This design comes from an exercise in tuning for a short achievable clock period and few clock cycles on the open sky130 flow, not from production work. Function was checked by simulation only, so behaviour that the tests miss may differ from the original. Some runs may be left out. An edit can pass the tests and still lose a function that they never use.

### design/flow/design.v
module Reg #(WIDTH = 1, RESET_VAL = 0) (
  input clk,
  input rst,
  input [WIDTH-1:0] din,
  output reg [WIDTH-1:0] dout,
  input wen
);
  always @(posedge clk) begin
    if (rst) dout <= RESET_VAL;
    else if (wen) dout <= din;
  end
endmodule
module MuxKeyInternal #(NR_KEY = 2, KEY_LEN = 1, DATA_LEN = 1, HAS_DEFAULT = 0) (
  output reg [DATA_LEN-1:0] out,
  input [KEY_LEN-1:0] key,
  input [DATA_LEN-1:0] default_out,
  input [NR_KEY*(KEY_LEN + DATA_LEN)-1:0] lut
);
  localparam PAIR_LEN = KEY_LEN + DATA_LEN;
  wire [PAIR_LEN-1:0] pair_list [NR_KEY-1:0];
  wire [KEY_LEN-1:0] key_list [NR_KEY-1:0];
  wire [DATA_LEN-1:0] data_list [NR_KEY-1:0];
  generate
    for (genvar n = 0; n < NR_KEY; n = n + 1) begin
      assign pair_list[n] = lut[PAIR_LEN*(n+1)-1 : PAIR_LEN*n];
      assign data_list[n] = pair_list[n][DATA_LEN-1:0];
      assign key_list[n]  = pair_list[n][PAIR_LEN-1:DATA_LEN];
    end
  endgenerate
  reg [DATA_LEN-1 : 0] lut_out;
  reg hit;
  integer i;
  always @(*) begin
    lut_out = 0;
    hit = 0;
    for (i = 0; i < NR_KEY; i = i + 1) begin
      lut_out = lut_out | ({DATA_LEN{key == key_list[i]}} & data_list[i]);
      hit = hit | (key == key_list[i]);
    end
    if (!HAS_DEFAULT) out = lut_out;
    else out = (hit ? lut_out : default_out);
  end
endmodule
module MuxKey #(NR_KEY = 2, KEY_LEN = 1, DATA_LEN = 1) (
  output [DATA_LEN-1:0] out,
  input [KEY_LEN-1:0] key,
  input [NR_KEY*(KEY_LEN + DATA_LEN)-1:0] lut
);
  MuxKeyInternal #(NR_KEY, KEY_LEN, DATA_LEN, 0) i0 (out, key, {DATA_LEN{1'b0}}, lut);
endmodule
module ysyx_040729_IDU_Decoder #(INST_WIDTH = 32, DATA_WIDTH = 64) (
  input  [INST_WIDTH-1:0] instruction,
  output ecall,
  output mret,
  output csr_enable,
  output rf_we,  
  output [2:0] rf_wdata_src,
  output [1:0] npc_src,
  output alu_len_dw,
  output alu_src2_ri,
  output mem_wen,
  output [DATA_WIDTH-1:0] immediate
);
localparam R_TYPE    = 3'd1;
localparam I_TYPE    = 3'd2;
localparam S_TYPE    = 3'd3;
localparam B_TYPE    = 3'd4;
localparam U_TYPE    = 3'd5;
localparam J_TYPE    = 3'd6;
localparam SYS_TYPE  = 3'd7;
wire [6:0] opcode;
assign opcode = instruction[6:0];
wire [2:0] inst_type;
assign ecall = instruction==32'h00000073;
assign mret  = instruction==32'h30200073;
assign csr_enable = inst_type==SYS_TYPE;
MuxKey #(12, 7, 9) opcode_decode (
  {rf_wdata_src, npc_src, alu_len_dw, inst_type},
  opcode[6:0], {
  7'b0110111, 3'b010, 2'b00, 1'b0, U_TYPE,      
  7'b0010111, 3'b100, 2'b00, 1'b0, U_TYPE,      
  7'b1101111, 3'b101, 2'b01, 1'b0, J_TYPE,      
  7'b1100111, 3'b101, 2'b10, 1'b0, I_TYPE,      
  7'b1100011, 3'b000, 2'b11, 1'b0, B_TYPE,      
  7'b0000011, 3'b001, 2'b00, 1'b0, I_TYPE,      
  7'b0100011, 3'b000, 2'b00, 1'b0, S_TYPE,      
  7'b0010011, 3'b000, 2'b00, 1'b0, I_TYPE,      
  7'b0110011, 3'b000, 2'b00, 1'b0, R_TYPE,      
  7'b0011011, 3'b000, 2'b00, 1'b1, I_TYPE,      
  7'b0111011, 3'b000, 2'b00, 1'b1, R_TYPE,      
  7'b1110011, 3'b000, 2'b00, 1'b0, SYS_TYPE}    
);
MuxKey #(7, 3, 3) inst_type_decode (
  {rf_we, mem_wen, alu_src2_ri},
  inst_type, {
  R_TYPE,   1'b1, 1'b0, 1'b0,
  I_TYPE,   1'b1, 1'b0, 1'b1,
  S_TYPE,   1'b0, 1'b1, 1'b1,
  B_TYPE,   1'b0, 1'b0, 1'b0,
  U_TYPE,   1'b1, 1'b0, 1'b0,
  J_TYPE,   1'b1, 1'b0, 1'b0,
  SYS_TYPE, 1'b1, 1'b0, 1'b1}
);
assign immediate[63:31] = {33{instruction[31]}};
assign immediate[30:20] = inst_type==U_TYPE ? instruction[30:20] : {11{instruction[31]}};
assign immediate[19:12] = (inst_type==U_TYPE || inst_type==J_TYPE) ? instruction[19:12] : {8{instruction[31]}};
assign immediate[11:11] = (inst_type==I_TYPE || inst_type==S_TYPE) ? instruction[31] :
                          (inst_type==J_TYPE) ? instruction[20] :
                          (inst_type==B_TYPE) ? instruction[7] : 1'b0;
assign immediate[10: 5] = (inst_type==I_TYPE || inst_type==S_TYPE || inst_type==B_TYPE || inst_type==J_TYPE) ? instruction[30:25] : 6'b0;
assign immediate[ 4: 1] = (inst_type==I_TYPE || inst_type==J_TYPE) ? instruction[24:21] : (inst_type==S_TYPE || inst_type==B_TYPE) ? instruction[11:8] : 4'b0;
assign immediate[ 0: 0] = inst_type==I_TYPE ? instruction[20] : inst_type==S_TYPE ? instruction[7] : 1'b0;
endmodule
module ysyx_040729_IDU_RegisterFile #(REGI_DEPTH = 32, DATA_WIDTH = 64) (
  input  clock,
  input  reset,
  input  wen,
  input  [$clog2(REGI_DEPTH)-1:0] waddr,
  input  [$clog2(REGI_DEPTH)-1:0] raddr1,
  input  [$clog2(REGI_DEPTH)-1:0] raddr2,
  input  [DATA_WIDTH-1:0] wdata,
  output [DATA_WIDTH-1:0] rdata1,
  output [DATA_WIDTH-1:0] rdata2
);
reg [DATA_WIDTH-1:0] rf [REGI_DEPTH-1:0];
assign rdata1 = reset ? '0 : raddr1=='0 ? '0 : (wen & raddr1==waddr) ? wdata : rf[raddr1];
assign rdata2 = reset ? '0 : raddr2=='0 ? '0 : (wen & raddr2==waddr) ? wdata : rf[raddr2];
always @(posedge clock) begin
  if (wen&!reset) rf[waddr] <= waddr=='0 ? '0 : wdata;
end
endmodule
module ysyx_040729_IDU #(
    parameter DATA_WIDTH = 64,
    parameter ADDR_WIDTH = 64,
    parameter INST_WIDTH = 32,
    parameter REG_ADDR_W = 5
)(
  input  clock,
  input  reset,
  input  [INST_WIDTH-1:0] instruction_i,
  input  [ADDR_WIDTH-1:0] pc_i,
  input  system_jump_i,
  input  [ADDR_WIDTH-1:0] system_jump_entry_i,
  input  rf_we_i,
  input  [REG_ADDR_W-1:0] rf_waddr_i,
  input  [DATA_WIDTH-1:0] rf_wdata_i,
  input                   rf_we_exe_i,
  input                   rf_we_mem_i,
  input  [2:0]            rf_wdata_src_exe_i,
  input  [2:0]            rf_wdata_src_mem_i,
  input  [REG_ADDR_W-1:0] dst_addr_exe_i,
  input  [REG_ADDR_W-1:0] dst_addr_mem_i,
  input  [DATA_WIDTH-1:0] ALU_result_exe_i,
  input  [DATA_WIDTH-1:0] immediate_exe_i,
  input  [DATA_WIDTH-1:0] pc_exe_i,
  input  [DATA_WIDTH-1:0] ALU_result_mem_i,
  input  [DATA_WIDTH-1:0] immediate_mem_i,
  input  [DATA_WIDTH-1:0] pc_mem_i,
  output                  mem_hazard_o,
  output rf_we_o,
  output [REG_ADDR_W-1:0] rf_waddr_o,
  output [DATA_WIDTH-1:0] rf_rdata1_o,
  output [DATA_WIDTH-1:0] rf_rdata2_o,
  output mem_wen_o,
  output alu_src2_ri_o,
  output alu_len_dw_o,
  output ecall_o,
  output mret_o,
  output csr_enable_o,
  output [2:0] rf_wdata_src_o,
  output [DATA_WIDTH-1:0] immediate_o,
  output [ADDR_WIDTH-1:0] npc,
  output [ADDR_WIDTH-1:0] pc_next_o
);
wire [1:0] npc_src;
ysyx_040729_IDU_Decoder #(32, 64) Decoder_inst(
  .instruction  (instruction_i),
  .ecall        (ecall_o),
  .mret         (mret_o),
  .csr_enable   (csr_enable_o),
  .rf_we        (rf_we_o),
  .rf_wdata_src (rf_wdata_src_o),
  .npc_src      (npc_src),
  .alu_len_dw   (alu_len_dw_o),
  .mem_wen      (mem_wen_o),
  .alu_src2_ri  (alu_src2_ri_o),
  .immediate    (immediate_o)
);
wire [REG_ADDR_W-1:0] rf_raddr1, rf_raddr2;
wire [DATA_WIDTH-1:0] rf_rdata1, rf_rdata2;
ysyx_040729_IDU_RegisterFile #(32, DATA_WIDTH) RF_inst (
  .clock    (clock),
  .reset    (reset),
  .wen      (rf_we_i),
  .waddr    (rf_waddr_i),
  .wdata    (rf_wdata_i),
  .raddr1   (rf_raddr1),
  .rdata1   (rf_rdata1),
  .raddr2   (rf_raddr2),
  .rdata2   (rf_rdata2)
);
assign rf_raddr1  = instruction_i[19:15];
assign rf_raddr2  = instruction_i[24:20];
assign rf_waddr_o = instruction_i[11:7];
wire                  rf_we_exe    = rf_we_exe_i;
wire                  rf_we_mem    = rf_we_mem_i;
wire [REG_ADDR_W-1:0] dst_addr_exe = dst_addr_exe_i;
wire [REG_ADDR_W-1:0] dst_addr_mem = dst_addr_mem_i;
wire [DATA_WIDTH-1:0] rf_wdata_exe = ({DATA_WIDTH{rf_wdata_src_exe_i == 3'b000}} & (ALU_result_exe_i  )) |
                                     ({DATA_WIDTH{rf_wdata_src_exe_i == 3'b010}} & (immediate_exe_i   )) |
                                     ({DATA_WIDTH{rf_wdata_src_exe_i == 3'b100}} & (pc_exe_i + immediate_exe_i)) |
                                     ({DATA_WIDTH{rf_wdata_src_exe_i == 3'b101}} & (pc_exe_i + 64'd4  ));
wire [DATA_WIDTH-1:0] rf_wdata_mem = ({DATA_WIDTH{rf_wdata_src_mem_i == 3'b000}} & (ALU_result_mem_i  )) |
                                     ({DATA_WIDTH{rf_wdata_src_mem_i == 3'b010}} & (immediate_mem_i   )) |
                                     ({DATA_WIDTH{rf_wdata_src_mem_i == 3'b100}} & (pc_mem_i + immediate_mem_i)) |
                                     ({DATA_WIDTH{rf_wdata_src_mem_i == 3'b101}} & (pc_mem_i + 64'd4  ));
wire src1_forward_exe = (|rf_raddr1) & (rf_raddr1==dst_addr_exe) & rf_we_exe;
wire src1_forward_mem = (|rf_raddr1) & (rf_raddr1==dst_addr_mem) & rf_we_mem;
wire src2_forward_exe = (|rf_raddr2) & (rf_raddr2==dst_addr_exe) & rf_we_exe;
wire src2_forward_mem = (|rf_raddr2) & (rf_raddr2==dst_addr_mem) & rf_we_mem;
assign rf_rdata1_o = src1_forward_exe ? rf_wdata_exe : src1_forward_mem ? rf_wdata_mem : rf_rdata1;
assign rf_rdata2_o = src2_forward_exe ? rf_wdata_exe : src2_forward_mem ? rf_wdata_mem : rf_rdata2;
assign mem_hazard_o = (rf_wdata_src_mem_i==3'b001 | rf_wdata_src_exe_i==3'b001) &
                      (npc_src[1] | (csr_enable_o&~instruction_i[14])) &  
                      (src1_forward_mem | src2_forward_mem | src1_forward_exe | src2_forward_exe);
wire [DATA_WIDTH-1:0] snpc, dnpc, rnpc, bnpc;
wire branch_switch;
wire [DATA_WIDTH:0] sub_result = rf_rdata1_o - rf_rdata2_o;
wire signed_lt = (rf_rdata1_o[DATA_WIDTH-1] ^ rf_rdata2_o[DATA_WIDTH-1]) ? rf_rdata1_o[DATA_WIDTH-1] : sub_result[DATA_WIDTH-1];
MuxKey #(6, 3, 1) mux_branch (
  branch_switch,
  instruction_i[14:12], {
    3'b000, !(|sub_result),               
    3'b001, |sub_result,                  
    3'b100, signed_lt,                    
    3'b101, !signed_lt,                   
    3'b110, sub_result[DATA_WIDTH],       
    3'b111, !sub_result[DATA_WIDTH]}      
);
assign snpc = pc_i + 4;
assign dnpc = pc_i + immediate_o;
assign rnpc = rf_rdata1_o + immediate_o;
assign bnpc = branch_switch ? dnpc : snpc;
assign pc_next_o =  system_jump_i ? system_jump_entry_i : npc;
assign npc =  ({DATA_WIDTH{npc_src == 2'b00}} & snpc) |
              ({DATA_WIDTH{npc_src == 2'b01}} & dnpc) |
              ({DATA_WIDTH{npc_src == 2'b10}} & rnpc) |
              ({DATA_WIDTH{npc_src == 2'b11}} & bnpc) ;
endmodule
module ysyx_040729_EXE_ALU_Multiplier#(
	 parameter	Multiplier_WIDTH		= 64
)(
	input	wire         clock		, 
	input	wire         reset		, 
	input	wire         mul_valid	, 
	input	wire         flush		, 
	input	wire         mulw		, 
	input	wire  [1:0]  mul_signed	, 
	input	wire  [Multiplier_WIDTH-1:0]   multiplicand	, 
	input	wire  [Multiplier_WIDTH-1:0]   multiplier	, 
	output	wire         mul_ready	, 
	output	wire         out_valid	, 
	output	wire  [Multiplier_WIDTH-1:0]   result_hi, 
	output	wire  [Multiplier_WIDTH-1:0]   result_lo  
);
wire[Multiplier_WIDTH*2+3:0] x_ext;
wire[Multiplier_WIDTH+2:0]   y_ext; 
assign x_ext = mulw ? {(mul_signed[1] ? {(Multiplier_WIDTH+36){multiplicand[31]}} : {(Multiplier_WIDTH+36){1'b0}}), multiplicand[31:0]} :
						{(mul_signed[1] ? {(Multiplier_WIDTH+4){multiplicand[63]}} : {(Multiplier_WIDTH+4){1'b0}}), multiplicand};
assign y_ext = mulw ? {(mul_signed[0] ? {34{multiplier[31]}} : 34'b0), multiplier[31:0], 1'b0} :
						{(mul_signed[0] ? {2{multiplier[63]}} : 2'b0), multiplier, 1'b0};
wire mul_doing;
wire [Multiplier_WIDTH*2+3:0] res;
wire [Multiplier_WIDTH+2  :0] y_shift;
wire [Multiplier_WIDTH*2+3:0] x_shift;
wire [5:0]                    cnt;
wire[131:0] x_comp = (~x_shift) + 1;
wire[131:0] z = {132{y_shift[2:0] == 3'b000 || y_shift[2:0] == 3'b111}} & 132'b0  |
  				{132{y_shift[2:0] == 3'b001 || y_shift[2:0] == 3'b010}} & x_shift |
  				{132{y_shift[2:0] == 3'b101 || y_shift[2:0] == 3'b110}} & x_comp  |
  				{132{y_shift[2:0] == 3'b011}} & {x_shift[130:0], 1'b0}            |
  				{132{y_shift[2:0] == 3'b100}} & {x_comp[130:0], 1'b0};
assign mul_ready = ~mul_doing;
wire mul_done = ~|y_shift | cnt==(mulw?6'd17:6'd33);
assign out_valid = mul_done & mul_doing;
Reg #(Multiplier_WIDTH*2+4, {(Multiplier_WIDTH*2+4){1'b0}}) x_shift_inst (clock, reset, mul_valid ? x_ext : x_shift<<2, x_shift, mul_valid | mul_doing);
Reg #(Multiplier_WIDTH+3, {(Multiplier_WIDTH+3){1'b0}}) y_shift_inst (clock, reset, mul_valid ? y_ext : y_shift>>2, y_shift, mul_valid | mul_doing);
Reg #(Multiplier_WIDTH*2+4, {(Multiplier_WIDTH*2+4){1'b0}}) res_inst (clock, reset, mul_valid ? {(Multiplier_WIDTH*2+4){1'b0}} : z + res, res, mul_valid | (mul_doing&!mul_done));
Reg #(6, 6'b0) cnt_inst (clock, reset, mul_valid ? 6'b0 : cnt+1'b1, cnt, mul_valid | mul_doing);
Reg #(1, 1'b0) mul_doing_inst (clock, reset, mul_valid & mul_ready & ~flush, mul_doing, (mul_valid & mul_ready) | flush | mul_done);
assign result_hi = res[127:64];
assign result_lo = res[63:0];
endmodule
module ysyx_040729_EXE_ALU_Divider#(
	parameter	DIVISOR_WIDTH		= 32,
	parameter	DIVIDEND_WIDTH		= 32
)(
	input  clock,
    input  reset,
	input  [DIVISOR_WIDTH-1:0]	dividend,
	input  [DIVIDEND_WIDTH-1:0]	divisor,
    input  div_valid,
    input  divw,
    input  flush,
    output div_ready,
    output out_valid,
	output [DIVIDEND_WIDTH-1:0]	quotient,
	output [DIVISOR_WIDTH-1:0]	remainder
);
wire [DIVISOR_WIDTH+DIVIDEND_WIDTH-1:0] dividend_shift, dividend_shift_next;
wire [DIVISOR_WIDTH-1:0]  divisor_shift;
wire [$clog2(DIVIDEND_WIDTH):0] cnt;
wire div_doing;
wire div_done = cnt==(divw?DIVIDEND_WIDTH/2:DIVIDEND_WIDTH);
assign div_ready = ~div_doing;
assign out_valid = div_done & div_doing;
Reg #(DIVISOR_WIDTH+DIVIDEND_WIDTH, {(DIVISOR_WIDTH+DIVIDEND_WIDTH){1'b0}}) dividend_shift_inst (clock, reset, dividend_shift_next, dividend_shift, div_valid | (div_doing&!div_done));
Reg #(DIVISOR_WIDTH, {(DIVISOR_WIDTH){1'b0}}) divisor_shift_inst (clock, reset, divw?{{DIVIDEND_WIDTH/2{1'b0}},divisor[DIVIDEND_WIDTH-1:DIVIDEND_WIDTH/2]}:divisor, divisor_shift, div_valid);
Reg #($clog2(DIVIDEND_WIDTH)+1, {($clog2(DIVIDEND_WIDTH)+1){1'b0}}) cnt_inst (clock, reset,
	div_valid ? {($clog2(DIVIDEND_WIDTH)+1){1'b0}} : cnt+1'b1, cnt, div_valid | div_doing);
Reg #(1, 1'b0) div_doing_inst (clock, reset, div_valid & div_ready & ~flush, div_doing, (div_valid & div_ready) | flush | div_done);
assign dividend_shift_next = div_valid ? {{(DIVISOR_WIDTH){1'b0}}, dividend} :
                             subres[DIVISOR_WIDTH] ? {dividend_shift[DIVISOR_WIDTH+DIVIDEND_WIDTH-2:0], 1'b0} :
							 {subres[DIVISOR_WIDTH-1:0], dividend_shift[DIVIDEND_WIDTH-2:0], 1'b1};
wire [DIVISOR_WIDTH:0] subres;
assign subres = {dividend_shift[DIVISOR_WIDTH+DIVIDEND_WIDTH-2:DIVIDEND_WIDTH-1]} - divisor_shift; 
assign remainder = dividend_shift[DIVISOR_WIDTH+DIVIDEND_WIDTH-1:DIVIDEND_WIDTH];
assign quotient  = dividend_shift[DIVIDEND_WIDTH-1:0];
endmodule
module ysyx_040729_EXE_ALU #(DATA_WIDTH = 64)(
  input  clock,
  input  reset,
  input  exe_flow,
  input  [DATA_WIDTH-1:0] src1,
  input  [DATA_WIDTH-1:0] src2,
  input  [2:0] alu_func3,
  input  [6:0] alu_func7,
  input  alu_src2_ri,
  input  alu_len_dw,
  input  alu_m_en,
  input  mem_hazard,
  output alu_busy,
  output [DATA_WIDTH-1:0] result
);
wire [DATA_WIDTH-1:0] result_before_dw;
assign result = alu_len_dw ? {{33{result_before_dw[31]}}, result_before_dw[30:0]} : result_before_dw;
wire [DATA_WIDTH-1:0] result_rbasic, result_ibasic;
assign result_before_dw = alu_src2_ri ? result_ibasic : result_rbasic;
wire [DATA_WIDTH:0] add_result;
assign add_result = src1 + src2;
wire [DATA_WIDTH:0] sub_result;
assign sub_result = src1 - src2;
wire [DATA_WIDTH-1:0] sll_result;
assign sll_result = src1 << {alu_len_dw ? 1'b0 : src2[5], src2[4:0]};  
wire [DATA_WIDTH-1:0] slt_result;
assign slt_result = {{DATA_WIDTH-1{1'b0}}, (src1[DATA_WIDTH-1] ^ src2[DATA_WIDTH-1]) ? src1[DATA_WIDTH-1] : sub_result[DATA_WIDTH-1]};  
wire [DATA_WIDTH-1:0] sltu_result;
assign sltu_result = {{DATA_WIDTH-1{1'b0}}, sub_result[DATA_WIDTH]};
wire [DATA_WIDTH-1:0] xor_result;
assign xor_result = src1 ^ src2;
wire [DATA_WIDTH-1:0] srla_result, srl_result, sra_result, srl_result_t, srlw_result_t, sra_result_t, sraw_result_t, eff_mask, eff_mask_w;
wire [5:0] shift_amount = {alu_len_dw ? 1'b0 : src2[5], src2[4:0]};
assign eff_mask = {DATA_WIDTH{1'b1}} >> shift_amount;
assign eff_mask_w = {{DATA_WIDTH/2{1'b0}}, eff_mask[DATA_WIDTH-1:DATA_WIDTH/2]};
assign srl_result_t = src1 >> shift_amount;
assign srlw_result_t = srl_result_t & eff_mask_w;
assign sra_result_t = (srl_result_t & eff_mask) | ({DATA_WIDTH{src1[DATA_WIDTH-1]}} & (~eff_mask));
assign sraw_result_t = (srl_result_t & eff_mask_w) | ({DATA_WIDTH{src1[DATA_WIDTH/2-1]}} & (~eff_mask_w));
assign srl_result = alu_len_dw ? srlw_result_t : srl_result_t;
assign sra_result = alu_len_dw ? sraw_result_t : sra_result_t;
assign srla_result = alu_func7[5] ? sra_result : srl_result;
wire [DATA_WIDTH-1:0] or_result;
assign or_result = src1 | src2;
wire [DATA_WIDTH-1:0] and_result;
assign and_result = src1 & src2;
wire [2*DATA_WIDTH-1:0] mul_result;
wire mul_src1_sign, mul_src2_sign;
wire mul_cal, mul_ready, mul_out_valid, mul_valid;
Reg #(1, 1'b0) mul_cal_inst (clock, reset, exe_flow, mul_cal, exe_flow | mul_out_valid);
wire mul_busy = alu_m_en & {alu_func7[0],alu_func3[2]}==2'b10 & mul_cal & !mul_out_valid & ~mem_hazard;
assign mul_valid = alu_m_en & {alu_func7[0],alu_func3[2]}==2'b10 & mul_cal & mul_ready & ~mem_hazard;
assign mul_src1_sign = alu_func3[1:0]!=2'b11;
assign mul_src2_sign = !alu_func3[1];
ysyx_040729_EXE_ALU_Multiplier #(DATA_WIDTH) multiplier_inst(
  .clock          (clock),
	.reset          (reset),
	.mul_valid      (mul_valid),
	.flush          (exe_flow),
	.mulw	          (alu_len_dw),
	.mul_signed     ({mul_src1_sign, mul_src2_sign}),
	.multiplicand   (src1),
	.multiplier     (src2),
	.mul_ready      (mul_ready),
	.out_valid      (mul_out_valid),
	.result_hi      (mul_result[127:64]),
	.result_lo      (mul_result[63:0])
);
wire [DATA_WIDTH-1:0] div_quo, div_rem, div_quo_temp, div_rem_temp, div_dividend, div_divisor;
wire div_sign;
wire div_cal, div_ready, div_out_valid, div_valid;
Reg #(1, 1'b0) div_cal_inst (clock, reset, exe_flow, div_cal, exe_flow | div_out_valid);
wire div_busy = alu_m_en & {alu_func7[0],alu_func3[2]}==2'b11 & div_cal & !div_out_valid & ~mem_hazard;
assign div_valid = alu_m_en & {alu_func7[0],alu_func3[2]}==2'b11 & div_cal & div_ready & ~mem_hazard;
ysyx_040729_EXE_ALU_Divider #(DATA_WIDTH, DATA_WIDTH) divider_inst( 
  .clock       (clock),
  .reset       (reset),
  .dividend    (div_dividend),
  .divisor     (div_divisor),
  .div_valid   (div_valid),
  .divw        (alu_len_dw),
  .flush       (exe_flow),
  .div_ready   (div_ready),
  .out_valid   (div_out_valid),
  .quotient    (div_quo_temp),
  .remainder   (div_rem_temp)
);
wire [DATA_WIDTH-1:0] div_dividend_t = alu_len_dw ? {src1[DATA_WIDTH/2-1:0], {DATA_WIDTH/2{1'b0}}} : src1;
wire [DATA_WIDTH-1:0] div_divisor_t  = alu_len_dw ? {src2[DATA_WIDTH/2-1:0], {DATA_WIDTH/2{1'b0}}} : src2;
assign div_sign = !alu_func3[0];
assign div_dividend = div_sign & div_dividend_t[DATA_WIDTH-1] ? ~div_dividend_t + 1'b1 : div_dividend_t;
assign div_divisor  = div_sign & div_divisor_t[DATA_WIDTH-1] ? ~div_divisor_t + 1'b1 : div_divisor_t;
assign div_quo      = ~|div_divisor_t ? {DATA_WIDTH{1'b1}} :  
                      (div_sign & (div_dividend_t[DATA_WIDTH-1] ^ div_divisor_t[DATA_WIDTH-1])) ? ~div_quo_temp + 1'b1 : div_quo_temp;
assign div_rem      = (div_sign & div_dividend_t[DATA_WIDTH-1]) ? ~div_rem_temp + 1'b1 : div_rem_temp;
assign alu_busy = mul_busy | div_busy;
MuxKey #(16, 4, DATA_WIDTH) mux_rbasic (
  result_rbasic,
  {alu_func7[0],alu_func3}, {
    4'b0000, alu_func7[5] ? sub_result[DATA_WIDTH-1:0] : add_result[DATA_WIDTH-1:0],  
    4'b0001, sll_result,     
    4'b0010, slt_result,     
    4'b0011, sltu_result,    
    4'b0100, xor_result,     
    4'b0101, srla_result,    
    4'b0110, or_result,      
    4'b0111, and_result,     
    4'b1000, mul_result[DATA_WIDTH-1:0],               
    4'b1001, mul_result[2*DATA_WIDTH-1:DATA_WIDTH],    
    4'b1010, mul_result[2*DATA_WIDTH-1:DATA_WIDTH],    
    4'b1011, mul_result[2*DATA_WIDTH-1:DATA_WIDTH],    
    4'b1100, div_quo,                                  
    4'b1101, div_quo,                                  
    4'b1110, div_rem,                                  
    4'b1111, div_rem}                                  
);
MuxKey #(8, 3, DATA_WIDTH) mux_ibasic (
  result_ibasic,
  alu_func3, {
    3'b000, add_result[DATA_WIDTH-1:0],   
    3'b001, sll_result,                   
    3'b010, slt_result,                   
    3'b011, sltu_result,                  
    3'b100, xor_result,                   
    3'b101, srla_result,                  
    3'b110, or_result,                    
    3'b111, and_result}                   
);
endmodule
module ysyx_040729_EXE #(
    parameter DATA_WIDTH = 64,
    parameter INST_WIDTH = 32,
    parameter REG_ADDR_W = 5
)(
  input  clock,
  input  reset,
  input  exe_flow,
  input  [DATA_WIDTH-1:0] rf_rdata1_i,
  input  [DATA_WIDTH-1:0] rf_rdata2_i,
  input  alu_src2_ri_i,
  input  alu_len_dw_i,
  input  [DATA_WIDTH-1:0] immediate_i,
  input  [INST_WIDTH-1:0] instruction_i,
  input  [DATA_WIDTH-1:0] csr_rdata_i,
  input                   rf_we_wb_i,
  input                   rf_we_mem_i,
  input  [2:0]            rf_wdata_src_mem_i,
  input  [REG_ADDR_W-1:0] dst_addr_wb_i,
  input  [REG_ADDR_W-1:0] dst_addr_mem_i,
  input  [DATA_WIDTH-1:0] rf_wdata_wb_i,
  output                  alu_busy,
  output                  mem_hazard_o,
  output [DATA_WIDTH-1:0] mem_wdata_exe_o,
  output [DATA_WIDTH-1:0] ALU_result_o
);
wire mem_cmd = {instruction_i[6], instruction_i[4:2]}==4'b0;
wire csr_cmd = instruction_i[6:2]==5'b11100;
wire std_cmd = !(mem_cmd | csr_cmd);
wire m_cmd = instruction_i[6:0]==7'b0110011 | instruction_i[6:0]==7'b0111011;
wire [REG_ADDR_W-1:0] src1_addr    = instruction_i[19:15];
wire [REG_ADDR_W-1:0] src2_addr    = instruction_i[24:20];
wire                  rf_we_wb     = rf_we_wb_i;
wire                  rf_we_mem    = rf_we_mem_i;
wire [REG_ADDR_W-1:0] dst_addr_wb  = dst_addr_wb_i;
wire [REG_ADDR_W-1:0] dst_addr_mem = dst_addr_mem_i;
wire [DATA_WIDTH-1:0] rf_wdata_wb  = rf_wdata_wb_i;
wire src1_forward_wb  = (|src1_addr) & (src1_addr==dst_addr_wb ) & rf_we_wb ;
wire src1_forward_mem = (|src1_addr) & (src1_addr==dst_addr_mem) & rf_we_mem;
wire src2_forward_wb  = (|src2_addr) & (src2_addr==dst_addr_wb ) & rf_we_wb ;
wire src2_forward_mem = (|src2_addr) & (src2_addr==dst_addr_mem) & rf_we_mem;
wire src1_forward_wbed, src2_forward_wbed;
wire [DATA_WIDTH-1:0] rf_wdata_wbed;
Reg #(1, 1'b0) src1_forward_wbed_inst (clock, reset, (mem_hazard_o&src1_forward_wb) | (src1_forward_wbed&~exe_flow), src1_forward_wbed, 1);
Reg #(1, 1'b0) src2_forward_wbed_inst (clock, reset, (mem_hazard_o&src2_forward_wb) | (src2_forward_wbed&~exe_flow), src2_forward_wbed, 1);
Reg #(DATA_WIDTH, {DATA_WIDTH{1'b0}}) rf_wdata_wbed_inst (clock, reset, rf_wdata_wb, rf_wdata_wbed, mem_hazard_o&(src1_forward_wb|src2_forward_wb));
assign mem_wdata_exe_o = src2_forward_wb ? rf_wdata_wb : rf_rdata2_i;
assign mem_hazard_o = (rf_wdata_src_mem_i == 3'b001) & (src1_forward_mem|src2_forward_mem) & ~mem_cmd;
wire [DATA_WIDTH-1:0] ALU_src1, ALU_src2, ALU_result;
wire [2:0] alu_func3 = instruction_i[14:12];
wire [6:0] alu_func7 = instruction_i[31:25];
ysyx_040729_EXE_ALU #(DATA_WIDTH) ALU_inst (
  .clock        (clock),
	.reset        (reset),
  .exe_flow     (exe_flow),
  .src1         (ALU_src1),
  .src2         (ALU_src2),
  .alu_func3    (alu_func3),
  .alu_func7    (alu_func7),
  .alu_src2_ri  (alu_src2_ri_i),
  .alu_len_dw   (alu_len_dw_i),
  .alu_m_en     (m_cmd),
  .mem_hazard   (mem_hazard_o),
  .alu_busy     (alu_busy),
  .result       (ALU_result)
);
assign ALU_src1 = src1_forward_mem ? rf_rdata1_i :
                  src1_forward_wb ? rf_wdata_wb : 
                  src1_forward_wbed ? rf_wdata_wbed : rf_rdata1_i;
assign ALU_src2 = alu_src2_ri_i ? immediate_i : 
                  src2_forward_mem ? rf_rdata2_i :
                  src2_forward_wb ? rf_wdata_wb :
                  src2_forward_wbed ? rf_wdata_wbed : rf_rdata2_i;
assign ALU_result_o = ({DATA_WIDTH{std_cmd}} & (ALU_result )) |
                      ({DATA_WIDTH{mem_cmd}} & (ALU_src1   )) |
                      ({DATA_WIDTH{csr_cmd}} & (csr_rdata_i));
endmodule
module ysyx_040729_CSR #(DATA_WIDTH = 64)(
    input  [11:0] csr_addr,
    input  [2:0]  csr_wfunc,
    input  [4:0]  csr_uimm,
    input  [DATA_WIDTH-1:0] csr_wsrc,
    output [DATA_WIDTH-1:0] csr_rdata,
    output [DATA_WIDTH-1:0] csr_mtvec_vis,
    output [DATA_WIDTH-1:0] csr_mepc_vis,
    input  [DATA_WIDTH-1:0] csr_mepc_hwdata,
    input  [DATA_WIDTH-1:0] csr_mcause_hwdata,
    input  exception,
    input  mret,
    input  eirp_i,
    input  tirp_i,
    output eirp_o,
    output tirp_o,
    input  flow_i,
    input  clock,
    input  reset
);
wire [DATA_WIDTH-1:0] csr_wdata, csr_wdata_temp;
assign csr_wdata_temp = csr_wfunc[2] ? {{DATA_WIDTH-5{1'b0}}, csr_uimm} : csr_wsrc;
assign csr_wdata  = ({DATA_WIDTH{csr_wfunc[1:0]==2'b01}} & ( csr_wdata_temp            )) |
                    ({DATA_WIDTH{csr_wfunc[1:0]==2'b10}} & ( csr_wdata_temp | csr_rdata)) |
                    ({DATA_WIDTH{csr_wfunc[1:0]==2'b11}} & (~csr_wdata_temp & csr_rdata)) ;
assign csr_rdata =  ({DATA_WIDTH{csr_mstatus_sel}} &  csr_mstatus) |
                    ({DATA_WIDTH{csr_mie_sel    }} &  csr_mie    ) |
                    ({DATA_WIDTH{csr_mtvec_sel  }} &  csr_mtvec  ) |
                    ({DATA_WIDTH{csr_mepc_sel   }} &  csr_mepc   ) |
                    ({DATA_WIDTH{csr_mcause_sel }} &  csr_mcause ) |
                    ({DATA_WIDTH{csr_mip_sel    }} &  csr_mip    ) ;
wire [DATA_WIDTH-1:0] csr_mstatus; 
wire csr_mstatus_sel = csr_addr==12'h300;
wire csr_mstatus_mie, csr_mstatus_mie_next, csr_mstatus_mie_hwdata;  
wire csr_mstatus_mie_wen, csr_mstatus_mie_hwwen;
Reg #(1, 1'b0) CSR_mstatus_mie (clock, reset, csr_mstatus_mie_next, csr_mstatus_mie, csr_mstatus_mie_wen);
assign csr_mstatus_mie_next = csr_mstatus_mie_hwwen ? csr_mstatus_mie_hwdata : csr_wdata[3];
assign csr_mstatus_mie_hwdata = mret ? csr_mstatus_mpie : 0;
assign csr_mstatus_mie_wen = (csr_mstatus_sel & |csr_wfunc[1:0]) | csr_mstatus_mie_hwwen;
assign csr_mstatus_mie_hwwen = (exception | mret) & flow_i;
wire csr_mstatus_mpie, csr_mstatus_mpie_next, csr_mstatus_mpie_hwdata;  
wire csr_mstatus_mpie_wen, csr_mstatus_mpie_hwwen;
Reg #(1, 1'b0) CSR_mstatus_mpie (clock, reset, csr_mstatus_mpie_next, csr_mstatus_mpie, csr_mstatus_mpie_wen);
assign csr_mstatus_mpie_next = csr_mstatus_mpie_hwwen ? csr_mstatus_mpie_hwdata : csr_wdata[7];
assign csr_mstatus_mpie_hwdata = csr_mstatus_mie & flow_i;
assign csr_mstatus_mpie_wen = (csr_mstatus_sel & |csr_wfunc[1:0]) | csr_mstatus_mpie_hwwen;
assign csr_mstatus_mpie_hwwen = exception & flow_i;  
assign csr_mstatus = {28'h0, 2'b10, 2'b10, 19'b0, 2'b11, 3'b0, csr_mstatus_mpie, 3'b0, csr_mstatus_mie, 3'b0};
wire [DATA_WIDTH-1:0] csr_mie_next, csr_mie; 
wire csr_mie_wen, csr_mie_sel;
wire csr_mie_meie, csr_mie_mtie;
Reg #(1, 1'b0) CSR_mie_meie (clock, reset, csr_mie_next[11], csr_mie_meie, csr_mie_wen);
Reg #(1, 1'b0) CSR_mie_mtie (clock, reset, csr_mie_next[ 7], csr_mie_mtie, csr_mie_wen);
assign csr_mie = {52'b0, csr_mie_meie, 3'b0, csr_mie_mtie, 7'b0};
assign csr_mie_next = csr_wdata;
assign csr_mie_sel = csr_addr==12'h304;
assign csr_mie_wen = csr_mie_sel & |csr_wfunc[1:0];
assign eirp_o = csr_mstatus_mie & csr_mie_meie & eirp_i;
assign tirp_o = csr_mstatus_mie & csr_mie_mtie & tirp_i;
wire [DATA_WIDTH-1:0] csr_mtvec_next, csr_mtvec; 
wire csr_mtvec_wen, csr_mtvec_sel;
Reg #(DATA_WIDTH, {DATA_WIDTH{1'b0}}) CSR_mtvec (clock, reset, csr_mtvec_next, csr_mtvec, csr_mtvec_wen);
assign csr_mtvec_next = csr_wdata;
assign csr_mtvec_sel = csr_addr==12'h305;
assign csr_mtvec_wen = csr_mtvec_sel & |csr_wfunc[1:0];
assign csr_mtvec_vis = csr_mtvec;
wire [DATA_WIDTH-1:0] csr_mepc_next, csr_mepc; 
wire csr_mepc_wen, csr_mepc_wen_hw, csr_mepc_sel;
Reg #(DATA_WIDTH, {DATA_WIDTH{1'b0}}) CSR_mepc (clock, reset, csr_mepc_next, csr_mepc, csr_mepc_wen);
assign csr_mepc_next = csr_mepc_wen_hw ? csr_mepc_hwdata : csr_wdata;
assign csr_mepc_sel = csr_addr==12'h341;
assign csr_mepc_wen = (csr_mepc_sel & |csr_wfunc[1:0]) | csr_mepc_wen_hw;
assign csr_mepc_wen_hw = exception & flow_i;
assign csr_mepc_vis = csr_mepc;
wire [DATA_WIDTH-1:0] csr_mcause_next, csr_mcause; 
wire csr_mcause_wen, csr_mcause_wen_hw, csr_mcause_sel;
Reg #(DATA_WIDTH, {DATA_WIDTH{1'b0}}) CSR_mcause (clock, reset, csr_mcause_next, csr_mcause, csr_mcause_wen);
assign csr_mcause_next = csr_mcause_wen_hw ? csr_mcause_hwdata : csr_wdata;
assign csr_mcause_sel = csr_addr==12'h342;
assign csr_mcause_wen = (csr_mcause_sel & |csr_wfunc[1:0]) | csr_mcause_wen_hw;
assign csr_mcause_wen_hw = exception & flow_i;
wire [DATA_WIDTH-1:0] csr_mip; 
wire csr_mip_sel;
wire csr_mip_meip, csr_mip_mtip;
Reg #(1, 1'b0) CSR_mip_meip (clock, reset, eirp_i, csr_mip_meip, 1'b1);
Reg #(1, 1'b0) CSR_mip_mtip (clock, reset, tirp_i, csr_mip_mtip, 1'b1);
assign csr_mip = {52'b0, csr_mip_meip, 3'b0, csr_mip_mtip, 7'b0};
assign csr_mip_sel = csr_addr==12'h344;
endmodule
module ysyx_040729_Excp #(DATA_WIDTH = 64)(
    input  ext_irq,
    input  tmr_irq,
    input  ecall,
    output [DATA_WIDTH-1:0]excp_mcause,
    output epc_select,
    output exception
);
wire interrupt = ext_irq | tmr_irq;
wire [3:0] itrpt_cause, error_cause;
assign exception = ext_irq | tmr_irq | ecall;
assign epc_select = interrupt;
assign excp_mcause[DATA_WIDTH-1] = interrupt;
assign excp_mcause[DATA_WIDTH-2:4] = {DATA_WIDTH-5{1'b0}};
assign excp_mcause[3:0] = interrupt ? itrpt_cause : error_cause;
assign itrpt_cause = ext_irq ? 4'hb :
                     tmr_irq ? 4'h7 :
                     4'h0;
assign error_cause = 4'hb;
endmodule
module ysyx_040729_CPU #(
    parameter DATA_WIDTH = 64,
    parameter ADDR_WIDTH = 32,
    parameter INST_WIDTH = 32,
    parameter REG_ADDR_W = 5,
    parameter RESET_ADDR = 64'h80000000,
    parameter RESET_INST = 32'h00000013
)(
  input  clock,
  input  reset,
  output fence_o,
  output                      mem_valid,
  input                       mem_ready,
  input   [DATA_WIDTH-1:0]    mem_data_read,
  output  [DATA_WIDTH-1:0]    mem_data_write,
  output  [ADDR_WIDTH-1:0]    mem_addr,
  output  [2:0]               mem_size,
  output                      mem_wen,
  output                      if_valid,
  input                       if_ready,
  input   [INST_WIDTH-1:0]    if_data_read,
  output  [ADDR_WIDTH-1:0]    if_addr
);
wire flow_if, flow_id, flow_exe, flow_mem, flow_wb;
wire flush_if, flush_id, flush_exe, flush_mem;  
wire stall_if, stall_id, stall_exe, stall_mem, stall_wb;
wire if_hs  = if_valid & if_ready;
wire mem_hs = mem_valid & mem_ready;
wire alu_busy;
wire flow   = (if_hs | ~if_valid) & (mem_hs | ~mem_valid) & (~fence_o | mem_ready) & !alu_busy;
wire mem_hazard_id, mem_hazard_exe;
assign flow_if   = flow & ~stall_if;
assign flow_id   = flow & ~stall_id;
assign flow_exe  = flow & ~stall_exe;
assign flow_mem  = flow & ~stall_mem;
assign flow_wb   = flow & ~stall_wb;
assign stall_if  = mem_hazard_exe | mem_hazard_id;
assign stall_id  = mem_hazard_exe | mem_hazard_id;
assign stall_exe = mem_hazard_exe;
assign stall_mem = 0;
assign stall_wb  = 0;
wire boot;
wire [INST_WIDTH-1:0] instruction, instruction_load;
wire [DATA_WIDTH-1:0] pc, pc_next, pc_id;
Reg #(1, 1'b1) if_valid_inst (clock, reset, flow_if, if_valid, flow_if | if_ready);
assign if_addr = pc[ADDR_WIDTH-1:0];
Reg #(1, 0) boot_inst (clock, reset, 1, boot, flow_if);
Reg #(DATA_WIDTH, RESET_ADDR) PC_inst (clock, reset, flush_if ? pc_next : pc+4, pc, flow_if);
assign instruction = boot ? if_data_read : RESET_INST;
Reg #(INST_WIDTH, RESET_INST) instruction_load_inst (clock, reset, instruction, instruction_load, if_hs);
assign flush_if = !(pc_next==pc | flush_id | ~boot) | system_jump;
assign instruction_id = flush_id ? RESET_INST : if_hs ? instruction : instruction_load;
Reg #(1, 1'b0) flush_id_stage_inst (clock, reset, flush_if, flush_id, flow_id);
Reg #(DATA_WIDTH, {DATA_WIDTH{1'b0}}) PC_stage_inst (clock, reset, pc, pc_id, flow_id);
wire rf_we_exe, mem_wen_exe, alu_src2_ri_exe, alu_len_dw_exe;
wire rf_we_id, mem_wen_id, alu_src2_ri_id, alu_len_dw_id;
wire [2:0] rf_wdata_src_exe, rf_wdata_src_id;
wire [REG_ADDR_W-1:0] rf_waddr_exe, rf_waddr_id;
wire [INST_WIDTH-1:0] instruction_id, instruction_exe;
wire [DATA_WIDTH-1:0] immediate_exe, immediate_id, pc_exe;
wire [DATA_WIDTH-1:0] rf_rdata1_exe, rf_rdata2_exe, rf_rdata1_id, rf_rdata2_id;
wire rf_we_wb;
wire [REG_ADDR_W-1:0] rf_waddr_wb;
wire [DATA_WIDTH-1:0] rf_wdata_wb;
wire [DATA_WIDTH-1:0] npc;
wire ecall, mret, csr_enable;
wire system_jump;
wire [DATA_WIDTH-1:0] system_jump_entry;
ysyx_040729_IDU #(
  .DATA_WIDTH(DATA_WIDTH),
  .ADDR_WIDTH(DATA_WIDTH),
  .INST_WIDTH(INST_WIDTH),
  .REG_ADDR_W(REG_ADDR_W)
) IDU_inst (
  .clock                  (clock),
  .reset                  (reset),
  .instruction_i          (instruction_id),
  .pc_i                   (pc_id),
  .system_jump_i          (system_jump),
  .system_jump_entry_i    (system_jump_entry),
  .rf_we_i                (rf_we_wb),
  .rf_waddr_i             (rf_waddr_wb),
  .rf_wdata_i             (rf_wdata_wb),
  .rf_we_exe_i            (rf_we_exe),
  .rf_we_mem_i            (rf_we_mem),
  .rf_wdata_src_exe_i     (rf_wdata_src_exe),
  .rf_wdata_src_mem_i     (rf_wdata_src_mem),
  .dst_addr_exe_i         (rf_waddr_exe),
  .dst_addr_mem_i         (rf_waddr_mem),
  .ALU_result_exe_i       (ALU_result_exe),
  .immediate_exe_i        (immediate_exe),
  .pc_exe_i               (pc_exe),
  .ALU_result_mem_i       (ALU_result_mem),
  .immediate_mem_i        (immediate_mem),
  .pc_mem_i               (pc_mem),
  .mem_hazard_o           (mem_hazard_id),
  .rf_we_o                (rf_we_id),
  .rf_waddr_o             (rf_waddr_id),
  .rf_rdata1_o            (rf_rdata1_id),
  .rf_rdata2_o            (rf_rdata2_id),
  .mem_wen_o              (mem_wen_id),
  .alu_src2_ri_o          (alu_src2_ri_id),
  .alu_len_dw_o           (alu_len_dw_id),
  .rf_wdata_src_o         (rf_wdata_src_id),
  .immediate_o            (immediate_id),
  .ecall_o                (ecall),
  .mret_o                 (mret),
  .csr_enable_o           (csr_enable),
  .npc                    (npc),
  .pc_next_o              (pc_next)
);
wire exception, ext_irq, tmr_irq, epc_select;
wire [DATA_WIDTH-1:0] excp_mcause;
ysyx_040729_Excp Excp_inst(
  .ext_irq      (ext_irq),
  .tmr_irq      (tmr_irq),
  .ecall        (ecall),
  .excp_mcause  (excp_mcause),
  .epc_select   (epc_select),
  .exception    (exception)
);
wire [2:0] csr_wfunc;
wire clint_tirq;
wire [DATA_WIDTH-1:0] csr_rdata_id, csr_rdata_exe, csr_mtvec_vis, csr_mepc_hwdata, csr_mcause_hwdata, csr_mepc_vis;
ysyx_040729_CSR CSR_inst(
  .csr_addr           (instruction_id[31:20]),
  .csr_wfunc          (csr_wfunc),
  .csr_uimm           (instruction_id[19:15]),
  .csr_wsrc           (rf_rdata1_id),
  .csr_rdata          (csr_rdata_id),
  .csr_mtvec_vis      (csr_mtvec_vis),
  .csr_mepc_vis       (csr_mepc_vis),
  .csr_mepc_hwdata    (csr_mepc_hwdata),
  .csr_mcause_hwdata  (csr_mcause_hwdata),
  .exception          (exception),
  .mret               (mret),
  .eirp_i             (0),
  .tirp_i             (clint_tirq),
  .eirp_o             (ext_irq),
  .tirp_o             (tmr_irq),
  .flow_i             (flow_id),
  .clock              (clock),
  .reset              (reset)
);
assign system_jump_entry =({DATA_WIDTH{exception}} & csr_mtvec_vis) |
                          ({DATA_WIDTH{mret     }} & csr_mepc_vis ) |
                          ({DATA_WIDTH{!(mret | exception)}} & RESET_ADDR);
assign csr_wfunc = instruction_id[14:12] & {3{csr_enable & flow_id}};  
assign csr_mepc_hwdata = epc_select ? flush_id ? pc : npc : pc_id;
assign csr_mcause_hwdata = excp_mcause;
assign system_jump = exception | mret;
Reg #(1, 1'b0) flush_exe_stage_inst (clock, reset, flush_id | mem_hazard_id, flush_exe, flow_exe);
Reg #(1, 1'b0) rf_we_exe_stage_inst (clock, reset, mem_hazard_id?1'b0:rf_we_id, rf_we_exe, flow_exe);
Reg #(1, 1'b0) mem_wen_exe_stage_inst (clock, reset, mem_hazard_id?1'b0:mem_wen_id, mem_wen_exe, flow_exe);
Reg #(1, 1'b0) alu_src2_ri_exe_stage_inst (clock, reset, alu_src2_ri_id, alu_src2_ri_exe, flow_exe);
Reg #(1, 1'b0) alu_len_dw_exe_stage_inst (clock, reset, alu_len_dw_id, alu_len_dw_exe, flow_exe);
Reg #(3, 3'b0) rf_wdata_src_exe_stage_inst (clock, reset, mem_hazard_id?3'b0:rf_wdata_src_id, rf_wdata_src_exe, flow_exe);
Reg #(REG_ADDR_W, {REG_ADDR_W{1'b0}}) rf_waddr_exe_stage_inst (clock, reset, rf_waddr_id, rf_waddr_exe, flow_exe);
Reg #(INST_WIDTH, RESET_INST) instruction_exe_stage_inst (clock, reset, instruction_id, instruction_exe, flow_exe);
Reg #(DATA_WIDTH, {DATA_WIDTH{1'b0}}) rf_rdata1_exe_stage_inst (clock, reset, rf_rdata1_id, rf_rdata1_exe, flow_exe);
Reg #(DATA_WIDTH, {DATA_WIDTH{1'b0}}) rf_rdata2_exe_stage_inst (clock, reset, rf_rdata2_id, rf_rdata2_exe, flow_exe);
Reg #(DATA_WIDTH, {DATA_WIDTH{1'b0}}) csr_rdata_exe_stage_inst (clock, reset, csr_rdata_id, csr_rdata_exe, flow_exe);
Reg #(DATA_WIDTH, {DATA_WIDTH{1'b0}}) immediate_exe_stage_inst (clock, reset, immediate_id, immediate_exe, flow_exe);
Reg #(DATA_WIDTH, {DATA_WIDTH{1'b0}}) pc_exe_stage_inst (clock, reset, pc_id, pc_exe, flow_exe);
wire rf_we_mem, mem_wen_mem;
wire [2:0] rf_wdata_src_mem;
wire [REG_ADDR_W-1:0] rf_waddr_mem;
wire [INST_WIDTH-1:0] instruction_mem;
wire [DATA_WIDTH-1:0] mem_wdata_exe, mem_wdata_mem, pc_mem, immediate_mem;
wire [DATA_WIDTH-1:0] ALU_result_mem, ALU_result_exe;
ysyx_040729_EXE #(
  .DATA_WIDTH(DATA_WIDTH),
  .INST_WIDTH(INST_WIDTH),
  .REG_ADDR_W(REG_ADDR_W)
) EXE_inst(
  .clock               (clock),
  .reset               (reset),
  .exe_flow            (flow_exe),
  .rf_rdata1_i         (rf_rdata1_exe),
  .rf_rdata2_i         (rf_rdata2_exe),
  .alu_src2_ri_i       (alu_src2_ri_exe),
  .alu_len_dw_i        (alu_len_dw_exe),
  .immediate_i         (immediate_exe),
  .instruction_i       (instruction_exe),
  .csr_rdata_i         (csr_rdata_exe),
  .rf_we_wb_i          (rf_we_wb        ),
  .rf_we_mem_i         (rf_we_mem       ),
  .rf_wdata_src_mem_i  (rf_wdata_src_mem),
  .dst_addr_wb_i       (rf_waddr_wb     ),
  .dst_addr_mem_i      (rf_waddr_mem    ),
  .rf_wdata_wb_i       (rf_wdata_wb     ),
  .alu_busy            (alu_busy),
  .mem_hazard_o        (mem_hazard_exe),
  .mem_wdata_exe_o     (mem_wdata_exe),
  .ALU_result_o        (ALU_result_exe)
);
Reg #(1, 1'b0) flush_mem_stage_inst (clock, reset, flush_exe|mem_hazard_exe, flush_mem, flow_mem);
Reg #(1, 1'b0) rf_we_mem_stage_inst (clock, reset, mem_hazard_exe?1'b0:rf_we_exe, rf_we_mem, flow_mem);
Reg #(1, 1'b0) mem_wen_mem_stage_inst (clock, reset, mem_hazard_exe?1'b0:mem_wen_exe, mem_wen_mem, flow_mem);
Reg #(3, 3'b0) rf_wdata_src_mem_stage_inst (clock, reset, mem_hazard_exe?3'b0:rf_wdata_src_exe, rf_wdata_src_mem, flow_mem);
Reg #(REG_ADDR_W, {REG_ADDR_W{1'b0}}) rf_waddr_mem_stage_inst (clock, reset, rf_waddr_exe, rf_waddr_mem, flow_mem);
Reg #(DATA_WIDTH, {DATA_WIDTH{1'b0}}) ALU_result_mem_stage_inst (clock, reset, ALU_result_exe, ALU_result_mem, flow_mem);
Reg #(DATA_WIDTH, {DATA_WIDTH{1'b0}}) mem_wdata_mem_stage_inst (clock, reset, mem_wdata_exe, mem_wdata_mem, flow_mem);
Reg #(DATA_WIDTH, {DATA_WIDTH{1'b0}}) immediate_mem_stage_inst (clock, reset, immediate_exe, immediate_mem, flow_mem);
Reg #(DATA_WIDTH, {DATA_WIDTH{1'b0}}) pc_mem_stage_inst (clock, reset, pc_exe, pc_mem, flow_mem);
Reg #(INST_WIDTH, {INST_WIDTH{1'b0}}) instruction_mem_stage_inst (clock, reset, instruction_exe, instruction_mem, flow_mem);
wire [2:0] rf_wdata_src_wb;
wire [DATA_WIDTH-1:0] pc_wb, immediate_wb, ALU_result_wb, mem_rdata_wb;
wire mem_wdata_forward = (|instruction_mem[24:20]) & (instruction_mem[24:20]==rf_waddr_wb ) & rf_we_wb;
wire mem_addr_forward  = (|instruction_mem[19:15]) & (instruction_mem[19:15]==rf_waddr_wb ) & rf_we_wb;
wire clint_sel, clint_sel_wb;
wire mem_valid_set, mem_valid_clr, mem_valid_reg;
Reg #(1, 1'b0) mem_valid_inst (clock, reset, mem_valid_set, mem_valid_reg, mem_valid_set | mem_valid_clr);
assign mem_valid_set  = ((rf_wdata_src_exe==3'b001) | mem_wen_exe) & flow_mem;
assign mem_valid_clr  = mem_ready | clint_sel;
assign mem_valid      = mem_valid_reg & ~clint_sel;
assign mem_data_write = mem_wdata_forward ? rf_wdata_wb : mem_wdata_mem;  
assign mem_addr       = (mem_addr_forward ? rf_wdata_wb[31:0] : ALU_result_mem[31:0]) + immediate_mem[31:0];
assign mem_wen        = mem_wen_mem;
assign mem_size       = instruction_mem[14:12];
assign fence_o = {instruction_mem[14:12], instruction_mem[6:0]} == 10'b0010001111;
assign clint_tirq = 1'b0;
assign clint_sel = 1'b0;
Reg #(1, 1'b0) clint_sel_wb_stage_inst (clock, reset, clint_sel, clint_sel_wb, flow_wb);
assign mem_rdata_wb = mem_data_read;
Reg #(1, 1'b0) rf_we_wb_stage_inst (clock, reset, rf_we_mem, rf_we_wb, flow_wb);
Reg #(3, 3'b0) rf_wdata_src_wb_stage_inst (clock, reset, rf_wdata_src_mem, rf_wdata_src_wb, flow_wb);
Reg #(REG_ADDR_W, {REG_ADDR_W{1'b0}}) rf_waddr_wb_stage_inst (clock, reset, rf_waddr_mem, rf_waddr_wb, flow_wb);
Reg #(DATA_WIDTH, {DATA_WIDTH{1'b0}}) ALU_result_wb_stage_inst (clock, reset, ALU_result_mem, ALU_result_wb, flow_wb);
Reg #(DATA_WIDTH, {DATA_WIDTH{1'b0}}) immediate_wb_stage_inst (clock, reset, immediate_mem, immediate_wb, flow_wb);
Reg #(DATA_WIDTH, {DATA_WIDTH{1'b0}}) pc_wb_stage_inst (clock, reset, pc_mem, pc_wb, flow_wb);
wire exec_once;
wire [DATA_WIDTH-1:0] rf_wdata_wb_t, rf_wdata_wb_load;
assign rf_wdata_wb_t = ({DATA_WIDTH{rf_wdata_src_wb == 3'b000}} & (ALU_result_wb  )) |
                       ({DATA_WIDTH{rf_wdata_src_wb == 3'b001}} & (mem_rdata_wb   )) |
                       ({DATA_WIDTH{rf_wdata_src_wb == 3'b010}} & (immediate_wb   )) |
                       ({DATA_WIDTH{rf_wdata_src_wb == 3'b100}} & (pc_wb + immediate_wb)) |
                       ({DATA_WIDTH{rf_wdata_src_wb == 3'b101}} & (pc_wb + 64'd4  )) ;
Reg #(DATA_WIDTH, {DATA_WIDTH{1'b0}}) rf_wdata_wb_load_inst (clock, reset, rf_wdata_wb_t, rf_wdata_wb_load, exec_once);
assign rf_wdata_wb = exec_once ? rf_wdata_wb_t : rf_wdata_wb_load;
Reg #(1, 1'b0) exec_once_inst (clock, reset, flow_wb&~flush_mem, exec_once, 1);
endmodule
### design/flow/config.mk
export PLATFORM = sky130hd
export DESIGN_NAME = ysyx_040729_CPU
export DESIGN_NICKNAME = ysyx_040729_CPU
export VERILOG_FILES = /design/flow/design.v
export SDC_FILE = /design/flow/constraint.sdc
export NUM_CORES = 8
export LEC_CHECK = 0
export ABC_CLOCK_PERIOD_IN_PS = 16000
export CAP_MARGIN = 40
export CORE_MARGIN = 2
export CORE_UTILIZATION = 30
export SETUP_SLACK_MARGIN = 5
export SLEW_MARGIN = 40
### design/flow/run.sh
#!/bin/bash
# synth_recipe.tcl (not shown) runs the flow's synth.tcl, then flattens the netlist and writes it again
# the make line also repeats each setting of config.mk as NAME=value (left out here)
make -C /OpenROAD-flow-scripts/flow DESIGN_CONFIG=/design/flow/config.mk WORK_HOME=/design/flow/orfs CLKGATE_MAP_FILE= SYNTH_SCRIPT=/design/flow/synth_recipe.tcl finish
### design/flow/constraint.sdc
create_clock -name core_clock -period 22.0 [get_ports {clock}]
set_input_delay 4.4000 -clock core_clock [delete_from_list [all_inputs] [get_ports {clock}]]
set_output_delay 4.4000 -clock core_clock [all_outputs]
set_load 0.01 [all_outputs]
### Wiring by layer, run 1

Scale bar: 200 µm. Two of the layers only.
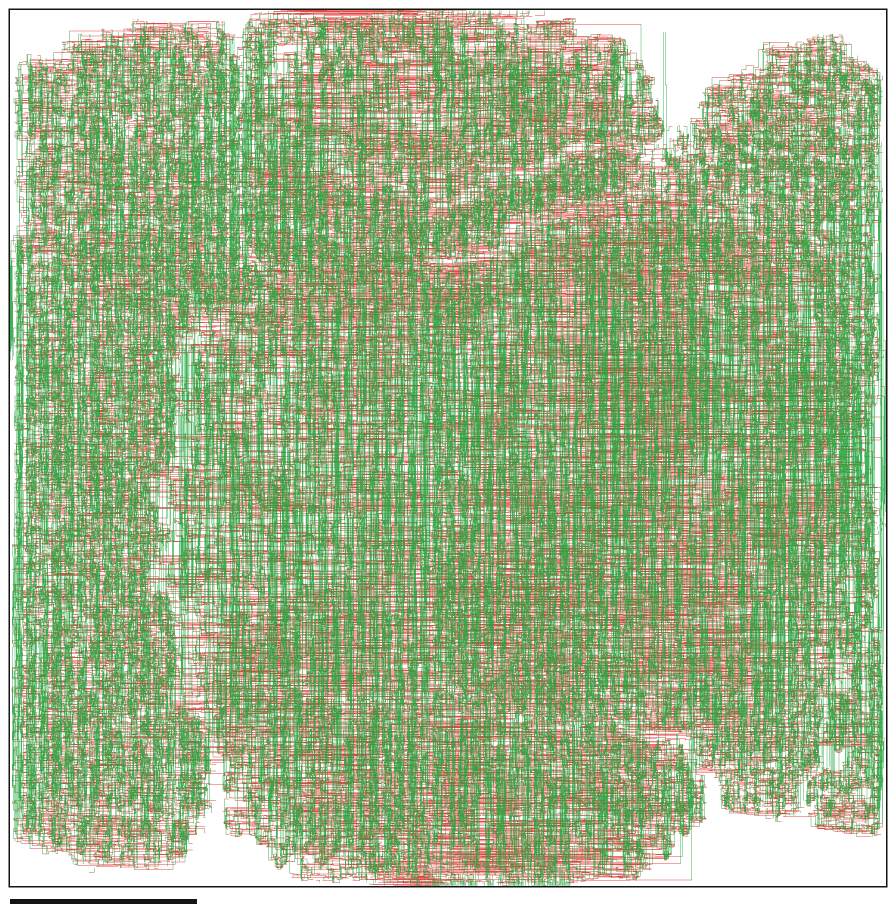
Key: red = met1 [wire length 762 mm]; green = met2 [wire length 875 mm]
DR vias: 296850
All-Layer GR Usage: 45.6%
wirelength, routed: 2090 mm
WL per Instance: 46.9 µm

### Layout detail, run 1

Region (219, 687) to (249, 717) µm. Cells in gray, sequential cells in the stronger gray; small squares are vias.
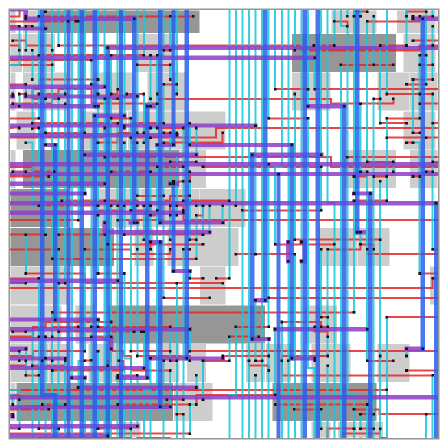
Key: purple = met3; cyan = met2; blue = met4; red = met1
Most frequent: nand2_1 (10), edfxtp_1 (5). 53 logic cells have their middle in the window. Netlist names of flops here include IDU_inst.RF_inst.rf (5). Sequential cells in the window: 7.

### Local utilization, run 1

The die is cut into 23 by 23 equal tiles; dark blue is low, red is high, 0 to 100% covered.
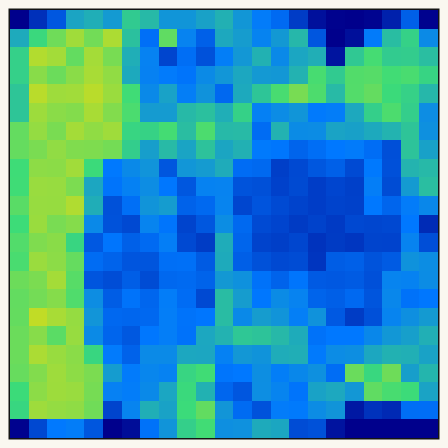
The emptiest ninth of the die: right middle. The mean over all tiles is 34%. 2.5% of the tiles are nearly empty.

### Top view of the die, run 1

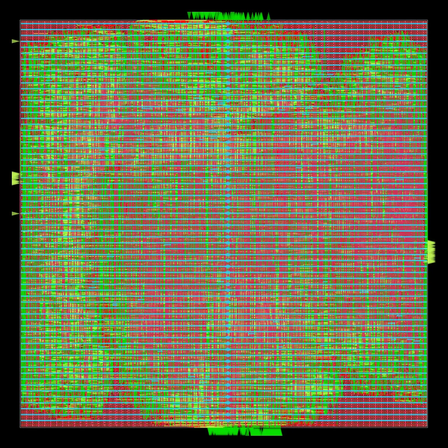
Rows: 342
Die Height: 936 µm
Core Util, Final: 36.0%
Die X: 936 µm

==> results.cfg, run 1 <==
[finish]
multi_input_area_share_pct = 50.6
final-nonclk-buf-share_pct = 7.95
nNetsFinal = 33344
sh_seq_area_pct = 31.1
multi_input_gates = 24688
seqCellArea_um2 = 97000
buffers = 2893
numSequentialCells = 3817
fill_cells = 89906

[synthesis]
yosysTopAreaCellShare_pct = 23.6
synth_top_area_cell = edfxtp_1
synth.avg_cell_area_um2 = 8.21
synth_top_family_by_area = compound AO/OA/AOI/OAI gates
synth_edf_count = 2048
yosysWarnings = 25
synthesis.nets = 32631
synth_xor_area_share_pct = 4.18
ys_seq_area_share_pct = 37.2
synth_top_flop_cell = edfxtp_1
postSynth.asyncResetShare_pct = 0
muxShareOfSynthArea_pct = 3.74

[worst_setup_path]
reg2reg_to = PC_inst.dout[25]
required_ns = 23.00
arrival_ns = 20.43
cp_slowest_cell = a311oi_1
cpLargestDelayFamily = compound AO/OA/AOI/OAI gates
endpoint = PC_inst.dout[25]

[run]
maxCapViolations = 0

[placed_design]
pre_cts_slack_ns = -0.433
gp_congestion = 1.10
placed_area_um2 = 292000
hpwl_mm = 1610

[clock_tree]
cts.clk_slew.worst_paths_ns = 0.06
numCtsBuffers = 452

[global_routing]
met2_usage_pct = 67.0
met3_usage_pct = 13.1
grtUsageMet1_pct = 53.6
grt_busiest_layer = met2
grt_pass1_vias = 269322
antenna_found_initial = 357
grt_max_degree = 140

[timing]
hold_ws_ns = 0.448
timing.fmax_mhz = 51.5
maxSlewHeadroom_pct = 24.7
worst_slew_pin_slew_ns = 1.13

[routing]
drc = 0
met3_wirelength_mm = 219
ant_nets = 0
vias_per_cell = 6.65

[outcome]
outcome = complete, no violations
Testbench counts for the RTL of run 1, summed over its fixed seeds: cycles 1,669,400.
## Run 2: what changed since run 1
--- a/design/flow/config.mk
+++ b/design/flow/config.mk
@@ -9,5 +9,5 @@
 export CAP_MARGIN = 40
 export CORE_MARGIN = 2
 export CORE_UTILIZATION = 30
-export SETUP_SLACK_MARGIN = 5
+export SETUP_SLACK_MARGIN = 1.0
 export SLEW_MARGIN = 40
### Wiring by layer, run 2

Scale bar: 200 µm. Two of the layers only.
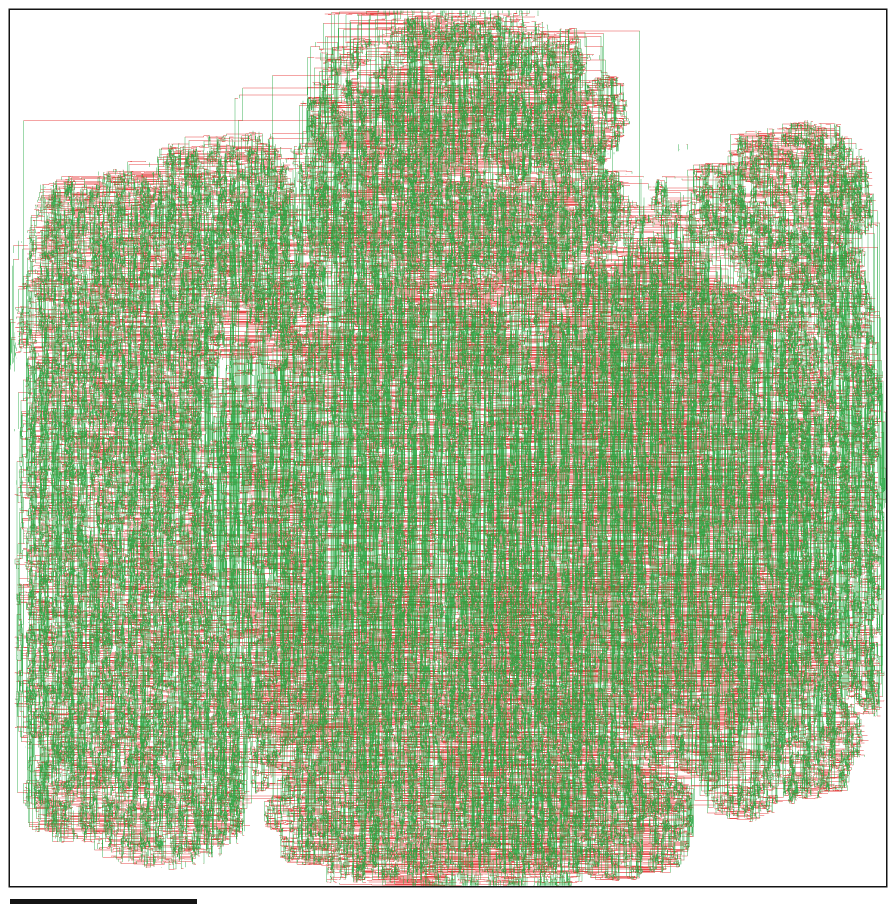
Key: red = met1 [wire length 685 mm]; green = met2 [wire length 804 mm]

### Top view of the die, run 2

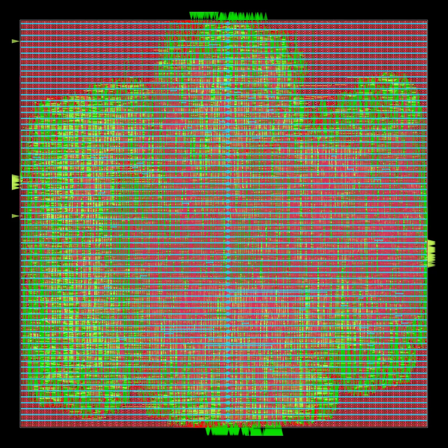
Core Util, Final: 35.7%
wirelength, routed: 1960 mm
Final Instance Count excl. Fillers: 44568
Top Ports: 235
design area: 309000 µm²

### Layout detail, run 2

Region (219, 687) to (249, 717) µm. Cells in gray, sequential cells in the stronger gray; small squares are vias.
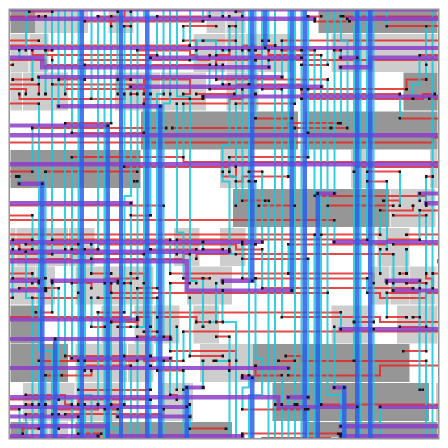

==> results.cfg, run 2 <==
[die]
die_h_um = 936
rows = 342
die_w_um = 936

[worst_setup_path]
worstReg2RegStart = immediate_wb_stage_inst.dout[19]
required_ns = 22.96
cpLargestDelayFamily = compound AO/OA/AOI/OAI gates
endpoint = PC_inst.dout[54]
r2r_slack_ns = 1.77
end_kind = flip-flop
cp_slowest_cell = a221oi_1
reg2reg_to = PC_inst.dout[54]
arrival_ns = 21.88
startpoint = mem_data_read[6]

[placed_design]
hpwl_mm = 1480
gp_congestion = 1.14
placed_area_um2 = 292000
dp_cells = 43441
pre_cts_slack_ns = -2.11

[timing]
timing.fmax_mhz = 47.8
maxSlewHeadroom_pct = 24.6
hold_ws_ns = 0.450
fin_crit_sh_pct = 95.1
worst_slew_pin_slew_ns = 1.13
skew_ns = 0.187

[routing]
ant_nets = 0
num_vias = 298294
vias_per_cell = 6.69
drt_iter0_markers = 49111
drt-wirelength-per-cell_um = 43.9
met3_wirelength_mm = 226
drc = 0

[outcome]
outcome = complete, no violations

[clock_tree]
htree_num_levels = 5
ctsResizeCount = 45
numCtsBuffers = 446
cts.clk_slew.worst_paths_ns = 0.06
holdBufCountCts = 0
tritoncts = built
cts_sinks = 3817

[finish]
multi_input_gates = 24688
final-nonclk-buf-share_pct = 7.81
numSequentialCells = 3817
seqCellArea_um2 = 97000
nNetsFinal = 33309
multi_input_area_share_pct = 50.3
drive_above_1_share_pct = 13.7
n_all_inverters = 571
final_common_cell = nand2_1
sh_seq_area_pct = 31.4
clk_share_pct = 4.91
fill_cells = 89860
buffers = 2864

[global_routing]
met3_usage_pct = 13.9
met2_usage_pct = 61.4
grtUsageMet1_pct = 48.5
grt_busiest_layer = met2
antenna_found_initial = 300
grt_pass1_vias = 269032
grt_max_degree = 127
track_usage_pct = 42.5

[synthesis]
yosysWarnings = 25
synth_top_family_by_area = compound AO/OA/AOI/OAI gates
synth_top_area_cell = edfxtp_1
postSynth.asyncResetShare_pct = 0
synth_top_flop_cell = edfxtp_1
ys_seq_area_share_pct = 37.2
muxShareOfSynthArea_pct = 3.74
synth.avg_cell_area_um2 = 8.21
yosysTopAreaCellShare_pct = 23.6
synthesis.nets = 32631
synth_xor_area_share_pct = 4.18
synth_edf_count = 2048
mappedNetlistArea_um2 = 260000

[run]
maxCapViolations = 0
## Run 3: what changed since run 2
==> design/flow/flow/run.sh (new file) <==
#!/bin/bash
# Standard synthesis, then the standard ORFS layout with timing repair aimed
# below the clock period (larger setup slack margin) and ports buffered with
# buf_4 cells, with cell sizing not limited to the same footprint. Each tool's output goes to its own log file in the work folder.
set -euo pipefail
bash standard.sh synth > synth.log 2>&1
bash standard.sh SETUP_SLACK_MARGIN=16 TNS_END_PERCENT=100 MATCH_CELL_FOOTPRINT=0 \
  "BUFFER_PORTS_ARGS=-buffer_cell sky130_fd_sc_hd__buf_4" finish > layout.log 2>&1
==> design/flow/standard.sh (new file) <==
#!/bin/bash
# synth_recipe.tcl (not shown) runs the flow's synth.tcl, then flattens the netlist and writes it again
# the make line also repeats each setting of config.mk as NAME=value (left out here)
make -C /OpenROAD-flow-scripts/flow DESIGN_CONFIG=/design/flow/config.mk WORK_HOME=/design/flow/orfs CLKGATE_MAP_FILE= SYNTH_SCRIPT=/design/flow/synth_recipe.tcl "${@:-finish}"
removed: design/flow/run.sh
==> results.cfg, run 3 <==
[clock_tree]
clock-root-buffer = clkbuf_16
postCtsSetupRepairBufs = 932
htree_num_levels = 5
cts_sinks = 3817
ctsResizeCount = 3034
clock_path_buffers = 4
numCtsBuffers = 452
holdBufCountCts = 0

[synthesis]
synthesis.nets = 32631
synth.avg_cell_area_um2 = 8.21
synth_commonest_cells = nand2_1 (4383), nor2_1 (2941), o21ai_0 (2591), a21oi_1 (2584), clkbuf_1 (2189)
synth_xor_area_share_pct = 4.18
ys_seq_area_share_pct = 37.2
yosysWarnings = 25
post-synth-top-count-cell = nand2_1
ys_ff_latch = 3817
synth-simple-area-share_pct = 18.4
muxShareOfSynthArea_pct = 3.74
mappedNetlistArea_um2 = 260000
netlist_top_cells_area = edfxtp_1 (24%), dfxtp_1 (14%), nand2_1 (6.3%)
synth_cells = 31710
synth_cell_types = 118
postSynth.asyncResetShare_pct = 0
synthAdderAreaFrac_pct = 3.98
synth_top_area_cell = edfxtp_1
synth_top_family_by_area = compound AO/OA/AOI/OAI gates
synth_top_flop_cell = edfxtp_1
synth_edf_count = 2048
synth_compound_area_share_pct = 27.8
yosysTopAreaCellShare_pct = 23.6

[placed_design]
portBuffers = 234
pre_cts_slack_ns = -0.861
dp_cells = 42702
gp_congestion = 1.14
hpwl_mm = 1480
placed_area_um2 = 290000

[global_routing]
grtUsageMet1_pct = 50.2
grt_busiest_layer = met2
grt_max_degree = 145
met3_usage_pct = 16.1
grt-ovfl-total = 1
met2_usage_pct = 63.6
track_usage_pct = 44.6

[die]
die_h_um = 936
die_w_um = 936
rows = 342
io_pins = 235
start_util_pct = 30.1

[outcome]
outcome = did not finish
error = [ERROR GRT-0232] Routing congestion too high. Check the congestion heatmap in the GUI.
haltStage = global routing (5_1_grt)
--- run 4: outline of the changes from run 3 ---
design/flow/design.v: 886 -> 8588 lines; modules unchanged: 10
  ysyx_040729_mul_tree_a: new, 6328 lines
  ysyx_040729_mul_tree_b: new, 1240 lines
  ysyx_040729_div: new, 193 lines
  ysyx_040729_div_setup: new, 30 lines
  ysyx_040729_EXE_ALU: edited, 129 -> 120 lines
  removed: ysyx_040729_EXE_ALU_Multiplier, ysyx_040729_EXE_ALU_Divider
==> module ysyx_040729_EXE_ALU as of run 4 <==
module ysyx_040729_EXE_ALU #(DATA_WIDTH = 64)(
  input  clock,
  input  reset,
  input  exe_flow,
  input  [DATA_WIDTH-1:0] src1,
  input  [DATA_WIDTH-1:0] src2,
  input  [2:0] alu_func3,
  input  [6:0] alu_func7,
  input  alu_src2_ri,
  input  alu_len_dw,
  input  alu_m_en,
  input  mem_hazard,
  output alu_busy,
  output [DATA_WIDTH-1:0] result
);
wire [DATA_WIDTH-1:0] result_before_dw;
assign result = alu_len_dw ? {{33{result_before_dw[31]}}, result_before_dw[30:0]} : result_before_dw;
wire [DATA_WIDTH-1:0] result_rbasic, result_ibasic;
assign result_before_dw = alu_src2_ri ? result_ibasic : result_rbasic;
wire [DATA_WIDTH:0] add_result;
assign add_result = src1 + src2;
wire [DATA_WIDTH:0] sub_result;
assign sub_result = src1 - src2;
wire [DATA_WIDTH-1:0] sll_result;
assign sll_result = src1 << {alu_len_dw ? 1'b0 : src2[5], src2[4:0]};  
wire [DATA_WIDTH-1:0] slt_result;
assign slt_result = {{DATA_WIDTH-1{1'b0}}, (src1[DATA_WIDTH-1] ^ src2[DATA_WIDTH-1]) ? src1[DATA_WIDTH-1] : sub_result[DATA_WIDTH-1]};  
wire [DATA_WIDTH-1:0] sltu_result;
assign sltu_result = {{DATA_WIDTH-1{1'b0}}, sub_result[DATA_WIDTH]};
wire [DATA_WIDTH-1:0] xor_result;
assign xor_result = src1 ^ src2;
wire [DATA_WIDTH-1:0] srla_result, srl_result, sra_result, srl_result_t, srlw_result_t, sra_result_t, sraw_result_t, eff_mask, eff_mask_w;
wire [5:0] shift_amount = {alu_len_dw ? 1'b0 : src2[5], src2[4:0]};
assign eff_mask = {DATA_WIDTH{1'b1}} >> shift_amount;
assign eff_mask_w = {{DATA_WIDTH/2{1'b0}}, eff_mask[DATA_WIDTH-1:DATA_WIDTH/2]};
assign srl_result_t = src1 >> shift_amount;
assign srlw_result_t = srl_result_t & eff_mask_w;
assign sra_result_t = (srl_result_t & eff_mask) | ({DATA_WIDTH{src1[DATA_WIDTH-1]}} & (~eff_mask));
assign sraw_result_t = (srl_result_t & eff_mask_w) | ({DATA_WIDTH{src1[DATA_WIDTH/2-1]}} & (~eff_mask_w));
assign srl_result = alu_len_dw ? srlw_result_t : srl_result_t;
assign sra_result = alu_len_dw ? sraw_result_t : sra_result_t;
assign srla_result = alu_func7[5] ? sra_result : srl_result;
wire [DATA_WIDTH-1:0] or_result;
assign or_result = src1 | src2;
wire [DATA_WIDTH-1:0] and_result;
assign and_result = src1 & src2;
wire [2*DATA_WIDTH-1:0] mul_result;
wire mul_src1_sign, mul_src2_sign;
wire mul_cal, mul_valid;
reg  mul_doing;
reg  [127:0] mul_prod;
wire mul_out_valid = mul_doing;
Reg #(1, 1'b0) mul_cal_inst (clock, reset, exe_flow, mul_cal, exe_flow | mul_out_valid);
wire mul_busy = alu_m_en & {alu_func7[0],alu_func3[2]}==2'b10 & mul_cal & !mul_out_valid & ~mem_hazard;
assign mul_valid = alu_m_en & {alu_func7[0],alu_func3[2]}==2'b10 & mul_cal & ~mul_doing & ~mem_hazard;
assign mul_src1_sign = alu_func3[1:0]!=2'b11;
assign mul_src2_sign = !alu_func3[1];
wire [64:0] mul_x = alu_len_dw ? {{33{mul_src1_sign & src1[31]}}, src1[31:0]} : {mul_src1_sign & src1[63], src1};
wire [64:0] mul_y = alu_len_dw ? {{33{mul_src2_sign & src2[31]}}, src2[31:0]} : {mul_src2_sign & src2[63], src2};
wire [767:0] mul_rows;
wire [127:0] mul_s, mul_c;
ysyx_040729_mul_tree_a MTA (.a(mul_x), .b(mul_y), .rows(mul_rows));
ysyx_040729_mul_tree_b MTB (.rows(mul_rows), .s(mul_s), .c(mul_c));
always @(posedge clock) begin
  if (reset | exe_flow) mul_doing <= 1'b0;
  else if (mul_valid) mul_doing <= 1'b1;
  if (mul_valid) mul_prod <= mul_s + mul_c;
end
assign mul_result = mul_prod;
wire [DATA_WIDTH-1:0] div_quo, div_rem;
wire div_cal, div_out_valid;
wire div_req = alu_m_en & {alu_func7[0],alu_func3[2]}==2'b11 & div_cal & ~mem_hazard;
wire div_done, div_fin;
wire [63:0] div_y, div_fq, div_fr;
ysyx_040729_div DIV (
  .clock(clock), .reset(reset), .req(div_req), .a(src1), .b(src2), .f3(alu_func3), .is_w(alu_len_dw),
  .hit(1'b0), .lz_ok(1'b0), .lzx_in(7'd0), .lzy_in(7'd0), .done(div_done),
  .fin(div_fin), .fin_q(div_fq), .fin_r(div_fr), .result(div_y)
);
assign div_out_valid = div_done;
Reg #(1, 1'b0) div_cal_inst (clock, reset, exe_flow, div_cal, exe_flow | div_out_valid);
wire div_busy = div_req & !div_done;
wire [63:0] div_fv = alu_func3[1] ? div_fr : div_fq;
wire [63:0] div_res = div_fin ? (alu_len_dw ? {{32{div_fv[31]}}, div_fv[31:0]} : div_fv) : div_y;
assign div_quo = div_res;
assign div_rem = div_res;
assign alu_busy = mul_busy | div_busy;
MuxKey #(16, 4, DATA_WIDTH) mux_rbasic (
  result_rbasic,
  {alu_func7[0],alu_func3}, {
    4'b0000, alu_func7[5] ? sub_result[DATA_WIDTH-1:0] : add_result[DATA_WIDTH-1:0],  
    4'b0001, sll_result,     
    4'b0010, slt_result,     
    4'b0011, sltu_result,    
    4'b0100, xor_result,     
    4'b0101, srla_result,    
    4'b0110, or_result,      
    4'b0111, and_result,     
    4'b1000, mul_result[DATA_WIDTH-1:0],               
    4'b1001, mul_result[2*DATA_WIDTH-1:DATA_WIDTH],    
    4'b1010, mul_result[2*DATA_WIDTH-1:DATA_WIDTH],    
    4'b1011, mul_result[2*DATA_WIDTH-1:DATA_WIDTH],    
    4'b1100, div_quo,                                  
    4'b1101, div_quo,                                  
    4'b1110, div_rem,                                  
    4'b1111, div_rem}                                  
);
MuxKey #(8, 3, DATA_WIDTH) mux_ibasic (
  result_ibasic,
  alu_func3, {
    3'b000, add_result[DATA_WIDTH-1:0],   
    3'b001, sll_result,                   
    3'b010, slt_result,                   
    3'b011, sltu_result,                  
    3'b100, xor_result,                   
    3'b101, srla_result,                  
    3'b110, or_result,                    
    3'b111, and_result}                   
);
endmodule
==> module ysyx_040729_div_setup as of run 4 <==
module ysyx_040729_div_setup (
  input  [63:0]  xs,
  input  [63:0]  ys,
  input  [6:0]   lzx,
  input  [6:0]   lzy,
  output [4:0]   j,
  output [63:0]  r_init,
  output [63:0]  xl_init,
  output [475:0] mults
);
  wire [7:0]  dd = {1'b0, lzy} - {1'b0, lzx} + 8'd4;    
  assign j = dd[7] ? 5'd0 : (dd[6:2] > 5'd16 ? 5'd16 : dd[6:2]);
  wire [6:0]  sh = {j, 2'b00};
  assign r_init  = (j == 5'd16) ? 64'd0 : (xs >> sh);
  assign xl_init = (j == 5'd0) ? 64'd0 : (xs << (7'd64 - sh));
  wire [67:0] y1 = {4'b0, ys};
  wire [67:0] m3  = y1 + (y1 << 1);
  wire [67:0] m5  = y1 + (y1 << 2);
  wire [67:0] m7  = (y1 << 3) - y1;
  wire [67:0] m9  = (y1 << 3) + y1;
  wire [67:0] c8 = y1 << 3, c2 = y1 << 1, c4 = y1 << 2;
  wire [67:0] s11 = c8 ^ c2 ^ y1;
  wire [67:0] k11 = ((c8 & c2) | (c8 & y1) | (c2 & y1)) << 1;
  wire [67:0] m11 = s11 + k11;
  wire [67:0] s13 = c8 ^ c4 ^ y1;
  wire [67:0] k13 = ((c8 & c4) | (c8 & y1) | (c4 & y1)) << 1;
  wire [67:0] m13 = s13 + k13;
  wire [67:0] m15 = (y1 << 4) - y1;
  assign mults = {m15, m13, m11, m9, m7, m5, m3};
endmodule
==> module ysyx_040729_div as of run 4 <==
module ysyx_040729_div (
  input         clock,
  input         reset,
  input         req,         
  input  [63:0] a,
  input  [63:0] b,
  input  [2:0]  f3,          
  input         is_w,
  input         hit,         
  input         lz_ok,       
  input  [6:0]  lzx_in,
  input  [6:0]  lzy_in,
  output        done,
  output        fin,         
  output [63:0] fin_q,
  output [63:0] fin_r,
  output [63:0] result       
);
  localparam ST_IDLE = 3'd0, ST_SETUP = 3'd1, ST_ITER = 3'd2, ST_OUT = 3'd3, ST_ZERO = 3'd4;
  function [1:0] lzc2(input [1:0] v);
    lzc2 = {~|v, ~v[1]};
  endfunction
  function [2:0] lzc4(input [3:0] v);
    reg [1:0] h, l;
    begin
      h = lzc2(v[3:2]); l = lzc2(v[1:0]);
      lzc4 = {h[1] & l[1], h[1] ? {1'b1, l[0]} : {1'b0, h[0]}};
    end
  endfunction
  function [3:0] lzc8(input [7:0] v);
    reg [2:0] h, l;
    begin
      h = lzc4(v[7:4]); l = lzc4(v[3:0]);
      lzc8 = {h[2] & l[2], h[2] ? {1'b1, l[1:0]} : {1'b0, h[1:0]}};
    end
  endfunction
  function [4:0] lzc16(input [15:0] v);
    reg [3:0] h, l;
    begin
      h = lzc8(v[15:8]); l = lzc8(v[7:0]);
      lzc16 = {h[3] & l[3], h[3] ? {1'b1, l[2:0]} : {1'b0, h[2:0]}};
    end
  endfunction
  function [5:0] lzc32(input [31:0] v);
    reg [4:0] h, l;
    begin
      h = lzc16(v[31:16]); l = lzc16(v[15:0]);
      lzc32 = {h[4] & l[4], h[4] ? {1'b1, l[3:0]} : {1'b0, h[3:0]}};
    end
  endfunction
  function [6:0] clz64(input [63:0] v);
    reg [5:0] h, l;
    begin
      h = lzc32(v[63:32]); l = lzc32(v[31:0]);
      clz64 = (h[5] & l[5]) ? 7'd64 : {1'b0, h[5] ? {1'b1, l[4:0]} : {1'b0, h[4:0]}};
    end
  endfunction
  reg  [2:0]  st;
  reg  [63:0] X, Y;           
  reg  [6:0]  LZX, LZY;       
  reg  [63:0] R, XL, Q;       
  reg  [67:0] M3, M5, M7, M9, M11, M13, M15;
  reg  [63:0] YD;             
  reg  [4:0]  cnt;
  reg         qneg, rneg;
  reg         sv_qneg, sv_rneg;
  reg  [63:0] sv_q, sv_r;
  wire sgn = ~f3[0];
  wire [63:0] x = is_w ? {{32{sgn & a[31]}}, a[31:0]} : a;
  wire [63:0] y = is_w ? {{32{sgn & b[31]}}, b[31:0]} : b;
  wire sx = sgn & x[63];
  wire sy = sgn & y[63];
  wire yz = ~|y;
  wire        idle = (st == ST_IDLE);
  wire [6:0]  lzxr = clz64(sx ? ~x : x);
  wire [6:0]  lzx0 = sx ? lzxr - 7'd1 : lzxr;
  wire [6:0]  lzy0 = clz64(sy ? ~y : y);
  wire        direct = idle & lz_ok & ~sx & ~sy;
  wire [4:0]   ja, jb;
  wire [63:0]  ra, rb, xla, xlb;
  wire [475:0] ma, mb;       
  ysyx_040729_div_setup SA (.xs(x), .ys(y), .lzx(lzx_in), .lzy(lzy_in),
                            .j(ja), .r_init(ra), .xl_init(xla), .mults(ma));
  ysyx_040729_div_setup SB (.xs(X), .ys(Y), .lzx(LZX), .lzy(LZY),
                            .j(jb), .r_init(rb), .xl_init(xlb), .mults(mb));
  wire [4:0]   j       = idle ? ja : jb;
  wire [63:0]  r_init  = idle ? ra : rb;
  wire [63:0]  xl_init = idle ? xla : xlb;
  wire [475:0] mults   = idle ? ma : mb;
  wire [63:0]  ys      = idle ? y : Y;
  wire [67:0] Y1 = {4'b0, YD};
  wire [67:0] T  = {R, XL[63:60]};
  wire [67:0] mk [1:15];
  assign mk[1]  = Y1;       assign mk[2]  = Y1 << 1;  assign mk[3]  = M3;
  assign mk[4]  = Y1 << 2;  assign mk[5]  = M5;       assign mk[6]  = M3 << 1;
  assign mk[7]  = M7;       assign mk[8]  = Y1 << 3;  assign mk[9]  = M9;
  assign mk[10] = M5 << 1;  assign mk[11] = M11;      assign mk[12] = M3 << 2;
  assign mk[13] = M13;      assign mk[14] = M7 << 1;  assign mk[15] = M15;
  wire [68:0] df [1:15];
  wire [16:0] ge;             
  assign ge[0] = 1'b1;
  assign ge[16] = 1'b0;
  genvar k;
  generate
    for (k = 1; k < 16; k = k + 1) begin : g_sub
      assign df[k] = {1'b0, T} - {1'b0, mk[k]};
      assign ge[k] = ~df[k][68];
    end
  endgenerate
  wire [15:0] oh = ge[15:0] & ~ge[16:1];           
  wire [3:0]  q_dig = {ge[8],
                       ge[12] | (ge[4] & ~ge[8]),
                       ge[14] | (ge[10] & ~ge[12]) | (ge[6] & ~ge[8]) | (ge[2] & ~ge[4]),
                       |(oh & 16'haaaa)};
  reg [63:0] r_next;
  integer i;
  always @(*) begin
    r_next = oh[0] ? T[63:0] : 64'd0;
    for (i = 1; i < 16; i = i + 1)
      r_next = r_next | ({64{oh[i]}} & df[i][63:0]);
  end
  wire [63:0] q_next = {Q[59:0], q_dig};
  wire        last = (st == ST_ITER) & (cnt == 5'd1);
  wire        neg_res = f3[1] ? rneg : qneg;
  assign fin   = req & last & ~neg_res;
  assign fin_q = q_next;
  assign fin_r = r_next;
  wire [63:0] qf  = qneg ? (~Q + 64'd1) : Q;
  wire [63:0] rf  = rneg ? (~R + 64'd1) : R;
  wire [63:0] sq  = sv_qneg ? (~sv_q + 64'd1) : sv_q;
  wire [63:0] sr  = sv_rneg ? (~sv_r + 64'd1) : sv_r;
  wire [63:0] res_out  = f3[1] ? rf : qf;
  wire [63:0] res_fuse = f3[1] ? sr : sq;
  wire [63:0] res_zero = f3[1] ? x : 64'hffff_ffff_ffff_ffff;
  wire [63:0] res = idle ? res_fuse : (st == ST_ZERO) ? res_zero : res_out;
  assign done = req & ((idle & hit) | (st == ST_ZERO) | (st == ST_OUT) | (last & ~neg_res));
  assign result = is_w ? {{32{res[31]}}, res[31:0]} : res;
  always @(posedge clock) begin
    if (req & ((last & ~neg_res) | (st == ST_OUT))) begin
      sv_qneg <= qneg; sv_rneg <= rneg;
      sv_q <= (st == ST_OUT) ? Q : q_next;
      sv_r <= (st == ST_OUT) ? R : r_next;
    end
    if (req & (st == ST_ZERO)) begin
      sv_qneg <= 1'b0; sv_rneg <= 1'b0;
      sv_q <= 64'hffff_ffff_ffff_ffff;
      sv_r <= x;
    end
    if (reset) begin
      st <= ST_IDLE;
    end else if (!req) begin
      st <= ST_IDLE;
    end else begin
      case (st)
        ST_IDLE: if (hit) begin
          st <= ST_IDLE;
        end else if (yz) begin
          st <= ST_ZERO;
        end else if (direct) begin
          qneg <= 1'b0;
          rneg <= 1'b0;
          st <= (j == 5'd0) ? ST_OUT : ST_ITER;
        end else begin
          st <= ST_SETUP;
        end
        ST_SETUP: st <= (j == 5'd0) ? ST_OUT : ST_ITER;
        ST_ITER:  if (last) st <= neg_res ? ST_OUT : ST_IDLE;
        default:  st <= ST_IDLE;
      endcase
    end
    if (idle & ~direct) begin
      qneg <= sx ^ sy;
      rneg <= sx;
      X <= sx ? (~x + 64'd1) : x;
      Y <= sy ? (~y + 64'd1) : y;
      LZX <= lzx0;
      LZY <= lzy0;
    end
    if ((st == ST_SETUP) | direct) begin
      R   <= r_init;
      XL  <= xl_init;
      Q   <= 64'd0;
      YD  <= ys;
      cnt <= j;
      {M15, M13, M11, M9, M7, M5, M3} <= mults;
    end else if (st == ST_ITER) begin
      R   <= r_next;
      XL  <= {XL[59:0], 4'b0};
      Q   <= q_next;
      cnt <= cnt - 5'd1;
    end
  end
endmodule
==> design/flow/run.sh (new file) <==
#!/bin/bash
# synth_recipe.tcl (not shown) runs the flow's synth.tcl, then flattens the netlist and writes it again
# the make line also repeats each setting of config.mk as NAME=value (left out here)
make -C /OpenROAD-flow-scripts/flow DESIGN_CONFIG=/design/flow/config.mk WORK_HOME=/design/flow/orfs CLKGATE_MAP_FILE= SYNTH_SCRIPT=/design/flow/synth_recipe.tcl finish
--- a/design/flow/config.mk
+++ b/design/flow/config.mk
@@ -10,4 +10,4 @@
 export CORE_MARGIN = 2
 export CORE_UTILIZATION = 30
-export SETUP_SLACK_MARGIN = 1.0
+export SETUP_SLACK_MARGIN = 5
 export SLEW_MARGIN = 40
removed: design/flow/flow/run.sh
removed: design/flow/standard.sh
### Wiring by layer, run 4

Scale bar: 500 µm. Two of the layers only.
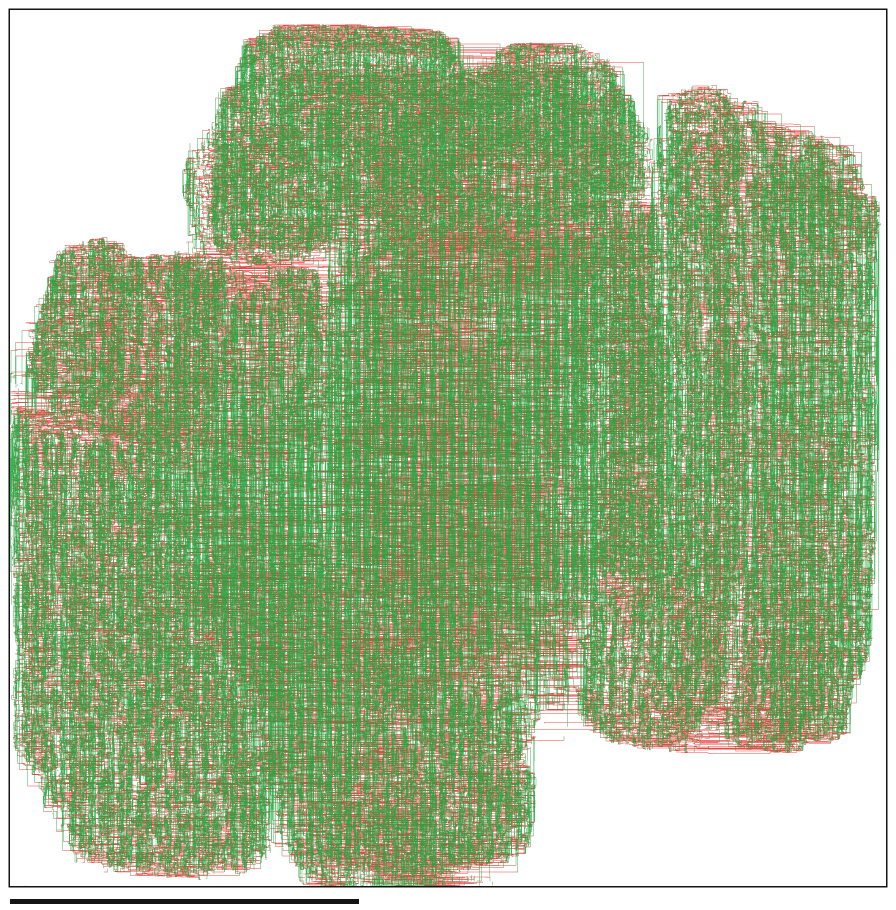
Key: green = met2 [wire length 1370 mm]; red = met1 [wire length 1210 mm]

### Layout detail, run 4

Region (299, 927) to (329, 957) µm. Cells in gray, sequential cells in the stronger gray; small squares are vias.
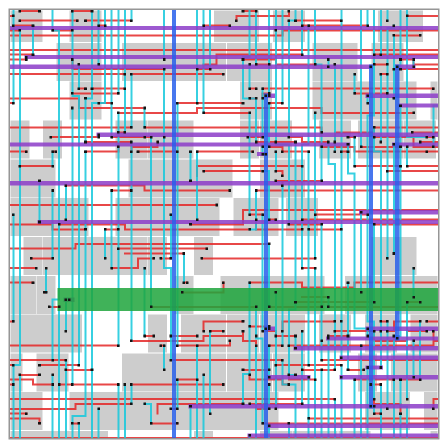

### Local utilization, run 4

The die is cut into 31 by 31 equal tiles; dark blue is low, red is high, 0 to 100% covered.
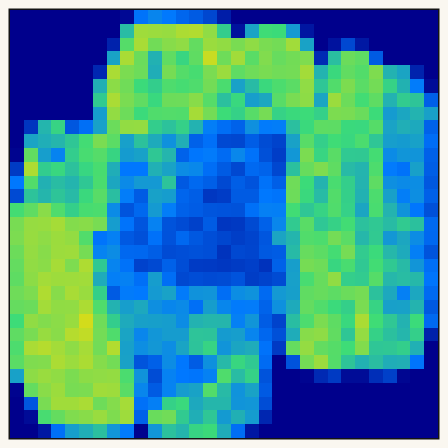
16% of the tiles are nearly empty. The mean over all tiles is 34%. The densest ninth of the die: bottom left. The fullest tile reaches 69%.
Core Util, Final: 35.8%
initial core utilization: 30.1%
core area: 1560000 µm²

==> results.cfg, run 4 <==
[run]
maxCapViolations = 0

[global_routing]
grt_pass1_vias = 480152
grtUsageMet1_pct = 48.0
track_usage_pct = 41.3
grt-ovfl-total = 0
met2_usage_pct = 58.6
met3_usage_pct = 15.0
grt_max_degree = 162
grt_busiest_layer = met2

[placed_design]
placed_area_um2 = 533000
hpwl_mm = 2600
portBuffers = 234
gp_congestion = 1.13
pre_cts_slack_ns = -2.86
dp_cells = 79033

[finish]
final_cells = 81035
fill_cells = 162725
multi_input_gates = 44531
seqCellArea_um2 = 119000
finish.instance_area_um2 = 559000
clk_share_pct = 3.34
final_common_cell = nand2_1
numSequentialCells = 4411
nNetsFinal = 64288
buffers = 5689
multi_input_area_um2 = 330000
largest_register_ffs = 2048
final-nonclk-buf-share_pct = 8.90
drive_above_1_share_pct = 13.7
n_all_inverters = 3916
multi_input_area_share_pct = 58.9

[timing]
fin_crit_sh_pct = 98.2
skew_ns = 0.113
fin_crit_ns = 21.61
worst_slew_pin_slew_ns = 1.15
timing.fmax_mhz = 46.3
maxSlewHeadroom_pct = 23.4
hold_ws_ns = 0.443

[die]
rows = 459
io_pins = 235
die_h_mm = 1.26
die_w_mm = 1.26

[worst_setup_path]
cp_slowest_cell = a311oi_2
reg2reg_depth = 81
arrival_ns = 22.67
startpoint = mem_data_read[10]
end_kind = flip-flop
worstReg2RegStart = EXE_inst.ALU_inst.DIV.XL[60]
r2r_slack_ns = 1.15
required_ns = 23.06
cpLargestDelayFamily = compound AO/OA/AOI/OAI gates
reg2reg_to = PC_inst.dout[62]

[routing]
drt_iter0_markers = 83140
met3_wirelength_mm = 420
vias_per_cell = 6.45
drc = 0
ant_nets = 0
num_vias = 523011
drt-wirelength-per-cell_um = 41.9

[synthesis]
yosysTopAreaCellShare_pct = 19.4
synth_compound_area_share_pct = 26.0
synthAdderAreaFrac_pct = 17.1
ys_ff_latch = 4411
synth_top_flop_cell = edfxtp_1
synth-simple-area-share_pct = 14.3
synth_commonest_cells = nand2_1 (5954), a21oi_1 (4422), nor2_1 (4041), inv_1 (3881), o21ai_0 (3440)
netlist_top_cells_area = edfxtp_1 (19%), fa_1 (9.5%), ha_1 (7.6%)
postSynth.asyncResetShare_pct = 0
synth_top_area_cell = edfxtp_1
muxShareOfSynthArea_pct = 1.83
yosysWarnings = 22
synth.avg_cell_area_um2 = 8.25
synth_top_family_by_area = compound AO/OA/AOI/OAI gates
synth_cells = 56942
ys_seq_area_share_pct = 25.3
mappedNetlistArea_um2 = 470000
synth_xor_area_share_pct = 9.01
synth_edf_count = 3037
synthesis.nets = 62118
post-synth-top-count-cell = nand2_1

[clock_tree]
clock_path_buffers = 5
holdBufCountCts = 0
tritoncts = built
postCtsSetupRepairBufs = 169
clock-root-buffer = clkbuf_16
cts.clk_slew.worst_paths_ns = 0.06
numCtsBuffers = 563
cts_sinks = 4411
ctsResizeCount = 456
htree_num_levels = 6

[hold_path]
holdPathStages = 1

[outcome]
outcome = complete, no violations
Testbench counts for the RTL of run 4, summed over its fixed seeds: cycles 887,175.

## afterwards: timing with drivers on the ports
Ports are ideal in the flow. The routed layouts listed here were re-timed in OpenROAD.
Step 1, drivers: a clkbuf_16 drives clock and a buf_2 each remaining input, both assumed.
Step 2 moves the port delays by t, midway between the first and last clock arrival at a register: inputs arrive t later, outputs are due t later. That takes back most of the time a late clock gives input paths.
Three values: ideal, step 1, step 2; two values: the first two.
run | t, ns | setup WS [ns] | clock arrival spread, ns
run 1 | 1.301 | 2.573 / 2.704 / 1.403 | 0.164 / 0.163
run 2 | 1.276 | 1.081 / 1.201 / -0.076 | 0.188 / 0.187
run 4 | 1.432 | 0.390 / 0.532 / -0.899 | 0.127 / 0.127
With both steps, setup timing fails in run 2 and run 4, where it was met with ideal ports. For run 4, which loses most, drivers alone change the setup slack by +0.142 ns; drivers and shift together by -1.289 ns.
